From an optimization exercise on the open Yosys and OpenROAD flow, aimed at a short achievable clock period and few clock cycles; shortcuts taken in it are not production practice.
The RTL was checked by simulation tests, not by an equivalence proof against the original design.
Not every run is shown, and edits may drop behaviour that the tests do not exercise.
Power figures rest on the tool's default switching activity, not on a simulated workload.

`flow/run.sh`:
```
#!/bin/bash
# synth_recipe.tcl (not shown) runs the flow's synth.tcl, then flattens the netlist and writes it again
# the make line also repeats each setting of config.mk as NAME=value (left out here)
make -C /OpenROAD-flow-scripts/flow DESIGN_CONFIG=/design/flow/config.mk WORK_HOME=/design/flow/orfs CLKGATE_MAP_FILE= SYNTH_SCRIPT=/design/flow/synth_recipe.tcl finish
```
`flow/config.mk`:
```
export PLATFORM = sky130hd
export DESIGN_NAME = cpu
export DESIGN_NICKNAME = cpu
export VERILOG_FILES = /design/flow/design.v
export SDC_FILE = /design/flow/constraint.sdc
export NUM_CORES = 4
export LEC_CHECK = 0
export CAP_MARGIN = 20
export CORE_MARGIN = 2
export CORE_UTILIZATION = 40
export PLACE_DENSITY = 0.6
export SLEW_MARGIN = 20
```
`flow/constraint.sdc`:
```
create_clock -name core_clock -period 11.0 [get_ports {clk}]
set_input_delay 2.2000 -clock core_clock [delete_from_list [all_inputs] [get_ports {clk}]]
set_output_delay 2.2000 -clock core_clock [all_outputs]
set_load 0.01 [all_outputs]
```
`flow/design.v`:
```
module dummydecoder(
    input [31:0] instr,       
    output reg [5:0] op,      
    output reg [4:0] rs1,     
    output reg [4:0] rs2,     
    output reg [4:0] rd,      
    input  [31:0] r_rv2,      
    output reg [31:0] rv2,    
    output reg we             
);
    always @* begin
        case({instr[14:12], instr[6:0]})
            10'b0000010011 : begin op = 0; rv2 = {{20{instr[31]}},instr[31:20]}; we = 1;end			 
            10'b0100010011 : begin op = 1; rv2 = {{20{instr[31]}},instr[31:20]}; we = 1;end			 
            10'b0110010011 : begin op = 2; rv2 = {{20{instr[31]}},instr[31:20]}; we = 1;end			 
            10'b1000010011 : begin op = 3; rv2 = {{20{instr[31]}},instr[31:20]}; we = 1;end			 
            10'b1100010011 : begin op = 4; rv2 = {{20{instr[31]}},instr[31:20]}; we = 1;end			 
            10'b1110010011 : begin op = 5; rv2 = {{20{instr[31]}},instr[31:20]}; we = 1;end			 
            10'b0010010011 : begin op = 6; rv2 = {{20{instr[31]}},instr[31:20]}; we = 1;end			 
            10'b1010010011 : begin op = instr[30] ? 8 : 7;  rv2 = instr[24:20]; we = 1;end	 
            10'b0000110011 : begin op = instr[30] ? 10 : 9; rv2 = r_rv2; we = 1;end	 
		    10'b0010110011 : begin op = 11; rv2 = r_rv2; we = 1;end			    
		    10'b0100110011 : begin op = 12; rv2 = r_rv2; we = 1;end			    
		    10'b0110110011 : begin op = 13; rv2 = r_rv2; we = 1;end			    
		    10'b1000110011 : begin op = 14; rv2 = r_rv2; we = 1;end			    
            10'b1010110011 : begin op = instr[30] ? 16 : 15; rv2 = r_rv2; we = 1;end	 
		    10'b1100110011 : begin op = 17; rv2 = r_rv2; we = 1;end			    
		    10'b1110110011 : begin op = 18; rv2 = r_rv2; we = 1;end			    
            10'b0000000011 : begin op = 19; rv2 = r_rv2; we = 1;end             
            10'b0010000011 : begin op = 20; rv2 = r_rv2; we = 1;end             
            10'b0100000011 : begin op = 21; rv2 = r_rv2; we = 1;end             
            10'b1000000011 : begin op = 22; rv2 = r_rv2; we = 1;end             
            10'b1010000011 : begin op = 23; rv2 = r_rv2; we = 1;end             
            10'b0000100011 : begin op = 24; rv2 = r_rv2; we = 0;end             
            10'b0010100011 : begin op = 25; rv2 = r_rv2; we = 0;end             
            10'b0100100011 : begin op = 26; rv2 = r_rv2; we = 0;end             
            10'b0001100011 : begin op = 31; rv2 = r_rv2; we = 0;end             
            10'b0011100011 : begin op = 32; rv2 = r_rv2; we = 0;end             
            10'b1001100011 : begin op = 33; rv2 = r_rv2; we = 0;end             
            10'b1011100011 : begin op = 34; rv2 = r_rv2; we = 0;end             
            10'b1101100011 : begin op = 35; rv2 = r_rv2; we = 0;end             
            10'b1111100011 : begin op = 36; rv2 = r_rv2; we = 0;end             
            10'b0001100111 : begin op = 30; rv2 = r_rv2; we = 1;end             
            default:begin
                 case (instr[6:0])
            7'b1101111 : begin op = 29; rv2 = r_rv2; we = 1;end             
            7'b0110111 : begin op = 27; rv2 = r_rv2; we = 1;end             
            7'b0010111 : begin op = 28; rv2 = r_rv2; we = 1;end             
                     default:begin op = 0; we = 0;rv2=r_rv2; end
        endcase
            end
	endcase
     rs1 = instr [19:15];
     rs2 = instr [24:20];
     rd  = instr [11:7];
    end
endmodule
module alu32(
    input [5:0] op,       
    input [31:0] rv1,     
    input [31:0] rv2,     
    output reg [31:0] rvout,   
    input [31:0] drdata,
    output reg [31:0] dwdata,
    output reg [3:0] dwe,
    input [31:0] daddr,
    input [31:0] iaddr,
    input [31:0] instr
);
    always @* begin
        case(op)
            0 : begin rvout = rv1 + rv2; dwe = 0; dwdata = 0; end   
            1 : begin rvout = $signed(rv1) < $signed(rv2); dwe = 0; dwdata = 0;end  
            2 : begin rvout = rv1 < rv2; dwe = 0; dwdata = 0;end  
            3 : begin rvout = rv1 ^ rv2; dwe = 0; dwdata = 0;end  
            4 : begin rvout = rv1 | rv2; dwe = 0; dwdata = 0;end  
            5 : begin rvout = rv1 & rv2; dwe = 0; dwdata = 0;end  
            6 : begin rvout = rv1 << rv2[4:0]; dwe = 0; dwdata = 0;end  
            7 : begin rvout = rv1 >> rv2[4:0]; dwe = 0; dwdata = 0;end  
            8 : begin rvout = $signed(rv1) >>> rv2[4:0]; dwe = 0; dwdata = 0;end  
            9 : begin rvout = rv1 + rv2; dwe = 0; dwdata = 0;end  
            10: begin rvout = rv1 - rv2; dwe = 0; dwdata = 0;end  
            11: begin rvout = rv1 << rv2[4:0]; dwe = 0; dwdata = 0;end  
            12: begin rvout = $signed(rv1) < $signed(rv2); dwe = 0; dwdata = 0;end  
            13: begin rvout = rv1 < rv2; dwe = 0; dwdata = 0;end  
            14: begin rvout = rv1 ^ rv2; dwe = 0; dwdata = 0;end  
            15: begin rvout = rv1 >> rv2[4:0]; dwe = 0; dwdata = 0;end  
            16: begin rvout = $signed(rv1) >>> rv2[4:0]; dwe = 0; dwdata = 0;end  
            17: begin rvout = rv1 | rv2; dwe = 0; dwdata = 0;end  
            18: begin rvout = rv1 & rv2; dwe = 0; dwdata = 0;end  
            19 : begin dwe = 0;dwdata = 0;            
            case (daddr[1:0])
                2'b00: rvout = {{24{drdata[7]}}, drdata[7:0]};    
                2'b01: rvout = {{24{drdata[15]}}, drdata[15:8]};  
                2'b10: rvout = {{24{drdata[23]}}, drdata[23:16]};
                2'b11: rvout = {{24{drdata[31]}}, drdata[31:24]};
                default : rvout = {{24{drdata[7]}}, drdata[7:0]};
            endcase
                end                                                      
            20 : begin  dwe = 0; dwdata = 0;
                case (daddr[1:0])
                    2'b00: rvout = {{16{drdata[15]}}, drdata[15:0]};
                    2'b10: rvout = {{16{drdata[31]}}, drdata[31:16]};
                    default : rvout = {{16{drdata[15]}}, drdata[15:0]};
                endcase
                end                                                      
            21 : begin rvout = drdata; dwe = 0; dwdata = 0; end                          
            22 : begin dwe = 0;dwdata = 0; 
                case (daddr[1:0])
                    2'b00: rvout = {{24{1'b0}}, drdata[7:0]};
                    2'b01: rvout = {{24{1'b0}}, drdata[15:8]};
                    2'b10: rvout = {{24{1'b0}}, drdata[23:16]};
                    2'b11: rvout = {{24{1'b0}}, drdata[31:24]};
                    default : rvout = {{24{1'b0}}, drdata[7:0]};
                endcase
                end                                                      
            23 : begin dwe = 0; dwdata = 0; 
                case (daddr[1:0])
                    2'b00: rvout = {{16{1'b0}}, drdata[15:0]};
                    2'b10: rvout = {{16{1'b0}}, drdata[31:16]};
                    default : rvout = {{16{1'b0}}, drdata[15:0]};
                endcase
                end                                                     
            24 : begin dwdata = {4{rv2[7:0]}}; rvout = 0;
                case(daddr[1:0])
                    2'b00: dwe = 4'b0001;         
                    2'b01: dwe = 4'b0010;         
                    2'b10: dwe = 4'b0100;         
                    2'b11: dwe = 4'b1000;         
                    default : dwe = 4'b0001; 
                endcase 
            end                                                             
            25 : begin dwdata = {2{rv2[15:0]}}; rvout = 0;
                case(daddr[1:0])
                    2'b00: dwe = 4'b0011;        
                    2'b10: dwe = 4'b1100;
                    default : dwe = 4'b0011;
                endcase
            end                                                              
            26 : begin dwdata = rv2; dwe = 4'b1111; rvout = 0; end                      
            27: begin rvout = {instr[31:12],{12{1'b0}}}; dwe = 0; dwdata = 0;end  
            28: begin rvout = iaddr + {instr[31:12],{12{1'b0}}}; dwe = 0; dwdata = 0;end  
            29: begin rvout = iaddr +4; dwe = 0; dwdata = 0;end  
            30: begin rvout = iaddr +4; dwe = 0; dwdata = 0;end  
            31: begin dwe = 0; dwdata = 0; rvout = 0; end       
            32: begin dwe = 0; rvout = 0; dwdata = 0; end  
            33: begin dwe = 0; rvout = 0; dwdata = 0; end  
            34: begin dwe = 0; rvout = 0; dwdata = 0; end  
            35: begin dwe = 0; rvout = 0; dwdata = 0; end  
            36: begin dwe = 0; rvout = 0; dwdata = 0; end  
            default : begin rvout =0; dwe = 0; dwdata = 0; end 
        endcase
    end
endmodule
module regfile(
    input [4:0] rs1,      
    input [4:0] rs2,      
    input [4:0] rd,       
    input we,             
    input [31:0] wdata,   
    output reg [31:0] rv1,    
    output reg [31:0] rv2,    
    input clk,             
    input [5:0] op,
    input [31:0] instr,
    output reg [31:0] daddr,
    input [31:0] iaddr
);
    reg [31:0] memory [0:31];
    always @* begin
        rv1 = (rs1 == 0) ? 32'd0 : memory[rs1];
        rv2 = (rs2 == 0) ? 32'd0 : memory[rs2];
        case(op)
            19,20,21,22,
            23: daddr = rv1 + {{20{instr[31]}},instr[31:20]};
            24,25,
            26: daddr = rv1 + {{ 20{instr[31]}},instr[31:25],instr[11:7]};
            default : daddr = 0;   
        endcase 
    end
    always @(posedge clk) begin   
        if(we == 1 & rd!= 0) begin
            memory[rd] <= wdata;
         end
    end
endmodule
module cpu (
    input clk, 
    input reset,
    output reg [31:0] iaddr,
    input [31:0] idata,
    output reg [31:0] daddr,
    input [31:0] drdata,
    output reg [31:0] dwdata,
    output reg [3:0] dwe
);
    wire [31:0] daddr1, dwdata1;  
    wire [3:0] dwe1;
    wire [5:0] op;
    wire [31:0] rv1, rv2, rvout, r_rv2, wdata;
    wire [4:0] rs1, rs2, rd;
    wire we;
    alu32 u1(
        .op(op),
        .rv1(rv1),            
        .rv2(rv2),
        .rvout(rvout),
        .drdata(drdata),      
        .dwdata(dwdata1),     
        .dwe(dwe1),
        .daddr(daddr1),
        .iaddr(iaddr),
        .instr(idata)
    );
    regfile u2(
        .rs1(rs1),
        .rs2(rs2),
        .rd(rd),
        .we(we),
        .wdata(rvout),
        .rv1(rv1),
        .rv2(r_rv2),
        .clk(clk),
        .op(op),
        .instr(idata),
        .daddr(daddr1)
    );
    dummydecoder u3(
        .instr(idata),
        .op(op),
        .rs1(rs1),
        .rs2(rs2),
        .rd(rd),
        .r_rv2(r_rv2),
        .rv2(rv2),
        .we(we)
    );
    always @* begin
        if (reset) begin
           daddr = 0;
           dwdata = 0;
           dwe = 0;
        end
        else begin
           daddr = daddr1;
           dwdata = dwdata1;
           dwe = dwe1;
        end
    end
    wire [31:0] imm_j = {{12{idata[31]}},idata[19:12],idata[20],idata[30:21],1'b0};
    wire [31:0] imm_b = {{20{idata[31]}},idata[7],idata[30:25],idata[11:8],1'b0};
    wire [31:0] jalr_t = rv1 + {{20{idata[31]}},idata[31:20]};
    reg  [31:0] pc_next;
    always @* begin  
        case(op)
            29 : pc_next = iaddr + imm_j;  
            30 : pc_next = {jalr_t[31:1], 1'b0};  
            31 : pc_next = (rv1 == rv2) ? iaddr + imm_b : iaddr + 4;  
            32 : pc_next = (rv1 != rv2) ? iaddr + imm_b : iaddr + 4;  
            33 : pc_next = ($signed(rv1) < $signed(rv2)) ? iaddr + imm_b : iaddr + 4;  
            34 : pc_next = ($signed(rv1) >= $signed(rv2)) ? iaddr + imm_b : iaddr + 4;  
            35 : pc_next = (rv1 < rv2) ? iaddr + imm_b : iaddr + 4;  
            36 : pc_next = (rv1 >= rv2) ? iaddr + imm_b : iaddr + 4;  
            default : pc_next = iaddr + 4;
        endcase
    end       
    always @(posedge clk) begin  
        if (reset) begin
            iaddr <= 0;
        end else begin
            iaddr <= pc_next;
        end
    end
endmodule
```
==> run_1/worst_path.png <==
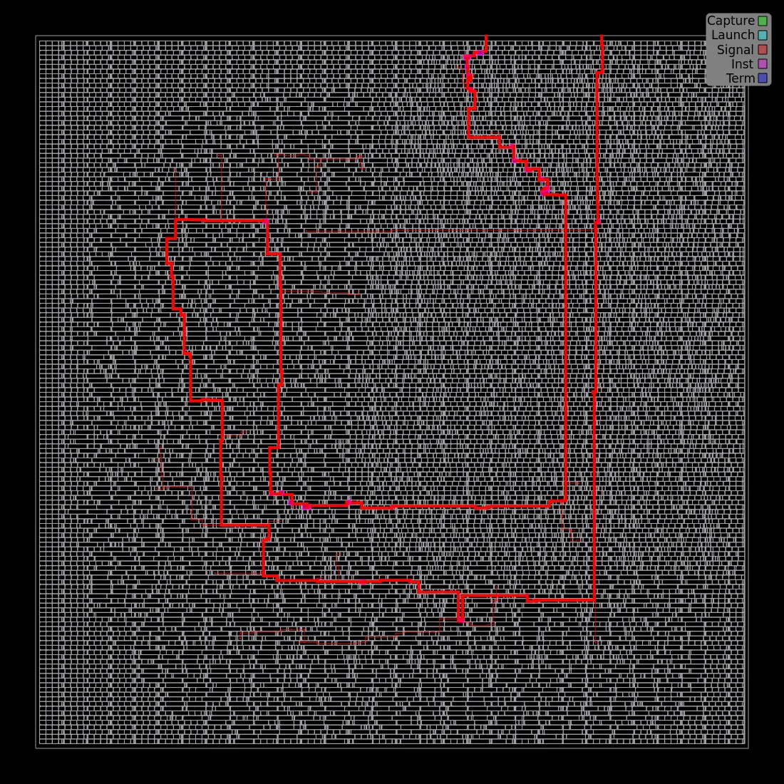
worst-case setup margin in the final layout: 0.542 ns
Util after Layout: 0.456
Final Non-Filler Cells: 7814
Setup Total Neg Slack: 0 ns

==> run_1/wires.png <==
The bar under the picture is 100 µm long. Two of the layers only.
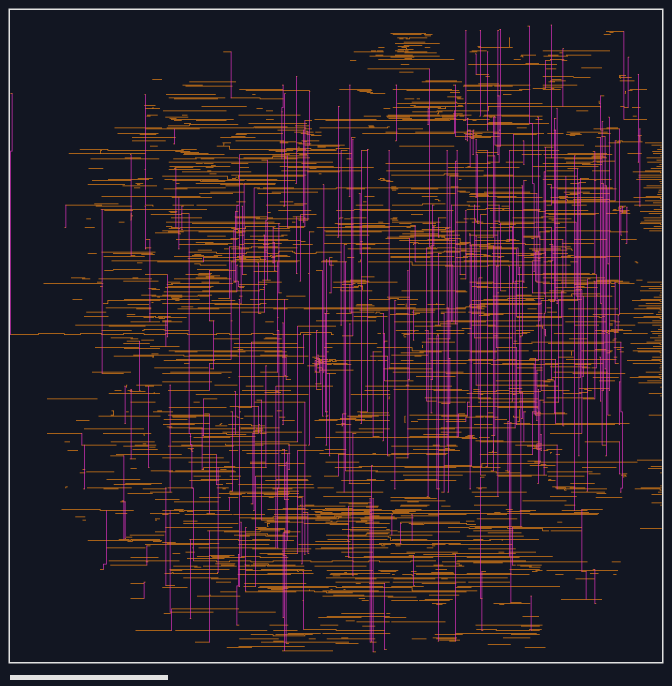
metal 3: marked orange, wire length 31.4 mm. metal 4: marked magenta, wire length 18800 µm.

==> run_1/layer_met1.png <==
The bar under the picture is 100 µm long. Supply wires on this layer in grey.
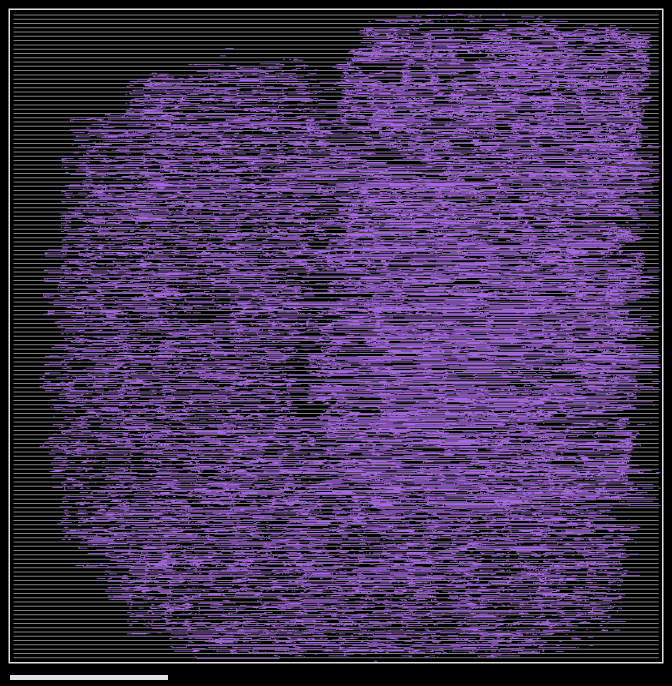
The wires run mostly horizontal. 5451 nets have wire on it.

-- run 1: worst register-to-register path, stage by stage (launching register included) --
cell and delay, ns:
sky130_fd_sc_hd__edfxtp_1 0.40, sky130_fd_sc_hd__mux4_2 0.49, sky130_fd_sc_hd__mux4_2 0.49, sky130_fd_sc_hd__mux2i_1 0.53, sky130_fd_sc_hd__o21ai_0 0.55, sky130_fd_sc_hd__ha_1 0.76, sky130_fd_sc_hd__nor3_1 0.15, sky130_fd_sc_hd__a221o_1 0.47
sky130_fd_sc_hd__and2_1 0.24, sky130_fd_sc_hd__or3_1 0.63, sky130_fd_sc_hd__a311oi_1 0.70, sky130_fd_sc_hd__o21bai_1 0.13, sky130_fd_sc_hd__a21o_1 0.27, sky130_fd_sc_hd__a2111oi_0 0.58, sky130_fd_sc_hd__o211ai_1 0.17, sky130_fd_sc_hd__o21ai_0 0.24
sky130_fd_sc_hd__nand4_1 0.25, sky130_fd_sc_hd__buf_4 0.31
-- run 1: flip-flops by register name, summed over array words and instances (netlist names) --
signal / flops
iaddr: 31
u2.memory: 1024
==> flow_metrics.py, run 1 <==
metrics = {
    "run_status": {
        "status": "no timing/DRC/antenna violations",
    },
    "worst_setup_path": {
        "ff2ff_path_depth": 17,
        "cp.depth": 20,
        "critical-path-top-cell-by-count": "sky130_fd_sc_hd__buf_4",
        "arrival_ns": 8.26,
        "critical_path_class": "in2out",
        "regToRegEndpoint": "u2.memory[27][26]",
        "timing.reg2reg.setup_slack_ns": 3.29,
        "critPathMaxFanout": 21,
        "cell_chain_critical_path": "buf_2, or3b_2, buf_4, buf_4, o22ai_1, or3_1, a211oi_1, nor4_2, buf_4, ha_1, a21boi_0, o21ai_0, nand2b_1, a21o_1, a21oi_1, o21ai_0, a31oi_1, o22ai_1, mux2_2, clkdlybuf4s50_1",
        "worstSetupEndpointType": "output pin",
    },
    "timing": {
        "final.hold.worst_slack_ns": 0.811,
        "worst_slew_pin_slew_ns": 1.17,
        "relative_max_transition_margin": 0.210,
        "final-hold-violation-count": 0,
        "final_critical_delay_including_setup_and_external_delays_ns": 10.46,
        "rsz0062_at_grt": "false",
        "report.final.slew_viol_count": 0,
        "period_share": 0.951,
        "fin_worst_skew_ns": 0.0802,
        "number_of_setup_violations_in_the_final_report": 0,
    },
    "layout": {
        "mostFrequentLayoutCell": "sky130_fd_sc_hd__edfxtp_1",
        "signal_buffer_area_fraction": 0.0520,
        "nFlopsAndLatches": 1055,
        "multiInputCombCellCount": 3765,
        "clock_network_area_share": 0.0467,
        "n_all_buffers": 444,
        "drive_gt1_frac": 0.205,
        "number_of_nets_at_the_end_of_the_flow": 5775,
        "non_clock_inverter_count": 138,
        "mostFrequentLayoutCells": "sky130_fd_sc_hd__edfxtp_1 (1024), sky130_fd_sc_hd__mux4_2 (511), sky130_fd_sc_hd__a21oi_1 (386)",
        "clock_buffers": 133,
        "dominant_cells": "multi-input gates",
        "layout.area.seq_mm2": 0.0314,
        "fillCellCount": 15000,
        "antenna_cells": 2,
    },
    "worst_hold_path": {
        "worstHoldStart": "iaddr[1]",
        "min_path_cells": 2,
        "hold-path-endpoint": "iaddr[1]",
    },
    "power": {
        "finalPower_w": 0.0122,
        "p_int_w": 0.00812,
        "power_density_mw_per_mm2": 160,
        "total_leakage_power_nw": 26.1,
        "share_seq_of_total_power": 0.412,
        "power.clock.total_w": 0.00372,
        "comb_power_share": 0.283,
        "power.clock.fraction": 0.306,
        "peakVddDrop_mv": 0.135,
    },
    "synth": {
        "ys_seq_area_frac": 0.467,
        "ys_types": 101,
        "area_fraction_in_compound_gates_after_synthesis": 0.138,
        "ys_seq_elements": 1055,
        "synth_area_leaders": "sky130_fd_sc_hd__edfxtp_1 (46%), sky130_fd_sc_hd__mux4_2 (17%), sky130_fd_sc_hd__mux2i_1 (3.8%)",
        "synthFlopType": "sky130_fd_sc_hd__edfxtp_1",
        "synth_simple_gate_area_frac": 0.0845,
    },
    "detailed_routing": {
        "detail_route.iter0.violations": 8154,
        "antenna_violating_nets_post_route": 0,
        "routedLengthMet1_mm": 116,
        "detail_route.wl_per_cell_um": 37.9,
        "route.met2.wl_mm": 131,
        "viasPerCell": 6.90,
        "drc_errors": 0,
        "highest-signal-layer": "met4",
        "wl_met3_mm": 31.4,
        "finalWirelength_mm": 296,
        "drtPass1Iterations": 8,
    },
    "flow_run": {
        "max_cap_violations": 0,
    },
    "grt": {
        "gr-total-overflow": 0,
        "grt-busiest-layer": "met2",
        "grt_util_all_layers": 0.340,
        "grt_pass1_vias": 50800,
        "grt_max_degree": 64,
        "grt_pass1_wl_mm": 407,
        "initial_antenna_violation_count": 11,
        "grt_use_met2": 0.513,
    },
    "clock_tree": {
        "clock_tree.buffer_depth": 3,
        "cts_tree": "done",
        "cts.htree.levels": 3,
    },
    "place": {
        "gp_congestion": 1.08,
        "numPortBuffers": 164,
        "dp_hpwl_mm": 207,
        "placedCellCount": 7606,
        "dpl_worst_slack_ns": 0.793,
    },
    "floorplan": {
        "nWellTaps": 2204,
        "die_area_mm2": 0.171,
        "core_area_mm2": 0.167,
        "die_h_um": 414,
        "rows": 150,
    },
}
Testbench counts for the RTL of run 1, summed over its fixed seeds: cycles 23,803.
==> run_1/cell_density.png <==
21 x 21 tiles, from white (low) to dark blue (high), 0 to 100% covered.
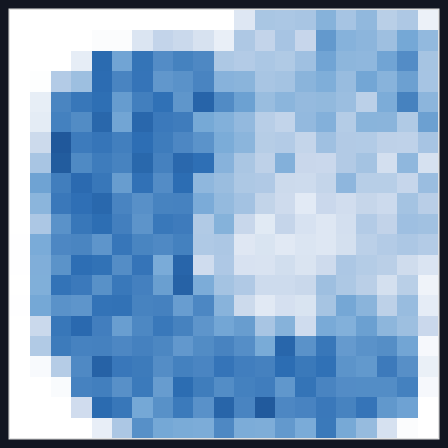

==> run 2: a larger rewrite; changed files in full <==
==> flow/design.v <==
module cpu (
    input clk,
    input reset,
    output [31:0] iaddr,
    input [31:0] idata,
    output [31:0] daddr,
    input [31:0] drdata,
    output [31:0] dwdata,
    output [3:0] dwe
);
    reg [31:0] pc;
    assign iaddr = pc;
    reg        d_valid;
    reg [31:0] d_ir;
    reg [31:0] d_pc;
    reg        e_we;         
    reg [4:0]  e_rd;
    reg        e_load, e_store, e_branch, e_jalr, e_const_sel, e_pred;
    reg [2:0]  e_f3;
    reg [3:0]  e_alu;
    reg        e_use_imm;
    reg        e_fwd_a, e_fwd_b;
    reg [31:0] e_a, e_b, e_imm, e_const, e_tgt, e_pc4;
    reg        m_we, m_load;
    reg [4:0]  m_rd;
    reg [2:0]  m_f3;
    reg [31:0] m_res, m_wdata;
    reg [3:0]  m_dwe;
    reg        w_we, w_load;
    reg [4:0]  w_rd;
    reg [2:0]  w_f3;
    reg [31:0] w_res, w_ld;
    reg [31:0] rf [0:31];
    reg [31:0] w_lval;
    always @* begin
        case (w_f3)
            3'b000: case (w_res[1:0])
                        2'd0: w_lval = {{24{w_ld[7]}},  w_ld[7:0]};
                        2'd1: w_lval = {{24{w_ld[15]}}, w_ld[15:8]};
                        2'd2: w_lval = {{24{w_ld[23]}}, w_ld[23:16]};
                        default: w_lval = {{24{w_ld[31]}}, w_ld[31:24]};
                    endcase
            3'b001: w_lval = (w_res[1:0] == 2'd2) ? {{16{w_ld[31]}}, w_ld[31:16]} : {{16{w_ld[15]}}, w_ld[15:0]};
            3'b100: case (w_res[1:0])
                        2'd0: w_lval = {24'd0, w_ld[7:0]};
                        2'd1: w_lval = {24'd0, w_ld[15:8]};
                        2'd2: w_lval = {24'd0, w_ld[23:16]};
                        default: w_lval = {24'd0, w_ld[31:24]};
                    endcase
            3'b101: w_lval = (w_res[1:0] == 2'd2) ? {16'd0, w_ld[31:16]} : {16'd0, w_ld[15:0]};
            default: w_lval = w_ld;
        endcase
    end
    wire [31:0] w_val = w_load ? w_lval : w_res;
    always @(posedge clk)
        if (w_we) rf[w_rd] <= w_val;
    wire [6:0] d_opc = d_ir[6:0];
    wire [2:0] d_f3  = d_ir[14:12];
    wire [4:0] d_rs1 = d_ir[19:15];
    wire [4:0] d_rs2 = d_ir[24:20];
    wire [4:0] d_rdf = d_ir[11:7];
    wire d_lui    = d_opc[6:2] == 5'b01101;
    wire d_auipc  = d_opc[6:2] == 5'b00101;
    wire d_jal    = d_opc[6:2] == 5'b11011;
    wire d_jalr   = d_opc[6:2] == 5'b11001 && d_f3 == 3'b000;
    wire d_br     = d_opc[6:2] == 5'b11000 && d_f3[2:1] != 2'b01;
    wire d_ld     = d_opc[6:2] == 5'b00000 && (d_f3 == 3'b000 || d_f3 == 3'b001 || d_f3 == 3'b010 || d_f3 == 3'b100 || d_f3 == 3'b101);
    wire d_st     = d_opc[6:2] == 5'b01000 && (d_f3 == 3'b000 || d_f3 == 3'b001 || d_f3 == 3'b010);
    wire d_opi    = d_opc[6:2] == 5'b00100;
    wire d_op     = d_opc[6:2] == 5'b01100;
    wire d_writes = d_lui | d_auipc | d_jal | d_jalr | d_ld | d_opi | d_op;
    wire [4:0] d_rd = (d_valid && d_writes) ? d_rdf : 5'd0;
    wire d_use1 = d_jalr | d_br | d_ld | d_st | d_opi | d_op;
    wire d_use2 = d_br | d_st | d_op;
    wire [31:0] imm_i = {{20{d_ir[31]}}, d_ir[31:20]};
    wire [31:0] imm_s = {{20{d_ir[31]}}, d_ir[31:25], d_ir[11:7]};
    wire [31:0] imm_b = {{20{d_ir[31]}}, d_ir[7], d_ir[30:25], d_ir[11:8], 1'b0};
    wire [31:0] imm_u = {d_ir[31:12], 12'd0};
    wire [31:0] imm_j = {{12{d_ir[31]}}, d_ir[19:12], d_ir[20], d_ir[30:21], 1'b0};
    wire [31:0] d_imm = d_st ? imm_s : (d_opi && d_f3[1:0] == 2'b01) ? {27'd0, d_ir[24:20]} : imm_i;
    wire [31:0] d_tgt = d_pc + (d_jal ? imm_j : imm_b);
    wire [31:0] d_pc4 = d_pc + 32'd4;
    wire [31:0] d_const = d_lui ? imm_u : d_auipc ? (d_pc + imm_u) : d_pc4;
    localparam A_ADD = 4'd0, A_SUB = 4'd1, A_SLL = 4'd2, A_SLT = 4'd3, A_SLTU = 4'd4,
               A_XOR = 4'd5, A_SRL = 4'd6, A_SRA = 4'd7, A_OR = 4'd8, A_AND = 4'd9;
    reg [3:0] d_alu;
    always @* begin
        d_alu = A_ADD;
        if (d_op | d_opi) begin
            case (d_f3)
                3'b000: d_alu = (d_op && d_ir[30]) ? A_SUB : A_ADD;
                3'b001: d_alu = A_SLL;
                3'b010: d_alu = A_SLT;
                3'b011: d_alu = A_SLTU;
                3'b100: d_alu = A_XOR;
                3'b101: d_alu = d_ir[30] ? A_SRA : A_SRL;
                3'b110: d_alu = A_OR;
                default: d_alu = A_AND;
            endcase
        end
    end
    wire [31:0] rf1 = rf[d_rs1];
    wire [31:0] rf2 = rf[d_rs2];
    wire m_byp1 = m_we && !m_load && m_rd == d_rs1;
    wire m_byp2 = m_we && !m_load && m_rd == d_rs2;
    wire w_byp1 = w_we && w_rd == d_rs1;
    wire w_byp2 = w_we && w_rd == d_rs2;
    wire [31:0] d_a = (d_rs1 == 5'd0) ? 32'd0 : m_byp1 ? m_res : w_byp1 ? w_val : rf1;
    wire [31:0] d_b = (d_rs2 == 5'd0) ? 32'd0 : m_byp2 ? m_res : w_byp2 ? w_val : rf2;
    wire e_hit1 = e_we && e_rd == d_rs1;
    wire e_hit2 = e_we && e_rd == d_rs2;
    wire ld_stall = d_valid && (
        (d_use1 && d_rs1 != 5'd0 && ((e_we && e_load && e_rd == d_rs1) || (m_we && m_load && m_rd == d_rs1))) ||
        (d_use2 && d_rs2 != 5'd0 && ((e_we && e_load && e_rd == d_rs2) || (m_we && m_load && m_rd == d_rs2))));
    wire d_pred  = d_br && d_ir[31];                    
    wire d_redir = d_valid && !ld_stall && (d_jal || d_pred);
    wire [31:0] ea = e_fwd_a ? m_res : e_a;
    wire [31:0] eb = e_fwd_b ? m_res : e_b;
    wire [31:0] op2 = e_use_imm ? e_imm : eb;
    wire [31:0] sum  = ea + op2;
    wire [31:0] diff = ea - op2;
    wire eq   = ea == op2;
    wire lt   = $signed(ea) < $signed(op2);
    wire ltu  = ea < op2;
    reg [31:0] alu;
    always @* begin
        case (e_alu)
            A_ADD:  alu = sum;
            A_SUB:  alu = diff;
            A_SLL:  alu = ea << op2[4:0];
            A_SLT:  alu = {31'd0, lt};
            A_SLTU: alu = {31'd0, ltu};
            A_XOR:  alu = ea ^ op2;
            A_SRL:  alu = ea >> op2[4:0];
            A_SRA:  alu = $signed(ea) >>> op2[4:0];
            A_OR:   alu = ea | op2;
            default: alu = ea & op2;
        endcase
    end
    wire [31:0] e_res = e_const_sel ? e_const : alu;
    reg taken;
    always @* begin
        case (e_f3)
            3'b000: taken = eq;
            3'b001: taken = !eq;
            3'b100: taken = lt;
            3'b101: taken = !lt;
            3'b110: taken = ltu;
            default: taken = !ltu;
        endcase
    end
    wire e_redir = e_jalr || (e_branch && (taken != e_pred));
    wire [31:0] e_rtgt = e_jalr ? {sum[31:1], 1'b0} : (taken ? e_tgt : e_pc4);
    reg [3:0] e_dwe;
    reg [31:0] e_wd;
    always @* begin
        e_dwe = 4'd0;
        e_wd = eb;
        if (e_store) begin
            case (e_f3[1:0])
                2'b00: begin e_wd = {4{eb[7:0]}};  e_dwe = 4'b0001 << sum[1:0]; end
                2'b01: begin e_wd = {2{eb[15:0]}}; e_dwe = (sum[1:0] == 2'd2) ? 4'b1100 : 4'b0011; end
                default: begin e_wd = eb; e_dwe = 4'b1111; end
            endcase
        end
    end
    always @(posedge clk) begin
        if (reset) begin
            pc <= 32'd0;
            d_valid <= 1'b0;
            e_we <= 1'b0; e_rd <= 5'd0; e_load <= 1'b0; e_store <= 1'b0; e_branch <= 1'b0; e_jalr <= 1'b0;
            m_we <= 1'b0; m_rd <= 5'd0; m_load <= 1'b0;
            w_we <= 1'b0; w_rd <= 5'd0; w_load <= 1'b0;
        end else begin
            if (e_redir) begin
                pc <= e_rtgt;
                d_valid <= 1'b0;
            end else if (ld_stall) begin
            end else if (d_redir) begin
                pc <= d_tgt;
                d_valid <= 1'b0;
            end else begin
                pc <= pc + 32'd4;
                d_valid <= 1'b1;
                d_ir <= idata;
                d_pc <= pc;
            end
            if (e_redir || ld_stall || !d_valid) begin
                e_we <= 1'b0; e_rd <= 5'd0; e_load <= 1'b0; e_store <= 1'b0; e_branch <= 1'b0; e_jalr <= 1'b0;
            end else begin
                e_we <= d_rd != 5'd0; e_rd <= d_rd;
                e_load <= d_ld; e_store <= d_st; e_branch <= d_br; e_jalr <= d_jalr;
            end
            m_we <= e_we; m_rd <= e_rd; m_load <= e_load;
            w_we <= m_we; w_rd <= m_rd; w_load <= m_load;
        end
    end
    always @(posedge clk) begin
        if (!ld_stall) begin
            e_a <= d_a; e_b <= d_b; e_imm <= d_imm;
            e_const <= d_const; e_tgt <= d_tgt; e_pc4 <= d_pc4;
            e_alu <= d_alu; e_f3 <= d_f3; e_pred <= d_pred;
            e_use_imm <= !(d_op || d_br);
            e_const_sel <= d_lui | d_auipc | d_jal | d_jalr;
            e_fwd_a <= e_hit1 && !e_redir;
            e_fwd_b <= e_hit2 && !e_redir;
        end
        m_res <= e_res; m_f3 <= e_f3; m_wdata <= e_wd;
        w_res <= m_res; w_f3 <= m_f3; w_ld <= drdata;
    end
    always @(posedge clk or posedge reset) begin
        if (reset) m_dwe <= 4'd0;
        else m_dwe <= e_dwe;
    end
    assign daddr = m_res;
    assign dwdata = m_wdata;
    assign dwe = m_dwe;
endmodule
==> run_2/cell_density.png <==
22 x 22 tiles, from white (low) to dark blue (high), 0 to 100% covered.
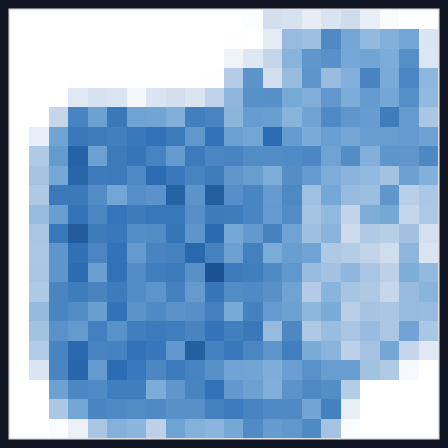
3.1% of the tiles are over 75% full. The mean over all tiles is 43%. The emptiest ninth of the die: top left. The fullest tile reaches 86%. 18% of the tiles are nearly empty.

==> run_2/worst_path.png <==
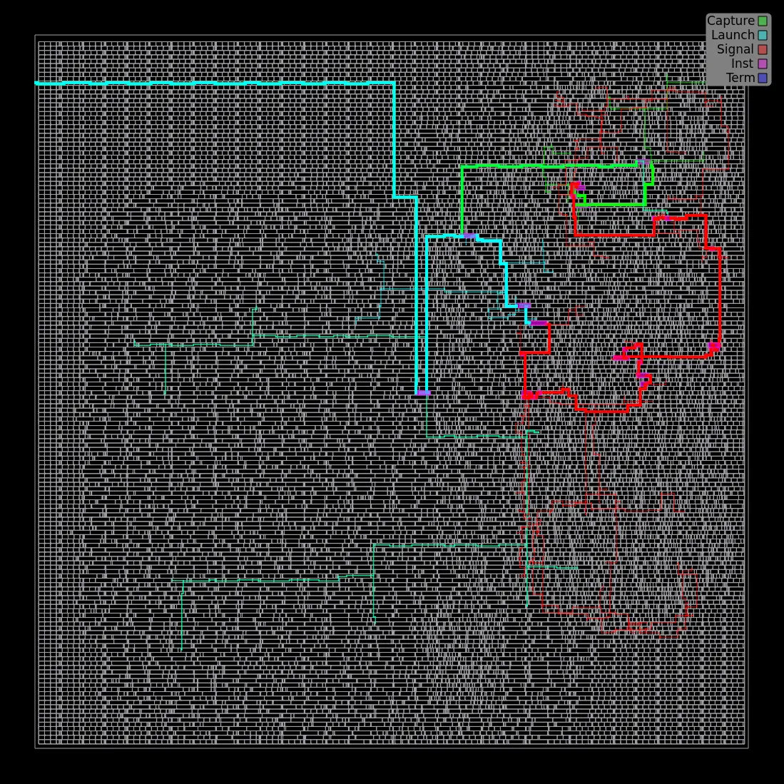
final critical delay including setup and external delays: 7.71 ns
Util after Layout: 0.457

==> flow_metrics.py, run 2 <==
metrics = {
    "layout": {
        "fillCellCount": 16800,
        "antenna_cells": 4,
        "non_clock_inverter_count": 133,
        "area_delta_synth_final_pct": 13.3,
        "largest_register_ff_count": 1024,
        "layout.area.seq_mm2": 0.0423,
        "multiInputCombCellCount": 3558,
        "nFlopsAndLatches": 1474,
        "clock_network_area_share": 0.0608,
        "mostFrequentLayoutCell": "sky130_fd_sc_hd__edfxtp_1",
        "clock_buffers": 213,
        "drive_gt1_frac": 0.219,
        "multiInputGateArea_mm2": 0.0339,
        "dominant_cells": "registers",
        "sequential_portion_of_the_cell_area": 0.480,
        "n_all_buffers": 315,
        "mostFrequentLayoutCells": "sky130_fd_sc_hd__edfxtp_1 (1269), sky130_fd_sc_hd__mux4_2 (642), sky130_fd_sc_hd__nor2_1 (441)",
        "signal_buffer_area_fraction": 0.0323,
        "number_of_nets_at_the_end_of_the_flow": 5862,
        "largest_register": "rf",
        "multi_input_logic_portion_of_the_cell_area": 0.385,
    },
    "worst_setup_path": {
        "crit_path_end": "pc[12]",
        "arrival_ns": 8.47,
        "crit-reg2reg-launch": "e_use_imm",
        "worst-endpoint-required_ns": 11.76,
        "cp.depth": 20,
        "crit_path_max_incr_delay_ns": 0.79,
        "cp-start-kind": "flop",
        "setup.worst_path.start": "e_use_imm",
        "critical-path-slowest-cell": "sky130_fd_sc_hd__edfxtp_1",
        "critPathTopFamily": "compound AO/OA/AOI/OAI gates",
        "regToRegEndpoint": "pc[12]",
        "ff2ff_path_depth": 20,
        "worstSetupEndpointType": "flop",
        "cell_chain_critical_path": "buf_4, nand2b_1, o21ai_4, buf_4, inv_1, buf_4, ha_1, fa_1, nand3b_1, a21oi_2, o2111ai_1, a2111oi_4, nor2_2, a31o_1, a211oi_4, buf_4, mux2i_1, nand3_1, o221ai_1, a21o_1",
        "critical-path-top-cell-by-count": "sky130_fd_sc_hd__buf_4",
        "worstPathBufferInverterCount": 5,
        "timing.reg2reg.setup_slack_ns": 3.29,
        "critPathMaxFanout": 52,
        "critical_path_class": "reg2reg",
    },
    "grt": {
        "grt_pass1_vias": 51700,
        "grt_use_met2": 0.438,
        "grt-busiest-layer": "met2",
        "gr-total-overflow": 0,
        "grt_max_degree": 111,
        "global_route_track_usage_on_met1": 0.360,
        "initial_antenna_violation_count": 8,
        "grt_pass1_wl_mm": 391,
        "grt_util_all_layers": 0.279,
        "use_met3": 0.0506,
    },
    "synth": {
        "postSynthCellCount": 5570,
        "ys_seq_elements": 1474,
        "yosys.cell_count.top_type": "sky130_fd_sc_hd__edfxtp_1",
        "synth.avg_cell_area_um2": 14.0,
        "count_of_flip_flops_with_a_built_in_enable_after_synthesis": 1269,
        "synthFlopType": "sky130_fd_sc_hd__edfxtp_1",
        "yosys.area.top_type": "sky130_fd_sc_hd__edfxtp_1",
        "ys_seq_area_frac": 0.543,
        "synth_top_cell_area_share": 0.490,
        "ys_types": 91,
        "synth.top_cells.by_count": "sky130_fd_sc_hd__edfxtp_1 (1269), sky130_fd_sc_hd__mux4_2 (642), sky130_fd_sc_hd__nor2_1 (477)",
        "synth-async-reset-ratio": 0.00271,
        "synth_area_leaders": "sky130_fd_sc_hd__edfxtp_1 (49%), sky130_fd_sc_hd__mux4_2 (19%), sky130_fd_sc_hd__dfxtp_1 (5.2%)",
        "ys_warn_count": 1,
        "synth.cell_area_mm2": 0.0777,
    },
    "floorplan": {
        "core_area_mm2": 0.193,
        "die_h_um": 445,
        "start_util": 0.403,
        "rows": 161,
        "floorplan.io_pins": 166,
        "nWellTaps": 2526,
        "die-width_um": 445,
        "die_area_mm2": 0.198,
    },
    "timing": {
        "final-hold-violation-count": 0,
        "final.hold.worst_slack_ns": 0.336,
        "number_of_setup_violations_in_the_final_report": 0,
        "fin_worst_skew_ns": 0.0602,
        "relative_max_transition_margin": 0.201,
        "report.final.slew_viol_count": 0,
        "worst_slew_pin_slew_ns": 1.20,
        "period_share": 0.701,
        "setup_total_neg_slack_ns": 0,
        "rsz0062_at_grt": "false",
        "timing.fmax_ghz": 0.130,
    },
    "detailed_routing": {
        "antenna_violating_nets_post_route": 0,
        "wl_met3_mm": 25.0,
        "detail_route.wl_per_cell_um": 33.7,
        "route.met2.wl_mm": 130,
        "vias": 53300,
        "highest-signal-layer": "met5",
        "routedLengthMet1_mm": 105,
        "detail_route.iter0.violations": 7226,
        "viasPerCell": 6.41,
        "drtPass1Iterations": 7,
        "drc_errors": 0,
        "finalWirelength_mm": 280,
    },
    "clock_tree": {
        "clkSinkCount": 1474,
        "worstSkewPairLatency_ns": 0.84,
        "cts-resized-gates": 0,
        "clockRootBuffer": "sky130_fd_sc_hd__clkbuf_16",
        "cts_tree": "done",
        "clock_tree.buffer_depth": 3,
        "cts.clk_slew.worst_paths_ns": 0.06,
        "cts.htree.levels": 4,
        "cts.hold.buffers_added": 0,
        "cts_setup_buffers": 0,
        "cts_buffers": 162,
    },
    "place": {
        "gp_congestion": 1.00,
        "dp_hpwl_mm": 180,
        "numPortBuffers": 163,
    },
    "run_status": {
        "status": "no timing/DRC/antenna violations",
    },
    "power": {
        "peakVddDrop_mv": 0.144,
        "power_density_mw_per_mm2": 191,
        "total_leakage_power_nw": 30.0,
    },
    "flow_run": {
        "max_cap_violations": 0,
    },
    "worst_hold_path": {
        "worstHoldStart": "m_f3[2]",
        "hold-path-endpoint": "w_f3[2]",
        "min_path_cells": 0,
        "worstHoldPathType": "reg2reg",
    },
}
Testbench counts for the RTL of run 2, summed over its fixed seeds: cycles 29,075.
==> run_2/wires.png <==
The bar under the picture is 100 µm long. Two of the layers only.
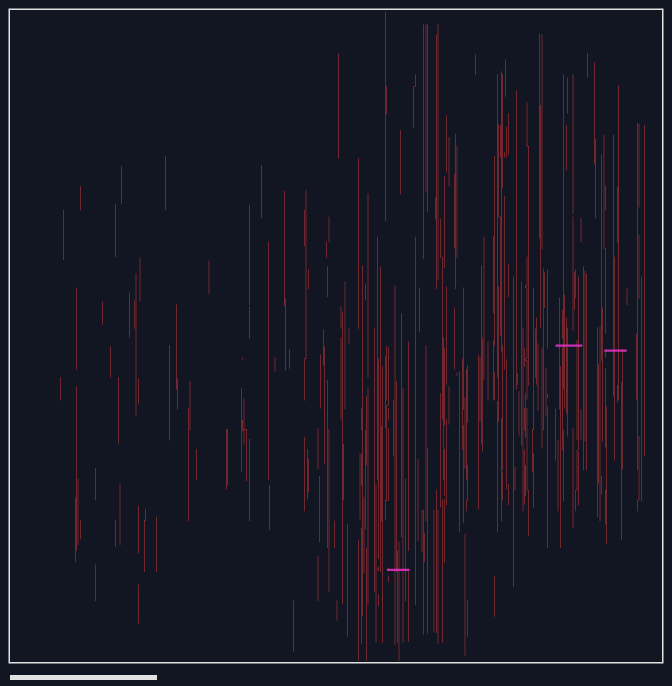
metal 5: marked magenta, wire length 44.2 µm. metal 4: marked red, wire length 19700 µm.

## run 2: worst reg2reg max path, delay by kind of cell, from the launching register on
kind,cells,cell delay [ns]
AOI/OAI and AO/OA,8,2.29
buffers and inverters,5,1.97
and+or+nand+nor,4,1.38
adders and majority gates,2,0.81
DFF,1,0.79
muxes,1,0.40
## run 2: per-stage QoR
stage	instances	worst slack [ns]	total power (W)	cell area, µm²	utilization
floorplan	5570	2.32	0.00948	77700	-
global placement	8005	3.43	0.0113	82700	0.429
detailed placement	8005	3.39	0.0113	82700	0.429
CTS	8302	3.33	0.0168	88000	0.457
global route	8303	2.89	0.0173	88100	0.457
finish	8307	3.29	0.0168	88100	0.457
## run 2: report_power, final
part	switching (W)	internal, W
logic	0.00262	0.00137
registers	0.000419	0.00691
clock network	0.00237	0.00310
## run 2: cell families (layout without fill, tap and decap cells)
family,after synthesis,after routing,synth area share
other cells,0,4,0
compound gates,1095,1095,0.0888
fa+ha+maj,152,152,0.0248
simple gates,1205,1205,0.0714
buf+inv,538,745,0.0268
xor+xnor,158,158,0.0178
mux,948,948,0.227
flops,1474,1474,0.543
==> run_2/placement_by_type.png <==
Fill, decap, tap and diode cells in grey.
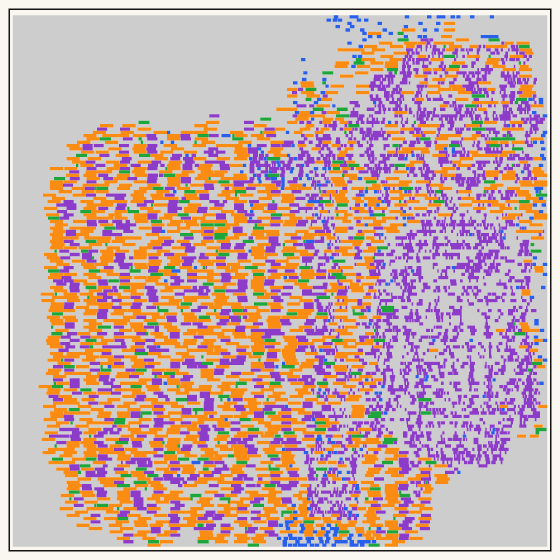

## Run 3: files that changed since run 2, shown whole
removed: flow/run.sh
==> flow/design.v <==
module cpu (
    input clk,
    input reset,
    output [31:0] iaddr,
    input [31:0] idata,
    output [31:0] daddr,
    input [31:0] drdata,
    output [31:0] dwdata,
    output [3:0] dwe
);
    reg [31:0] pc;
    assign iaddr = pc;
    reg        e_we;         
    reg [4:0]  e_rd;
    reg        e_load, e_store, e_branch, e_jalr, e_const_sel, e_pred;
    reg [2:0]  e_f3;
    reg [3:0]  e_alu;
    reg        e_use_imm;
    reg        e_fwd_a, e_fwd_b;
    reg [31:0] e_a, e_b, e_imm, e_const, e_tgt, e_pc4;
    reg        m_we, m_load;
    reg [4:0]  m_rd;
    reg [2:0]  m_f3;
    reg [31:0] m_res, m_wdata;
    reg [3:0]  m_dwe;
    reg [31:0] rf [0:31];
    reg [31:0] m_lval;
    always @* begin
        case (m_f3)
            3'b000: case (m_res[1:0])
                        2'd0: m_lval = {{24{drdata[7]}},  drdata[7:0]};
                        2'd1: m_lval = {{24{drdata[15]}}, drdata[15:8]};
                        2'd2: m_lval = {{24{drdata[23]}}, drdata[23:16]};
                        default: m_lval = {{24{drdata[31]}}, drdata[31:24]};
                    endcase
            3'b001: m_lval = (m_res[1:0] == 2'd2) ? {{16{drdata[31]}}, drdata[31:16]} : {{16{drdata[15]}}, drdata[15:0]};
            3'b100: case (m_res[1:0])
                        2'd0: m_lval = {24'd0, drdata[7:0]};
                        2'd1: m_lval = {24'd0, drdata[15:8]};
                        2'd2: m_lval = {24'd0, drdata[23:16]};
                        default: m_lval = {24'd0, drdata[31:24]};
                    endcase
            3'b101: m_lval = (m_res[1:0] == 2'd2) ? {16'd0, drdata[31:16]} : {16'd0, drdata[15:0]};
            default: m_lval = drdata;
        endcase
    end
    wire [31:0] m_val = m_load ? m_lval : m_res;
    always @(posedge clk)
        if (m_we) rf[m_rd] <= m_val;
    wire [31:0] ir = idata;
    wire [6:0] d_opc = ir[6:0];
    wire [2:0] d_f3  = ir[14:12];
    wire [4:0] d_rs1 = ir[19:15];
    wire [4:0] d_rs2 = ir[24:20];
    wire [4:0] d_rdf = ir[11:7];
    wire d_lui    = d_opc[6:2] == 5'b01101;
    wire d_auipc  = d_opc[6:2] == 5'b00101;
    wire d_jal    = d_opc[6:2] == 5'b11011;
    wire d_jalr   = d_opc[6:2] == 5'b11001 && d_f3 == 3'b000;
    wire d_br     = d_opc[6:2] == 5'b11000 && d_f3[2:1] != 2'b01;
    wire d_ld     = d_opc[6:2] == 5'b00000 && (d_f3 == 3'b000 || d_f3 == 3'b001 || d_f3 == 3'b010 || d_f3 == 3'b100 || d_f3 == 3'b101);
    wire d_st     = d_opc[6:2] == 5'b01000 && (d_f3 == 3'b000 || d_f3 == 3'b001 || d_f3 == 3'b010);
    wire d_opi    = d_opc[6:2] == 5'b00100;
    wire d_op     = d_opc[6:2] == 5'b01100;
    wire d_writes = d_lui | d_auipc | d_jal | d_jalr | d_ld | d_opi | d_op;
    wire [4:0] d_rd = d_writes ? d_rdf : 5'd0;
    wire d_use1 = d_jalr | d_br | d_ld | d_st | d_opi | d_op;
    wire d_use2 = d_br | d_st | d_op;
    wire [31:0] imm_i = {{20{ir[31]}}, ir[31:20]};
    wire [31:0] imm_s = {{20{ir[31]}}, ir[31:25], ir[11:7]};
    wire [31:0] imm_b = {{20{ir[31]}}, ir[7], ir[30:25], ir[11:8], 1'b0};
    wire [31:0] imm_u = {ir[31:12], 12'd0};
    wire [31:0] imm_j = {{12{ir[31]}}, ir[19:12], ir[20], ir[30:21], 1'b0};
    wire [31:0] d_imm = d_st ? imm_s : (d_opi && d_f3[1:0] == 2'b01) ? {27'd0, ir[24:20]} : imm_i;
    localparam A_ADD = 4'd0, A_SUB = 4'd1, A_SLL = 4'd2, A_SLT = 4'd3, A_SLTU = 4'd4,
               A_XOR = 4'd5, A_SRL = 4'd6, A_SRA = 4'd7, A_OR = 4'd8, A_AND = 4'd9;
    reg [3:0] d_alu;
    always @* begin
        d_alu = A_ADD;
        if (d_op | d_opi) begin
            case (d_f3)
                3'b000: d_alu = (d_op && ir[30]) ? A_SUB : A_ADD;
                3'b001: d_alu = A_SLL;
                3'b010: d_alu = A_SLT;
                3'b011: d_alu = A_SLTU;
                3'b100: d_alu = A_XOR;
                3'b101: d_alu = ir[30] ? A_SRA : A_SRL;
                3'b110: d_alu = A_OR;
                default: d_alu = A_AND;
            endcase
        end
    end
    wire [31:0] rf1 = rf[d_rs1];
    wire [31:0] rf2 = rf[d_rs2];
    wire m_byp1 = m_we && m_rd == d_rs1;
    wire m_byp2 = m_we && m_rd == d_rs2;
    wire [31:0] d_a = (d_rs1 == 5'd0) ? 32'd0 : m_byp1 ? m_val : rf1;
    wire [31:0] d_b = (d_rs2 == 5'd0) ? 32'd0 : m_byp2 ? m_val : rf2;
    wire e_hit1 = e_we && e_rd == d_rs1;
    wire e_hit2 = e_we && e_rd == d_rs2;
    wire ld_stall = e_load && ((d_use1 && e_hit1) || (d_use2 && e_hit2));
    wire [31:0] ea = e_fwd_a ? m_res : e_a;
    wire [31:0] eb = e_fwd_b ? m_res : e_b;
    wire [31:0] op2 = e_use_imm ? e_imm : eb;
    wire [31:0] sum  = ea + op2;
    wire [31:0] diff = ea - op2;
    wire eq   = ea == op2;
    wire lt   = $signed(ea) < $signed(op2);
    wire ltu  = ea < op2;
    reg [31:0] alu;
    always @* begin
        case (e_alu)
            A_ADD:  alu = sum;
            A_SUB:  alu = diff;
            A_SLL:  alu = ea << op2[4:0];
            A_SLT:  alu = {31'd0, lt};
            A_SLTU: alu = {31'd0, ltu};
            A_XOR:  alu = ea ^ op2;
            A_SRL:  alu = ea >> op2[4:0];
            A_SRA:  alu = $signed(ea) >>> op2[4:0];
            A_OR:   alu = ea | op2;
            default: alu = ea & op2;
        endcase
    end
    wire [31:0] e_res = e_const_sel ? e_const : alu;
    reg taken;
    always @* begin
        case (e_f3)
            3'b000: taken = eq;
            3'b001: taken = !eq;
            3'b100: taken = lt;
            3'b101: taken = !lt;
            3'b110: taken = ltu;
            default: taken = !ltu;
        endcase
    end
    wire e_redir = e_jalr || (e_branch && (taken != e_pred));
    wire [31:0] e_rtgt = e_jalr ? {sum[31:1], 1'b0} : taken ? e_tgt : e_pc4;
    reg [3:0] e_dwe;
    reg [31:0] e_wd;
    always @* begin
        e_dwe = 4'd0;
        e_wd = eb;
        if (e_store) begin
            case (e_f3[1:0])
                2'b00: begin e_wd = {4{eb[7:0]}};  e_dwe = 4'b0001 << sum[1:0]; end
                2'b01: begin e_wd = {2{eb[15:0]}}; e_dwe = (sum[1:0] == 2'd2) ? 4'b1100 : 4'b0011; end
                default: begin e_wd = eb; e_dwe = 4'b1111; end
            endcase
        end
    end
    wire [31:0] d_jtgt = pc + imm_j;
    wire [31:0] d_btgt = pc + imm_b;
    wire d_pred = d_br && ir[31];
    wire kill = e_redir;               
    always @(posedge clk) begin
        if (reset) begin
            pc <= 32'd0;
            e_we <= 1'b0; e_rd <= 5'd0; e_load <= 1'b0; e_store <= 1'b0; e_branch <= 1'b0; e_jalr <= 1'b0;
            m_we <= 1'b0; m_rd <= 5'd0; m_load <= 1'b0;
        end else begin
            if (e_redir) pc <= e_rtgt;
            else if (ld_stall) pc <= pc;
            else if (d_jal) pc <= d_jtgt;
            else if (d_pred) pc <= d_btgt;
            else pc <= pc + 32'd4;
            if (kill || ld_stall) begin
                e_we <= 1'b0; e_rd <= 5'd0; e_load <= 1'b0; e_store <= 1'b0; e_branch <= 1'b0; e_jalr <= 1'b0;
            end else begin
                e_we <= d_rd != 5'd0; e_rd <= d_rd;
                e_load <= d_ld; e_store <= d_st; e_branch <= d_br; e_jalr <= d_jalr;
            end
            m_we <= e_we; m_rd <= e_rd; m_load <= e_load;
        end
    end
    always @(posedge clk) begin
        e_a <= d_a; e_b <= d_b; e_imm <= d_imm;
        e_const <= d_lui ? imm_u : d_auipc ? (pc + imm_u) : (pc + 32'd4);
        e_tgt <= d_btgt; e_pc4 <= pc + 32'd4;
        e_alu <= d_alu; e_f3 <= d_f3; e_pred <= d_pred;
        e_use_imm <= !(d_op || d_br);
        e_const_sel <= d_lui | d_auipc | d_jal | d_jalr;
        e_fwd_a <= e_hit1;
        e_fwd_b <= e_hit2;
        m_res <= e_res; m_f3 <= e_f3; m_wdata <= e_wd;
    end
    always @(posedge clk or posedge reset) begin
        if (reset) m_dwe <= 4'd0;
        else m_dwe <= e_dwe;
    end
    assign daddr = m_res;
    assign dwdata = m_wdata;
    assign dwe = m_dwe;
endmodule
==> flow/flow/run.sh <==
#!/bin/bash
set -euo pipefail
bash standard.sh SETUP_SLACK_MARGIN=7.5 finish > flow_make.log 2>&1
==> flow/standard.sh <==
#!/bin/bash
# synth_recipe.tcl (not shown) runs the flow's synth.tcl, then flattens the netlist and writes it again
# the make line also repeats each setting of config.mk as NAME=value (left out here)
make -C /OpenROAD-flow-scripts/flow DESIGN_CONFIG=/design/flow/config.mk WORK_HOME=/design/flow/orfs CLKGATE_MAP_FILE= SYNTH_SCRIPT=/design/flow/synth_recipe.tcl "${@:-finish}"
==> run_3/placement_by_type.png <==
Fill, decap, tap and diode cells in grey.
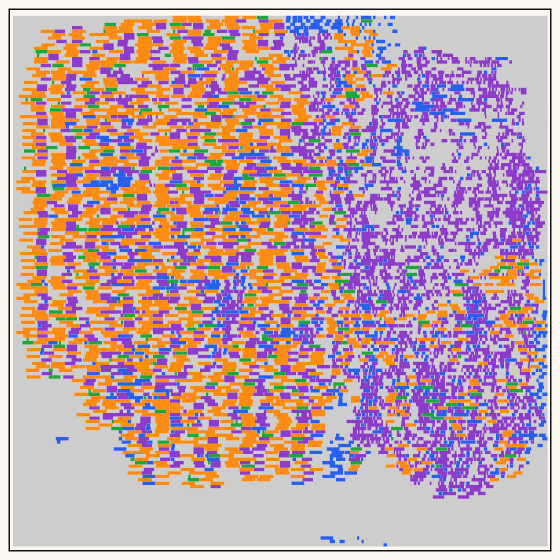
combinational and other logic: marked purple, cells 3656. other buffers and delay cells: marked blue, cells 897. clock drivers and dummy loads: marked green, cells 265. flops: marked orange, cells 1327.

==> run_3/worst_path.png <==
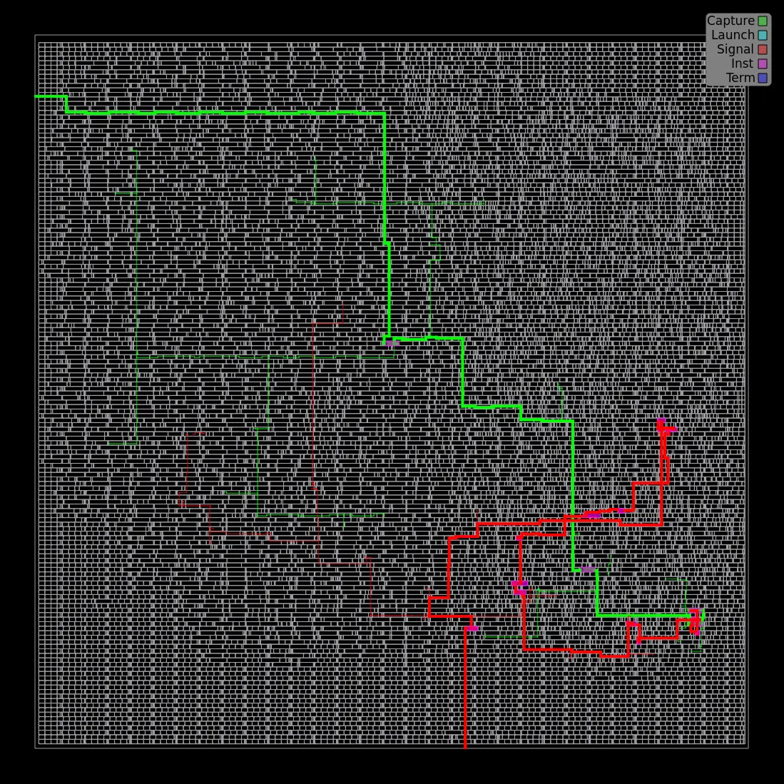
Final Non-Filler Cells: 8509
worst-case setup margin in the final layout: 6.38 ns

==> run_3/layer_met1.png <==
The bar under the picture is 100 µm long. Supply wires on this layer in grey.
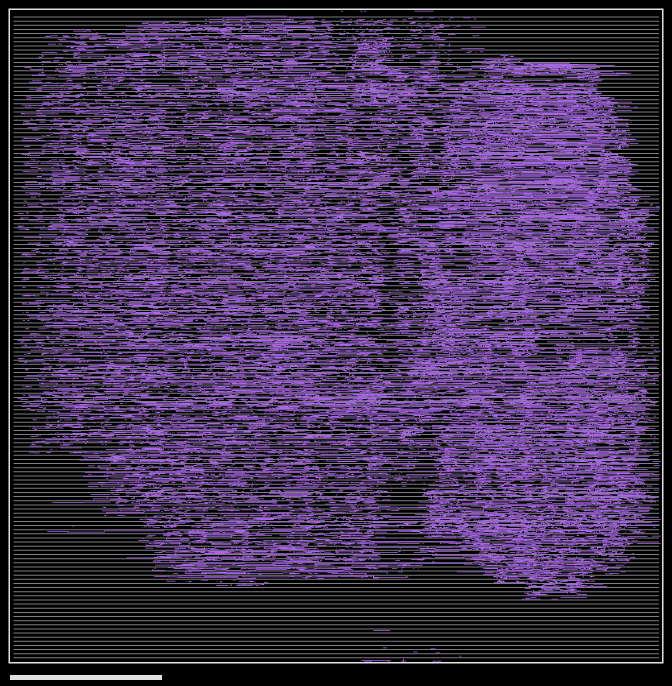
The longest straight run is 89.7 µm. The layer holds 34% of the routed length. 5923 nets have wire on it.

==> flow_metrics.py, run 3 <==
metrics = {
    "synth": {
        "yosys.cell_count.top_type": "sky130_fd_sc_hd__edfxtp_1",
        "synth-async-reset-ratio": 0.00301,
        "yosys.area.top_type": "sky130_fd_sc_hd__edfxtp_1",
        "ys_seq_area_frac": 0.510,
        "synth.avg_cell_area_um2": 13.4,
        "synth.cell_area_mm2": 0.0722,
        "synth_area_leaders": "sky130_fd_sc_hd__edfxtp_1 (43%), sky130_fd_sc_hd__mux4_2 (20%), sky130_fd_sc_hd__dfxtp_1 (8.3%)",
        "synth.top_cells.by_count": "sky130_fd_sc_hd__edfxtp_1 (1024), sky130_fd_sc_hd__mux4_2 (641), sky130_fd_sc_hd__nor2_1 (360)",
        "synth_top_cell_area_share": 0.426,
        "synthFlopType": "sky130_fd_sc_hd__edfxtp_1",
        "postSynthCellCount": 5393,
        "ys_warn_count": 1,
    },
    "clock_tree": {
        "cts.htree.levels": 4,
        "worstSkewPairLatency_ns": 0.84,
        "cts.clk_slew.worst_paths_ns": 0.06,
        "cts.hold.buffers_added": 0,
        "cts_tree": "done",
        "clockRootBuffer": "sky130_fd_sc_hd__clkbuf_16",
        "cts_buffers": 142,
        "cts-resized-gates": 1471,
        "clkSinkCount": 1327,
        "cts_setup_buffers": 321,
        "clock_tree.buffer_depth": 3,
    },
    "power": {
        "comb_power_share": 0.278,
        "share_seq_of_total_power": 0.403,
        "power_density_mw_per_mm2": 160,
        "peakVddDrop_mv": 0.136,
        "power.clock.total_w": 0.00483,
        "p_int_w": 0.0103,
        "power.clock.fraction": 0.319,
        "top_power_group": "sequential cells",
        "switching_part_of_the_total_power": 0.318,
        "power.sequential.total_w": 0.00610,
        "total_leakage_power_nw": 33.5,
        "finalPower_w": 0.0152,
    },
    "layout": {
        "antenna_cells": 9,
        "final_core_util": 0.530,
        "sequential_portion_of_the_cell_area": 0.391,
        "drive_gt1_frac": 0.424,
        "largest_register": "rf",
        "mostFrequentLayoutCell": "sky130_fd_sc_hd__edfxtp_1",
        "multiInputCombCellCount": 3484,
        "clock_buffers": 193,
        "dominant_cells": "multi-input gates",
        "layout.area.seq_mm2": 0.0371,
        "multi_input_logic_portion_of_the_cell_area": 0.403,
        "multiInputGateArea_mm2": 0.0382,
        "n_all_buffers": 897,
        "fillCellCount": 14600,
        "nFlopsAndLatches": 1327,
        "clock_network_area_share": 0.0493,
        "mostFrequentLayoutCells": "sky130_fd_sc_hd__edfxtp_1 (1024), sky130_fd_sc_hd__mux4_2 (641), sky130_fd_sc_hd__buf_4 (451)",
        "largest_register_ff_count": 1024,
        "number_of_nets_at_the_end_of_the_flow": 6247,
    },
    "floorplan": {
        "die_area_mm2": 0.184,
        "floorplan.io_pins": 166,
        "rows": 155,
        "start_util": 0.403,
        "die-width_um": 429,
        "core_area_mm2": 0.179,
        "die_h_um": 429,
    },
    "worst_setup_path": {
        "critical-path-slowest-cell": "sky130_fd_sc_hd__a2111oi_0",
        "worst-endpoint-required_ns": 11.71,
        "arrival_ns": 5.33,
        "critPathTopFamily": "compound AO/OA/AOI/OAI gates",
        "worstSetupEndpointType": "flop",
        "worstPathBufferInverterCount": 2,
        "crit_path_max_incr_delay_ns": 0.41,
    },
    "timing": {
        "period_share": 0.420,
        "timing.fmax_ghz": 0.217,
        "final.hold.worst_slack_ns": 0.463,
        "final-hold-violation-count": 0,
        "setup_total_neg_slack_ns": 0,
        "fin_worst_skew_ns": 0.0714,
        "report.final.slew_viol_count": 0,
        "rsz0062_at_grt": "true",
        "worst_slew_pin_slew_ns": 1.14,
        "relative_max_transition_margin": 0.236,
    },
    "detailed_routing": {
        "drc_errors": 0,
        "finalWirelength_mm": 314,
        "vias": 56800,
        "detail_route.wl_per_cell_um": 36.9,
        "antenna_violating_nets_post_route": 0,
        "drtPass1Iterations": 6,
        "viasPerCell": 6.68,
    },
    "place": {
        "placedCellCount": 7623,
        "dp_hpwl_mm": 183,
        "gp_congestion": 1.02,
        "dpl_worst_slack_ns": 4.47,
        "placed_area_mm2": 0.0777,
        "numPortBuffers": 163,
    },
    "grt": {
        "gr-total-overflow": 0,
        "grt_pass1_wl_mm": 426,
        "grt_max_degree": 60,
        "grt_util_all_layers": 0.328,
        "initial_antenna_violation_count": 21,
        "grt_pass1_vias": 54100,
    },
    "run_status": {
        "status": "no timing/DRC/antenna violations",
    },
    "flow_run": {
        "max_cap_violations": 0,
    },
    "worst_hold_path": {
        "worstHoldPathType": "reg2reg",
    },
}
Testbench counts for the RTL of run 3, summed over its fixed seeds: cycles 25,586.
-- run 3: changes by cell type after synthesis, sizes merged, moves of 25 or more --
cell    delta
a211oi    +58
a21oi     -69
a22oi     +25
dfxtp     +98
edfxtp   -245
inv       +36
mux2i     -58
nand2     +44
nor2     -119
nor2b     +36
-- run 3: final timing paths --
kind,cells after the start,slack (ns),end,startpoint
worst max register to register,15,6.40,pc[26],e_fwd_b
worst min register to register,1,0.46,e_pc4[0],pc[0]
worst min-delay path,1,0.46,e_pc4[0],pc[0]
worst max-delay path,14,6.38,pc[26],idata[24]
min in group asynchronous,3,2.05,m_dwe[0],reset
max in group asynchronous,3,8.72,m_dwe[3],reset
-- run 3: cells by family after synthesis --
logic type	count (synthesis)	share of synthesized area
flops	1327	0.510
compound gates	1178	0.108
simple gates	1134	0.0731
mux	866	0.232
buf+inv	588	0.0316
fa+ha+maj	157	0.0277
xor+xnor	143	0.0173
-- run 3: routing by layer --
metal | routed length, µm | part of all wire | track usage
met5 | 57 | 0.00018 | 0
met1 | 108000 | 0.34 | 0.402
met4 | 27300 | 0.087 | 0.224
met3 | 34600 | 0.11 | 0.0765
met2 | 144000 | 0.46 | 0.516
==> run_3/cell_density.png <==
21 x 21 tiles, from white (low) to dark blue (high), 0 to 100% covered.
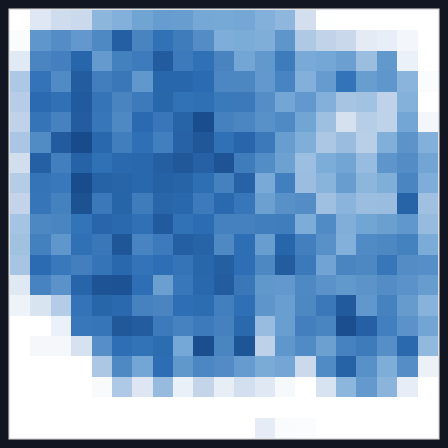

## Run 4: files that changed since run 3, shown whole
==> flow/design.v <==
module ksadd #(parameter W = 32, parameter L = 5) (
    input  [W-1:0] a,
    input  [W-1:0] b,
    input          cin,
    output [W-1:0] s,
    output         cout
);
    wire [W-1:0] p0 = a ^ b;
    wire [W-1:0] g [0:L];
    wire [W-1:0] p [0:L];
    assign g[0] = (a & b) | {{(W-1){1'b0}}, p0[0] & cin};
    assign p[0] = p0;
    genvar k, i;
    generate
        for (k = 0; k < L; k = k + 1) begin : lvl
            for (i = 0; i < W; i = i + 1) begin : bit_
                if (i >= (1 << k)) begin : c
                    assign g[k+1][i] = g[k][i] | (p[k][i] & g[k][i-(1<<k)]);
                    assign p[k+1][i] = p[k][i] & p[k][i-(1<<k)];
                end else begin : n
                    assign g[k+1][i] = g[k][i];
                    assign p[k+1][i] = p[k][i];
                end
            end
        end
    endgenerate
    assign s = p0 ^ {g[L][W-2:0], cin};
    assign cout = g[L][W-1];
endmodule
module cmp32 (
    input  [31:0] a,
    input  [31:0] b,
    output        eq,
    output        lt,
    output        ltu
);
    wire [31:0] l0 = {1'b0, ~a[30:0] & b[30:0]};
    wire [31:0] e0 = {1'b1, ~(a[30:0] ^ b[30:0])};
    wire [15:0] l1, e1;
    wire [7:0]  l2, e2;
    wire [3:0]  l3, e3;
    wire [1:0]  l4, e4;
    genvar i;
    generate
        for (i = 0; i < 16; i = i + 1) begin : g1
            assign l1[i] = l0[2*i+1] | (e0[2*i+1] & l0[2*i]);
            assign e1[i] = e0[2*i+1] & e0[2*i];
        end
        for (i = 0; i < 8; i = i + 1) begin : g2
            assign l2[i] = l1[2*i+1] | (e1[2*i+1] & l1[2*i]);
            assign e2[i] = e1[2*i+1] & e1[2*i];
        end
        for (i = 0; i < 4; i = i + 1) begin : g3
            assign l3[i] = l2[2*i+1] | (e2[2*i+1] & l2[2*i]);
            assign e3[i] = e2[2*i+1] & e2[2*i];
        end
        for (i = 0; i < 2; i = i + 1) begin : g4
            assign l4[i] = l3[2*i+1] | (e3[2*i+1] & l3[2*i]);
            assign e4[i] = e3[2*i+1] & e3[2*i];
        end
    endgenerate
    wire lt31 = l4[1] | (e4[1] & l4[0]);
    wire eq31 = e4[1] & e4[0];
    wire e_msb = ~(a[31] ^ b[31]);
    assign eq  = eq31 & e_msb;
    assign ltu = (~a[31] & b[31]) | (e_msb & lt31);
    assign lt  = (a[31] & ~b[31]) | (e_msb & lt31);
endmodule
module cpu (
    input clk,
    input reset,
    output [31:0] iaddr,
    input [31:0] idata,
    output [31:0] daddr,
    input [31:0] drdata,
    output [31:0] dwdata,
    output [3:0] dwe
);
    localparam NB = 8;        
    localparam IB = 3;        
    reg [31:0] pc;
    assign iaddr = pc;
    reg [NB-1:0]     bt_v;
    reg [29-IB:0]    bt_tag [0:NB-1];
    reg [29:0]       bt_tgt [0:NB-1];
    reg        e_we;         
    reg [4:0]  e_rd;
    reg        e_load, e_store, e_branch, e_jal, e_jalr, e_haz, e_pred;
    reg [1:0]  e_sz;
    reg        e_sub;
    reg        e_sel_add, e_sel_slt, e_sel_sltu, e_sel_xor, e_sel_or, e_sel_and,
               e_sel_sll, e_sel_sr, e_sel_const, e_sel_auipc, e_arith;
    reg        e_br_eq, e_br_lt, e_br_ltu, e_br_inv;
    reg        e_fwd_a, e_fwd_b, e_fwd_o;
    reg [31:0] e_a, e_b, e_op2, e_imm, e_const, e_pc, e_pc4;
    reg [2:0]  e_lf3;
    reg        m_we, m_load;
    reg [4:0]  m_rd;
    reg [31:0] m_res, m_wdata;
    reg [3:0]  m_dwe;
    reg        m_lw, m_lh0, m_lh1, m_lb0, m_lb1, m_lb2, m_lb3, m_lsgn;
    reg [31:0] rf [0:31];
    wire [7:0] m_b0 = ({8{m_lw | m_lh0 | m_lb0}} & drdata[7:0]) | ({8{m_lb1}} & drdata[15:8]) |
                      ({8{m_lh1 | m_lb2}} & drdata[23:16]) | ({8{m_lb3}} & drdata[31:24]);
    wire       m_bs = (m_lb0 & drdata[7]) | (m_lb1 & drdata[15]) | (m_lb2 & drdata[23]) | (m_lb3 & drdata[31]);
    wire       m_hs = (m_lh0 & drdata[15]) | (m_lh1 & drdata[31]);
    wire       m_ext = m_lsgn & (m_bs | m_hs);
    wire [7:0] m_b1 = ({8{m_lw | m_lh0}} & drdata[15:8]) | ({8{m_lh1}} & drdata[31:24]) |
                      ({8{m_lb0 | m_lb1 | m_lb2 | m_lb3}} & {8{m_ext}});
    wire [15:0] m_hi = m_lw ? drdata[31:16] : {16{m_ext}};
    wire [31:0] m_lval = {m_hi, m_b1, m_b0};
    wire [31:0] m_val = m_load ? m_lval : m_res;
    always @(posedge clk)
        if (m_we) rf[m_rd] <= m_val;
    wire [31:0] ir = idata;
    wire [4:0] opc = ir[6:2];
    wire [2:0] f3  = ir[14:12];
    wire [4:0] rs1 = ir[19:15];
    wire [4:0] rs2 = ir[24:20];
    wire d_lui    = opc == 5'b01101;
    wire d_auipc  = opc == 5'b00101;
    wire d_jal    = opc == 5'b11011;
    wire d_jalr   = opc == 5'b11001 && f3 == 3'b000;
    wire d_br     = opc == 5'b11000 && f3[2:1] != 2'b01;
    wire d_ld     = opc == 5'b00000 && (f3 == 3'b000 || f3 == 3'b001 || f3 == 3'b010 || f3 == 3'b100 || f3 == 3'b101);
    wire d_st     = opc == 5'b01000 && (f3 == 3'b000 || f3 == 3'b001 || f3 == 3'b010);
    wire d_opi    = opc == 5'b00100;
    wire d_op     = opc == 5'b01100;
    wire d_alu    = d_opi | d_op;
    wire d_writes = d_lui | d_auipc | d_jal | d_jalr | d_ld | d_alu;
    wire [4:0] d_rd = d_writes ? ir[11:7] : 5'd0;
    wire d_use1 = d_jalr | d_br | d_ld | d_st | d_alu;
    wire d_use2 = d_br | d_st | d_op;
    wire [31:0] imm_i = {{20{ir[31]}}, ir[31:20]};
    wire [31:0] imm_s = {{20{ir[31]}}, ir[31:25], ir[11:7]};
    wire [31:0] imm_b = {{20{ir[31]}}, ir[7], ir[30:25], ir[11:8], 1'b0};
    wire [31:0] imm_u = {ir[31:12], 12'd0};
    wire [31:0] imm_j = {{12{ir[31]}}, ir[19:12], ir[20], ir[30:21], 1'b0};
    wire [31:0] d_imm = d_st ? imm_s : (d_opi && f3[1:0] == 2'b01) ? {27'd0, ir[24:20]} : imm_i;
    wire [31:0] pc4 = pc + 32'd4;
    wire [IB-1:0] f_idx = pc[IB+1:2];
    wire f_hit = bt_v[f_idx] && bt_tag[f_idx] == pc[31:IB+2];
    wire [31:0] f_tgt = {bt_tgt[f_idx], 2'b00};
    wire [31:0] rf1 = rf[rs1];
    wire [31:0] rf2 = rf[rs2];
    wire m_byp1 = m_we && m_rd == rs1;
    wire m_byp2 = m_we && m_rd == rs2;
    wire [31:0] d_a = (rs1 == 5'd0) ? 32'd0 : m_byp1 ? m_val : rf1;
    wire [31:0] d_b = (rs2 == 5'd0) ? 32'd0 : m_byp2 ? m_val : rf2;
    wire e_hit1 = e_we && e_rd == rs1;
    wire e_hit2 = e_we && e_rd == rs2;
    wire ld_haz = e_load && ((d_use1 && e_hit1) || (d_use2 && e_hit2));
    wire [31:0] ea  = e_fwd_a ? m_res : e_a;
    wire [31:0] eb  = e_fwd_b ? m_res : e_b;
    wire [31:0] ov  = e_fwd_o ? m_res : e_op2;
    wire [31:0] eo  = ov ^ {32{e_sub}};
    wire [31:0] sum; wire cout;
    ksadd #(32) aa (.a(ea), .b(eo), .cin(e_sub), .s(sum), .cout(cout));
    wire eq, lt, ltu;
    cmp32 cmp (.a(ea), .b(ov), .eq(eq), .lt(lt), .ltu(ltu));
    wire [31:0] shl = ea << eo[4:0];
    wire [31:0] shr = $signed({e_arith & ea[31], ea}) >>> eo[4:0];
    wire [31:0] e_tgt = e_pc + e_imm;        
    wire [31:0] e_res = ({32{e_sel_add}} & sum) |
                        {31'd0, (e_sel_slt & lt) | (e_sel_sltu & ltu)} |
                        ({32{e_sel_xor}} & (ea ^ eo)) |
                        ({32{e_sel_or}} & (ea | eo)) |
                        ({32{e_sel_and}} & (ea & eo)) |
                        ({32{e_sel_sll}} & shl) |
                        ({32{e_sel_sr}} & shr) |
                        ({32{e_sel_const}} & e_const) |
                        ({32{e_sel_auipc}} & e_tgt);
    wire cond = ((e_br_eq & eq) | (e_br_lt & lt) | (e_br_ltu & ltu)) ^ e_br_inv;
    wire taken = e_jal | (e_branch & cond);                   
    wire e_redir = e_haz || e_jalr || (e_branch && (cond != e_pred)) || (e_jal && !e_pred);
    wire [31:0] e_rtgt = e_haz ? e_pc : e_jalr ? {sum[31:1], 1'b0} : e_pred ? e_pc4 : e_tgt;
    wire [IB-1:0] e_idx = e_pc[IB+1:2];
    wire bt_wr = !e_haz && (e_branch || e_jal);
    wire [3:0] e_dwe = !e_store ? 4'd0 :
                       (e_sz == 2'd0) ? (4'b0001 << sum[1:0]) :
                       (e_sz == 2'd1) ? ((sum[1:0] == 2'd2) ? 4'b1100 : 4'b0011) : 4'b1111;
    wire [31:0] e_wd = (e_sz == 2'd0) ? {4{eb[7:0]}} : (e_sz == 2'd1) ? {2{eb[15:0]}} : eb;
    always @(posedge clk) begin
        if (reset) begin
            pc <= 32'd0;
            bt_v <= {NB{1'b0}};
            e_we <= 1'b0; e_rd <= 5'd0; e_load <= 1'b0; e_store <= 1'b0; e_branch <= 1'b0; e_jal <= 1'b0; e_jalr <= 1'b0; e_haz <= 1'b0;
            m_we <= 1'b0; m_rd <= 5'd0; m_load <= 1'b0;
        end else begin
            if (e_redir) pc <= e_rtgt;
            else if (f_hit) pc <= f_tgt;
            else pc <= pc4;
            if (bt_wr) bt_v[e_idx] <= taken;
            if (e_redir) begin
                e_we <= 1'b0; e_rd <= 5'd0; e_load <= 1'b0; e_store <= 1'b0; e_branch <= 1'b0; e_jal <= 1'b0; e_jalr <= 1'b0; e_haz <= 1'b0;
            end else begin
                e_we <= d_rd != 5'd0; e_rd <= d_rd;
                e_load <= d_ld; e_store <= d_st; e_branch <= d_br; e_jal <= d_jal; e_jalr <= d_jalr; e_haz <= ld_haz;
            end
            m_we <= e_we && !e_haz; m_rd <= e_rd; m_load <= e_load;
        end
    end
    always @(posedge clk)
        if (bt_wr) begin
            bt_tag[e_idx] <= e_pc[31:IB+2];
            bt_tgt[e_idx] <= e_tgt[31:2];
        end
    always @(posedge clk) begin
        e_a <= d_a; e_b <= d_b;
        e_op2 <= (d_op || d_br) ? d_b : d_imm;
        e_imm <= d_auipc ? imm_u : d_jal ? imm_j : imm_b;
        e_pc <= pc; e_pc4 <= pc4;
        e_pred <= f_hit;
        e_const <= d_lui ? imm_u : pc4;
        e_sz <= f3[1:0];
        e_lf3 <= f3;
        e_sub <= d_op && ir[30] && f3 == 3'b000;
        e_sel_add   <= (d_alu && f3 == 3'b000) || d_ld || d_st;
        e_sel_slt   <= d_alu && f3 == 3'b010;
        e_sel_sltu  <= d_alu && f3 == 3'b011;
        e_sel_xor   <= d_alu && f3 == 3'b100;
        e_sel_or    <= d_alu && f3 == 3'b110;
        e_sel_and   <= d_alu && f3 == 3'b111;
        e_sel_sll   <= d_alu && f3 == 3'b001;
        e_sel_sr    <= d_alu && f3 == 3'b101;
        e_arith     <= ir[30];
        e_sel_const <= d_lui | d_jal | d_jalr;
        e_sel_auipc <= d_auipc;
        e_br_eq   <= f3[2] == 1'b0;
        e_br_lt   <= f3[2:1] == 2'b10;
        e_br_ltu  <= f3[2:1] == 2'b11;
        e_br_inv  <= f3[0];
        e_fwd_a <= e_hit1;
        e_fwd_b <= e_hit2;
        e_fwd_o <= e_hit2 && (d_op || d_br);
        m_res <= e_res; m_wdata <= e_wd;
        m_lw  <= e_lf3[1:0] == 2'b10;
        m_lh0 <= e_lf3[1:0] == 2'b01 && sum[1:0] != 2'd2;
        m_lh1 <= e_lf3[1:0] == 2'b01 && sum[1:0] == 2'd2;
        m_lb0 <= e_lf3[1:0] == 2'b00 && sum[1:0] == 2'd0;
        m_lb1 <= e_lf3[1:0] == 2'b00 && sum[1:0] == 2'd1;
        m_lb2 <= e_lf3[1:0] == 2'b00 && sum[1:0] == 2'd2;
        m_lb3 <= e_lf3[1:0] == 2'b00 && sum[1:0] == 2'd3;
        m_lsgn <= !e_lf3[2];
    end
    always @(posedge clk or posedge reset) begin
        if (reset) m_dwe <= 4'd0;
        else m_dwe <= e_haz ? 4'd0 : e_dwe;
    end
    assign daddr = m_res;
    assign dwdata = m_wdata;
    assign dwe = m_dwe;
endmodule
==> flow/flow/run.sh <==
#!/bin/bash
# The standard layout (standard.sh: unchanged synthesis, floorplan, placement, CTS, routing)
# with three resizer settings changed:
#  - SETUP_SLACK_MARGIN 7.5: repair_timing keeps improving paths well past the 11 ns clock;
#  - port buffers are buf_4 cells (every input and output still gets its own buffer);
#  - MATCH_CELL_FOOTPRINT 0: the resizer may swap a cell for any equivalent one.
# Each tool's full output is in the orfs/logs folder; make's output goes to flow_make.log.
set -euo pipefail
bash standard.sh SETUP_SLACK_MARGIN=7.5 "BUFFER_PORTS_ARGS=-buffer_cell sky130_fd_sc_hd__buf_4" \
    MATCH_CELL_FOOTPRINT=0 finish > flow_make.log 2>&1
==> flow/config.mk <==
export PLATFORM = sky130hd
export DESIGN_NAME = cpu
export DESIGN_NICKNAME = cpu
export VERILOG_FILES = /design/flow/design.v
export SDC_FILE = /design/flow/constraint.sdc
export NUM_CORES = 4
export LEC_CHECK = 0
export CAP_MARGIN = 20
export CORE_MARGIN = 2
export CORE_UTILIZATION = 55
export PLACE_DENSITY = 0.7
export SLEW_MARGIN = 20
==> run_4/cell_density.png <==
20 x 20 tiles, from white (low) to dark blue (high), 0 to 100% covered.
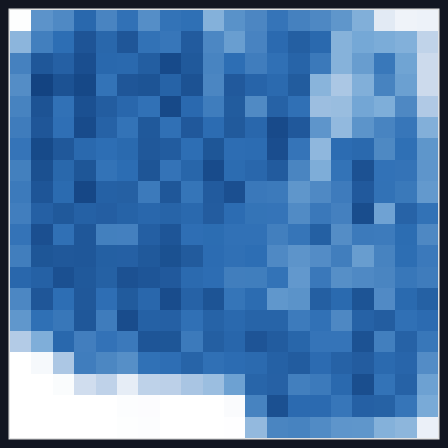
The fullest tile reaches 92%. 44% of the tiles are over 75% full. 6.2% of the tiles are nearly empty.

==> run_4/placement_by_type.png <==
Fill, decap, tap and diode cells in grey.
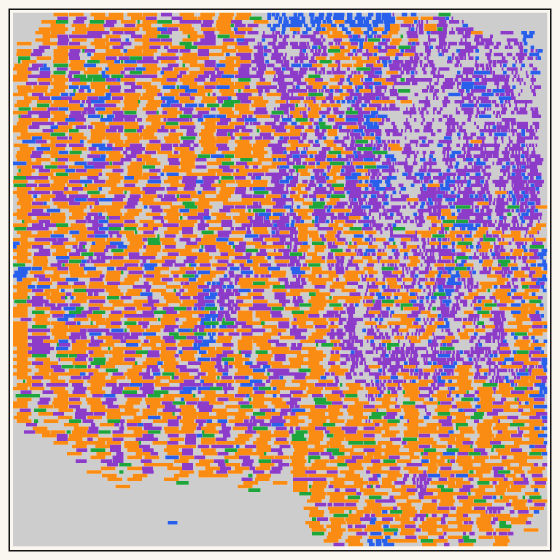
flops: marked orange, cells 1858. clock drivers and dummy loads: marked green, cells 352. combinational and other logic: marked purple, cells 3567. other buffers and delay cells: marked blue, cells 792.

==> flow_metrics.py, run 4 <==
metrics = {
    "clock_tree": {
        "cts_tree": "done",
        "cts_buffers": 188,
        "cts-resized-gates": 879,
        "clock_tree.buffer_depth": 3,
        "worstSkewPairLatency_ns": 0.88,
        "cts_setup_buffers": 218,
        "cts.clk_slew.worst_paths_ns": 0.06,
        "clockRootBuffer": "sky130_fd_sc_hd__clkbuf_16",
    },
    "grt": {
        "gr-total-overflow": 0,
        "grt_pass1_vias": 60000,
        "grt_max_degree": 65,
        "grt_pass1_wl_mm": 460,
        "grt_util_all_layers": 0.406,
    },
    "floorplan": {
        "die_h_um": 405,
        "rows": 147,
        "floorplan.io_pins": 166,
        "core_area_mm2": 0.160,
        "die_area_mm2": 0.164,
    },
    "worst_setup_path": {
        "regToRegEndpoint": "pc[16]",
        "cp-start-kind": "flop",
        "critical_path_class": "reg2reg",
        "setup.worst_path.start": "e_fwd_o",
        "worstPathBufferInverterCount": 3,
        "arrival_ns": 4.89,
        "cp.depth": 17,
        "timing.reg2reg.setup_slack_ns": 6.82,
        "worst-endpoint-required_ns": 11.70,
        "crit_path_end": "pc[16]",
        "ff2ff_path_depth": 17,
        "cell_chain_critical_path": "buf_12, buf_8, buf_6, and3b_2, a211oi_4, nand2_1, fa_2, a21o_1, a221oi_4, o21ai_4, o21a_1, nor2_4, o21ai_2, a31oi_2, xnor2_2, a222oi_1, a211oi_1",
        "critical-path-slowest-cell": "sky130_fd_sc_hd__a222oi_1",
        "worstSetupEndpointType": "flop",
        "crit-reg2reg-launch": "e_fwd_o",
    },
    "layout": {
        "drive_gt1_frac": 0.385,
        "number_of_nets_at_the_end_of_the_flow": 6607,
        "regs_by_ff_count": "rf (1024), bt_tgt (240), bt_tag (216)",
        "largest_register_ff_count": 1024,
        "nFlopsAndLatches": 1858,
        "clock_network_area_share": 0.0571,
        "final_core_util": 0.689,
        "layout.area.seq_mm2": 0.0523,
        "mostFrequentLayoutCell": "sky130_fd_sc_hd__edfxtp_1",
        "final_cell_count_no_fill": 8658,
        "signal_buffer_area_fraction": 0.0853,
        "non_clock_inverter_count": 148,
        "multiInputGateArea_mm2": 0.0390,
        "mostFrequentLayoutCells": "sky130_fd_sc_hd__edfxtp_1 (1480), sky130_fd_sc_hd__mux4_2 (691), sky130_fd_sc_hd__buf_4 (431)",
        "dominant_cells": "registers",
        "largest_register": "rf",
        "multiInputCombCellCount": 3419,
        "multi_input_logic_portion_of_the_cell_area": 0.354,
        "area_delta_synth_final_pct": 24.9,
    },
    "detailed_routing": {
        "vias": 63600,
        "detail_route.wl_per_cell_um": 39.6,
        "viasPerCell": 7.35,
        "antenna_violating_nets_post_route": 0,
        "finalWirelength_mm": 343,
        "routedLengthMet1_mm": 112,
        "detail_route.iter0.violations": 10400,
        "drc_errors": 0,
        "wl_met3_mm": 45.6,
        "highest-signal-layer": "met5",
        "drtPass1Iterations": 9,
    },
    "timing": {
        "final-hold-violation-count": 0,
        "fin_worst_skew_ns": 0.0569,
        "period_share": 0.380,
        "final_critical_delay_including_setup_and_external_delays_ns": 4.18,
        "timing.final.ws_setup_ns": 6.82,
        "worst_slew_pin_slew_ns": 1.20,
        "timing.fmax_ghz": 0.239,
        "relative_max_transition_margin": 0.196,
        "setup_total_neg_slack_ns": 0,
        "report.final.slew_viol_count": 0,
        "number_of_setup_violations_in_the_final_report": 0,
    },
    "synth": {
        "synth.top_cells.by_count": "sky130_fd_sc_hd__edfxtp_1 (1480), sky130_fd_sc_hd__mux4_2 (691), sky130_fd_sc_hd__nor2_1 (388)",
        "combinational_family_with_the_most_area_after_synthesis": "multiplexers",
        "yosys.area.top_type": "sky130_fd_sc_hd__edfxtp_1",
        "synth_simple_gate_area_frac": 0.0500,
        "count_of_flip_flops_with_a_built_in_enable_after_synthesis": 1480,
        "synth_top_cell_area_share": 0.503,
        "ys_warn_count": 2,
        "postSynthCellCount": 5816,
        "synth-adder-area-share": 0.0192,
        "ys_types": 84,
        "synth_mux_area_frac": 0.223,
        "area_fraction_in_compound_gates_after_synthesis": 0.0769,
        "synthFlopType": "sky130_fd_sc_hd__edfxtp_1",
        "ys_seq_elements": 1858,
    },
    "flow_run": {
        "max_cap_violations": 0,
    },
    "place": {
        "dp_hpwl_mm": 183,
        "dpl_worst_slack_ns": 4.79,
        "gp_congestion": 1.03,
    },
    "power": {
        "power_density_mw_per_mm2": 158,
        "peakVddDrop_mv": 0.198,
        "total_leakage_power_nw": 38.7,
        "finalPower_w": 0.0174,
    },
    "worst_hold_path": {
        "worstHoldStart": "e_lf3[2]",
        "worstHoldPathType": "reg2reg",
    },
    "run_status": {
        "status": "no timing/DRC/antenna violations",
    },
}
Testbench counts for the RTL of run 4, summed over its fixed seeds: cycles 25,882.
==> run_4/layer_met1.png <==
The bar under the picture is 100 µm long. Supply wires on this layer in grey.
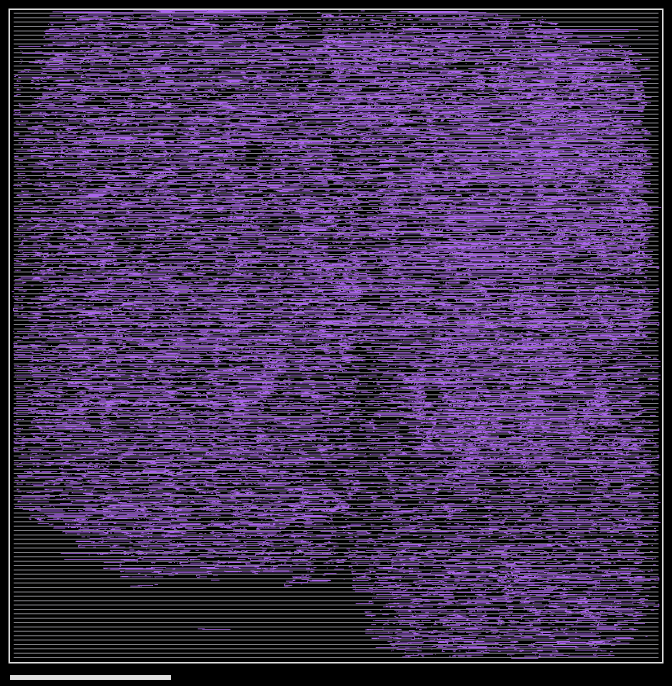
The wires run mostly horizontal. 6283 nets have wire on it. The longest straight run is 127 µm. The layer carries 112 mm of wire. The layer holds 33% of the routed length.

==> run 4: cell types whose count changed in the layout (fill, tap and decap cells not counted), moves of 41 or more <==
cell,previous run,this run
sky130_fd_sc_hd__clkbuf_16,162,258
sky130_fd_sc_hd__buf_2,44,0
sky130_fd_sc_hd__mux2i_4,30,78
sky130_fd_sc_hd__mux2i_1,95,245
sky130_fd_sc_hd__buf_16,85,30
sky130_fd_sc_hd__edfxtp_1,1024,1480
sky130_fd_sc_hd__mux4_2,641,691
sky130_fd_sc_hd__nand3_1,84,43
sky130_fd_sc_hd__buf_6,128,172
==> run 4: per-stage QoR <==
step | cell area (µm²) | hold slack (ns)
floorplan | 90300 | 0.338
global placement | 92900 | 0.347
detailed placement | 92900 | 0.351
CTS | 107000 | 0.369
global route | 110000 | 0.387
finish | 110000 | 0.372
==> run 4: layer usage <==
metal | vias up | global-route usage
li1 | 24500 | -
met1 | 32000 | 0.503
met2 | 5620 | 0.614
met3 | 1484 | 0.121
met4 | 10 | 0.288
met5 | - | 0.00178
==> run 4: power breakdown <==
group / internal [W] / switching [W]
combinational: 0.00125 / 0.00176
clock: 0.00369 / 0.00289
sequential: 0.00771 / 0.000117
==> run_4/wires.png <==
The bar under the picture is 100 µm long. Two of the layers only.
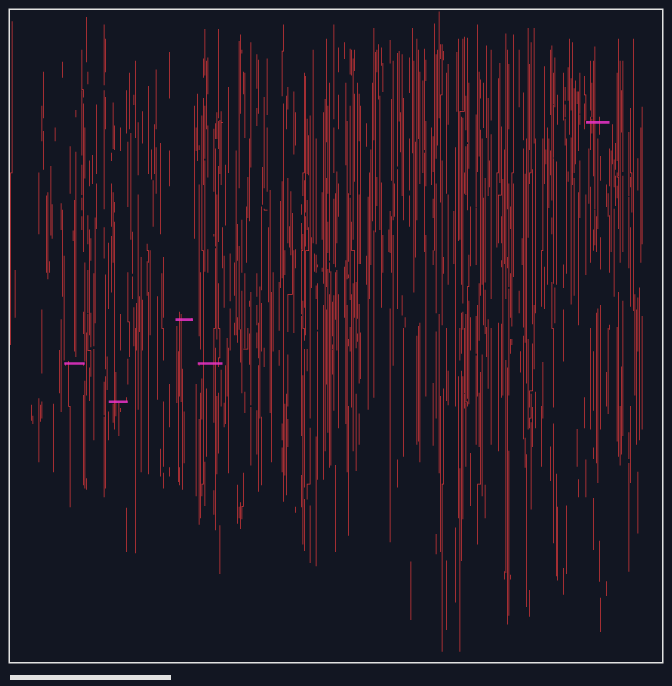

==> run 5, diff against run 4 <==
--- a/flow/design.v
+++ b/flow/design.v
@@ -76,8 +76,8 @@
     output [31:0] dwdata,
     output [3:0] dwe
 );
-    localparam NB = 8;        
-    localparam IB = 3;        
+    localparam NB = 16;       
+    localparam IB = 4;        
     reg [31:0] pc;
     assign iaddr = pc;
     reg [NB-1:0]     bt_v;
@@ -91,7 +91,8 @@
     reg        e_sel_add, e_sel_slt, e_sel_sltu, e_sel_xor, e_sel_or, e_sel_and,
                e_sel_sll, e_sel_sr, e_sel_const, e_sel_auipc, e_arith;
     reg        e_br_eq, e_br_lt, e_br_ltu, e_br_inv;
-    reg        e_fwd_a, e_fwd_b, e_fwd_o;
+    reg        e_fwd_a, e_fwd_b, e_fwd_o, e_dead;
+    reg [31:0] e_jimm;
     reg [31:0] e_a, e_b, e_op2, e_imm, e_const, e_pc, e_pc4;
     reg [2:0]  e_lf3;
     reg        m_we, m_load;
@@ -147,8 +148,9 @@
     wire m_byp2 = m_we && m_rd == rs2;
     wire [31:0] d_a = (rs1 == 5'd0) ? 32'd0 : m_byp1 ? m_val : rf1;
     wire [31:0] d_b = (rs2 == 5'd0) ? 32'd0 : m_byp2 ? m_val : rf2;
-    wire e_hit1 = e_we && e_rd == rs1;
-    wire e_hit2 = e_we && e_rd == rs2;
+    wire e_live = !e_dead;
+    wire e_hit1 = e_live && e_we && e_rd == rs1;
+    wire e_hit2 = e_live && e_we && e_rd == rs2;
     wire ld_haz = e_load && ((d_use1 && e_hit1) || (d_use2 && e_hit2));
     wire [31:0] ea  = e_fwd_a ? m_res : e_a;
     wire [31:0] eb  = e_fwd_b ? m_res : e_b;
@@ -172,11 +174,13 @@
                         ({32{e_sel_auipc}} & e_tgt);
     wire cond = ((e_br_eq & eq) | (e_br_lt & lt) | (e_br_ltu & ltu)) ^ e_br_inv;
     wire taken = e_jal | (e_branch & cond);                   
-    wire e_redir = e_haz || e_jalr || (e_branch && (cond != e_pred)) || (e_jal && !e_pred);
-    wire [31:0] e_rtgt = e_haz ? e_pc : e_jalr ? {sum[31:1], 1'b0} : e_pred ? e_pc4 : e_tgt;
+    wire e_redir = e_live && (e_haz || e_jalr || (e_branch && (cond != e_pred)) || (e_jal && !e_pred));
+    wire [31:0] jt;
+    ksadd #(32) ajt (.a(ea), .b(e_jimm), .cin(1'b0), .s(jt), .cout());
+    wire [31:0] e_rtgt = e_haz ? e_pc : e_jalr ? {jt[31:1], 1'b0} : e_pred ? e_pc4 : e_tgt;
     wire [IB-1:0] e_idx = e_pc[IB+1:2];
-    wire bt_wr = !e_haz && (e_branch || e_jal);
-    wire [3:0] e_dwe = !e_store ? 4'd0 :
+    wire bt_wr = e_live && !e_haz && (e_branch || e_jal);
+    wire [3:0] e_dwe = !(e_store && e_live && !e_haz) ? 4'd0 :
                        (e_sz == 2'd0) ? (4'b0001 << sum[1:0]) :
                        (e_sz == 2'd1) ? ((sum[1:0] == 2'd2) ? 4'b1100 : 4'b0011) : 4'b1111;
     wire [31:0] e_wd = (e_sz == 2'd0) ? {4{eb[7:0]}} : (e_sz == 2'd1) ? {2{eb[15:0]}} : eb;
@@ -184,20 +188,15 @@
         if (reset) begin
             pc <= 32'd0;
             bt_v <= {NB{1'b0}};
-            e_we <= 1'b0; e_rd <= 5'd0; e_load <= 1'b0; e_store <= 1'b0; e_branch <= 1'b0; e_jal <= 1'b0; e_jalr <= 1'b0; e_haz <= 1'b0;
+            e_dead <= 1'b1;
             m_we <= 1'b0; m_rd <= 5'd0; m_load <= 1'b0;
         end else begin
             if (e_redir) pc <= e_rtgt;
             else if (f_hit) pc <= f_tgt;
             else pc <= pc4;
             if (bt_wr) bt_v[e_idx] <= taken;
-            if (e_redir) begin
-                e_we <= 1'b0; e_rd <= 5'd0; e_load <= 1'b0; e_store <= 1'b0; e_branch <= 1'b0; e_jal <= 1'b0; e_jalr <= 1'b0; e_haz <= 1'b0;
-            end else begin
-                e_we <= d_rd != 5'd0; e_rd <= d_rd;
-                e_load <= d_ld; e_store <= d_st; e_branch <= d_br; e_jal <= d_jal; e_jalr <= d_jalr; e_haz <= ld_haz;
-            end
-            m_we <= e_we && !e_haz; m_rd <= e_rd; m_load <= e_load;
+            e_dead <= e_redir;
+            m_we <= e_live && e_we && !e_haz; m_rd <= e_rd; m_load <= e_load;
         end
     end
     always @(posedge clk)
@@ -206,6 +205,9 @@
             bt_tgt[e_idx] <= e_tgt[31:2];
         end
     always @(posedge clk) begin
+        e_we <= d_rd != 5'd0; e_rd <= d_rd;
+        e_load <= d_ld; e_store <= d_st; e_branch <= d_br; e_jal <= d_jal; e_jalr <= d_jalr; e_haz <= ld_haz;
+        e_jimm <= imm_i;
         e_a <= d_a; e_b <= d_b;
         e_op2 <= (d_op || d_br) ? d_b : d_imm;
         e_imm <= d_auipc ? imm_u : d_jal ? imm_j : imm_b;
@@ -245,7 +247,7 @@
     end
     always @(posedge clk or posedge reset) begin
         if (reset) m_dwe <= 4'd0;
-        else m_dwe <= e_haz ? 4'd0 : e_dwe;
+        else m_dwe <= e_dwe;
     end
     assign daddr = m_res;
     assign dwdata = m_wdata;
==> run_5/wires.png <==
The bar under the picture is 100 µm long. Two of the layers only.
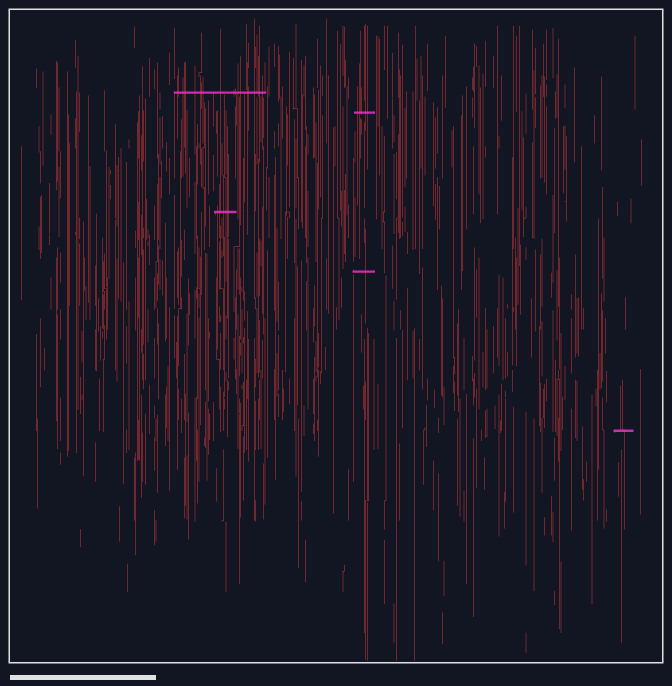
metal 4: marked red, wire length 35.5 mm. metal 5: marked magenta, wire length 114 µm.

==> run_5/cell_density.png <==
22 x 22 tiles, from white (low) to dark blue (high), 0 to 100% covered.
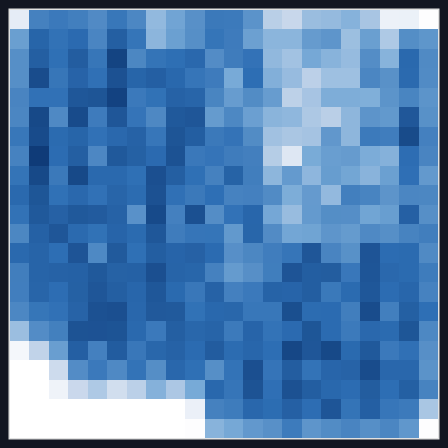
5.2% of the tiles are nearly empty. 37% of the tiles are over 75% full. The emptiest ninth of the die: bottom left.

==> run_5/layer_met1.png <==
The bar under the picture is 100 µm long. Supply wires on this layer in grey.
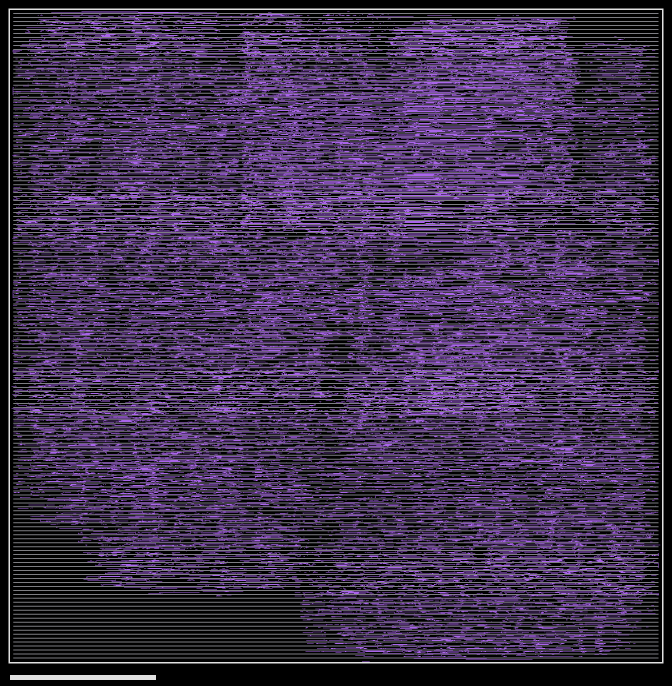
The layer holds 33% of the routed length. The longest straight run is 113 µm.

==> flow_metrics.py, run 5 <==
metrics = {
    "floorplan": {
        "die_h_um": 446,
        "rows": 162,
        "die_area_mm2": 0.199,
        "floorplan.io_pins": 166,
        "core_area_mm2": 0.194,
    },
    "layout": {
        "layout.area.seq_mm2": 0.0659,
        "regs_by_ff_count": "rf (1024), bt_tgt (480), bt_tag (416)",
        "drive_gt1_frac": 0.351,
        "mostFrequentLayoutCell": "sky130_fd_sc_hd__edfxtp_1",
        "final_core_util": 0.670,
        "multiInputGateArea_mm2": 0.0435,
        "mostFrequentLayoutCells": "sky130_fd_sc_hd__edfxtp_1 (1920), sky130_fd_sc_hd__mux4_2 (818), sky130_fd_sc_hd__buf_4 (451)",
        "final_cell_count_no_fill": 10100,
        "largest_register_ff_count": 1024,
        "non_filler_cell_area_final_mm2": 0.130,
        "fillCellCount": 12900,
    },
    "detailed_routing": {
        "detail_route.iter0.violations": 11000,
        "drtPass1Iterations": 6,
        "vias": 72800,
        "antenna_violating_nets_post_route": 0,
        "highest-signal-layer": "met5",
        "detail_route.wl_per_cell_um": 39.8,
        "route.met2.wl_mm": 186,
        "viasPerCell": 7.19,
        "wl_met3_mm": 48.8,
        "drc_errors": 0,
    },
    "worst_setup_path": {
        "ff2ff_path_depth": 13,
        "worstPathBufferInverterCount": 2,
        "critPathMaxFanout": 6,
        "regToRegEndpoint": "m_res[30]",
        "crit-reg2reg-launch": "e_fwd_a",
        "critPathTopFamily": "compound AO/OA/AOI/OAI gates",
        "cell_chain_critical_path": "buf_12, mux2i_4, clkinvlp_4, ha_4, or4_4, a211oi_4, nor3_4, o211a_1, o41a_1, a211o_1, a21oi_2, mux2i_2, a2111o_1",
        "worstSetupEndpointType": "flop",
        "critical-path-slowest-cell": "sky130_fd_sc_hd__a2111o_1",
        "worst-endpoint-required_ns": 11.74,
        "timing.reg2reg.setup_slack_ns": 6.70,
    },
    "timing": {
        "setup_total_neg_slack_ns": 0,
        "fin_worst_skew_ns": 0.103,
        "number_of_setup_violations_in_the_final_report": 0,
        "report.final.slew_viol_count": 0,
        "worst_slew_pin_slew_ns": 1.41,
        "period_share": 0.391,
        "final_critical_delay_including_setup_and_external_delays_ns": 4.30,
        "final-hold-violation-count": 0,
        "relative_max_transition_margin": 0.0547,
    },
    "synth": {
        "ys_seq_area_frac": 0.611,
        "synth_top_cell_area_share": 0.537,
        "synth_area_leaders": "sky130_fd_sc_hd__edfxtp_1 (54%), sky130_fd_sc_hd__mux4_2 (17%), sky130_fd_sc_hd__dfxtp_1 (7.3%)",
        "synthFlopType": "sky130_fd_sc_hd__edfxtp_1",
        "count_of_flip_flops_with_a_built_in_enable_after_synthesis": 1920,
        "yosys.area.top_type": "sky130_fd_sc_hd__edfxtp_1",
        "yosys.cell_count.top_type": "sky130_fd_sc_hd__edfxtp_1",
        "synth.avg_cell_area_um2": 15.8,
        "synth-async-reset-ratio": 0.00173,
        "postSynthCellCount": 6774,
        "ys_seq_elements": 2317,
        "synth.cell_area_mm2": 0.107,
        "ys_warn_count": 2,
    },
    "grt": {
        "grt_pass1_vias": 69900,
        "global_route_track_usage_on_met1": 0.495,
        "grt_use_met2": 0.620,
        "grt_util_all_layers": 0.401,
        "use_met3": 0.106,
        "gr-total-overflow": 0,
    },
    "clock_tree": {
        "cts.htree.levels": 4,
        "cts.clk_slew.worst_paths_ns": 0.07,
        "clockRootBuffer": "sky130_fd_sc_hd__clkbuf_16",
        "worstSkewPairLatency_ns": 0.94,
        "cts.hold.buffers_added": 0,
        "clock_tree.buffer_depth": 3,
        "cts_buffers": 229,
        "cts-resized-gates": 818,
        "clkSinkCount": 2317,
    },
    "power": {
        "finalPower_w": 0.0209,
        "peakVddDrop_mv": 0.200,
        "total_leakage_power_nw": 44.7,
        "power_density_mw_per_mm2": 161,
    },
    "place": {
        "placed_area_mm2": 0.113,
        "dp_hpwl_mm": 220,
        "dpl_worst_slack_ns": 4.76,
        "numPortBuffers": 163,
    },
    "flow_run": {
        "max_cap_violations": 0,
    },
    "worst_hold_path": {
        "min_path_cells": 1,
        "hold-path-endpoint": "m_lsgn",
        "worstHoldStart": "e_lf3[2]",
        "worstHoldPathType": "reg2reg",
    },
    "run_status": {
        "status": "no timing/DRC/antenna violations",
    },
}
Testbench counts for the RTL of run 5, summed over its fixed seeds: cycles 25,760.
## run 5: how the worst max path moves through the flow
| stage | endpoint | startpoint | cells after the start |
|---|---|---|---|
| after floorplan | e_op2[26] | idata[20] | 8 |
| after global placement | e_op2[12] | idata[20] | 7 |
| after detailed placement | e_op2[12] | idata[20] | 7 |
| after CTS | m_res[30] | e_fwd_a | 13 |
| after global routing | m_res[30] | e_fwd_a | 13 |
| final | m_res[30] | e_fwd_a | 13 |
## run 5: report_power, final
| group | total [W] | internal, W | switching, W |
|---|---|---|---|
| logic | 0.00333 | 0.00135 | 0.00199 |
| clock network | 0.00782 | 0.00433 | 0.00349 |
| registers | 0.00976 | 0.00964 | 0.000117 |
| total | 0.0209 | 0.0153 | 0.00560 |
## run 5: cell families after synthesis
family,share of synthesized area
AOI/OAI and AO/OA,0.0739
xor gates and xnor gates,0.0139
adders and majority gates,0.0197
buffers and inverters,0.0227
DFF,0.611
muxes,0.212
and+or+nand+nor,0.0466
## run 5: cell type report
type                    instances  share of cell area
flip-flops and latches       2317               0.506
repair buffers                801              0.0729
clock buffers                 294              0.0470
clock inverters               132              0.0104
inverters                     157             0.00519
multi-input cells            3877               0.334
well taps                    2542              0.0244
diodes                         10            0.000192

[static timing again, ports no longer ideal]
In the flow no input, the clock included, has a driving cell. The finished layouts below were timed again as built, in two steps.
Step 1 assumes that a clkbuf_16 drives the clock port and a buf_2 every other input.
Step 2 adds t to the input delays and takes it off the output delays; t is the mean of the earliest and latest rising clock arrival at the registers after step 1. Input paths then give back, and output paths get back, about the clock's delay inside the block.
Three values: ideal, step 1, step 2; two values: the first two.
run	t (ns)	setup slack, ns	worst hold slack (ns)	worst setup path at the end	worst data-port slew with drivers (ns)
run 1	0.800	0.542 / 0.430 / 0.378	0.811 / 0.811 / 0.811	input to register	0.19
run 2	0.897	3.294 / 3.294 / 3.294	0.336 / 0.336 / 0.336	register to register	0.08
run 3	0.887	6.382 / 6.304 / 5.417	0.463 / 0.463 / 0.463	input to register	0.40
run 4	0.935	6.815 / 6.815 / 5.902	0.372 / 0.372 / 0.372	input to register	0.56
run 5	0.984	6.704 / 6.704 / 5.967	0.366 / 0.366 / 0.366	input to register	0.43
After both steps every run listed still meets setup and hold. The setup slack of run 3, which loses most, moves by -0.078 ns with the drivers and by -0.965 ns with both steps.
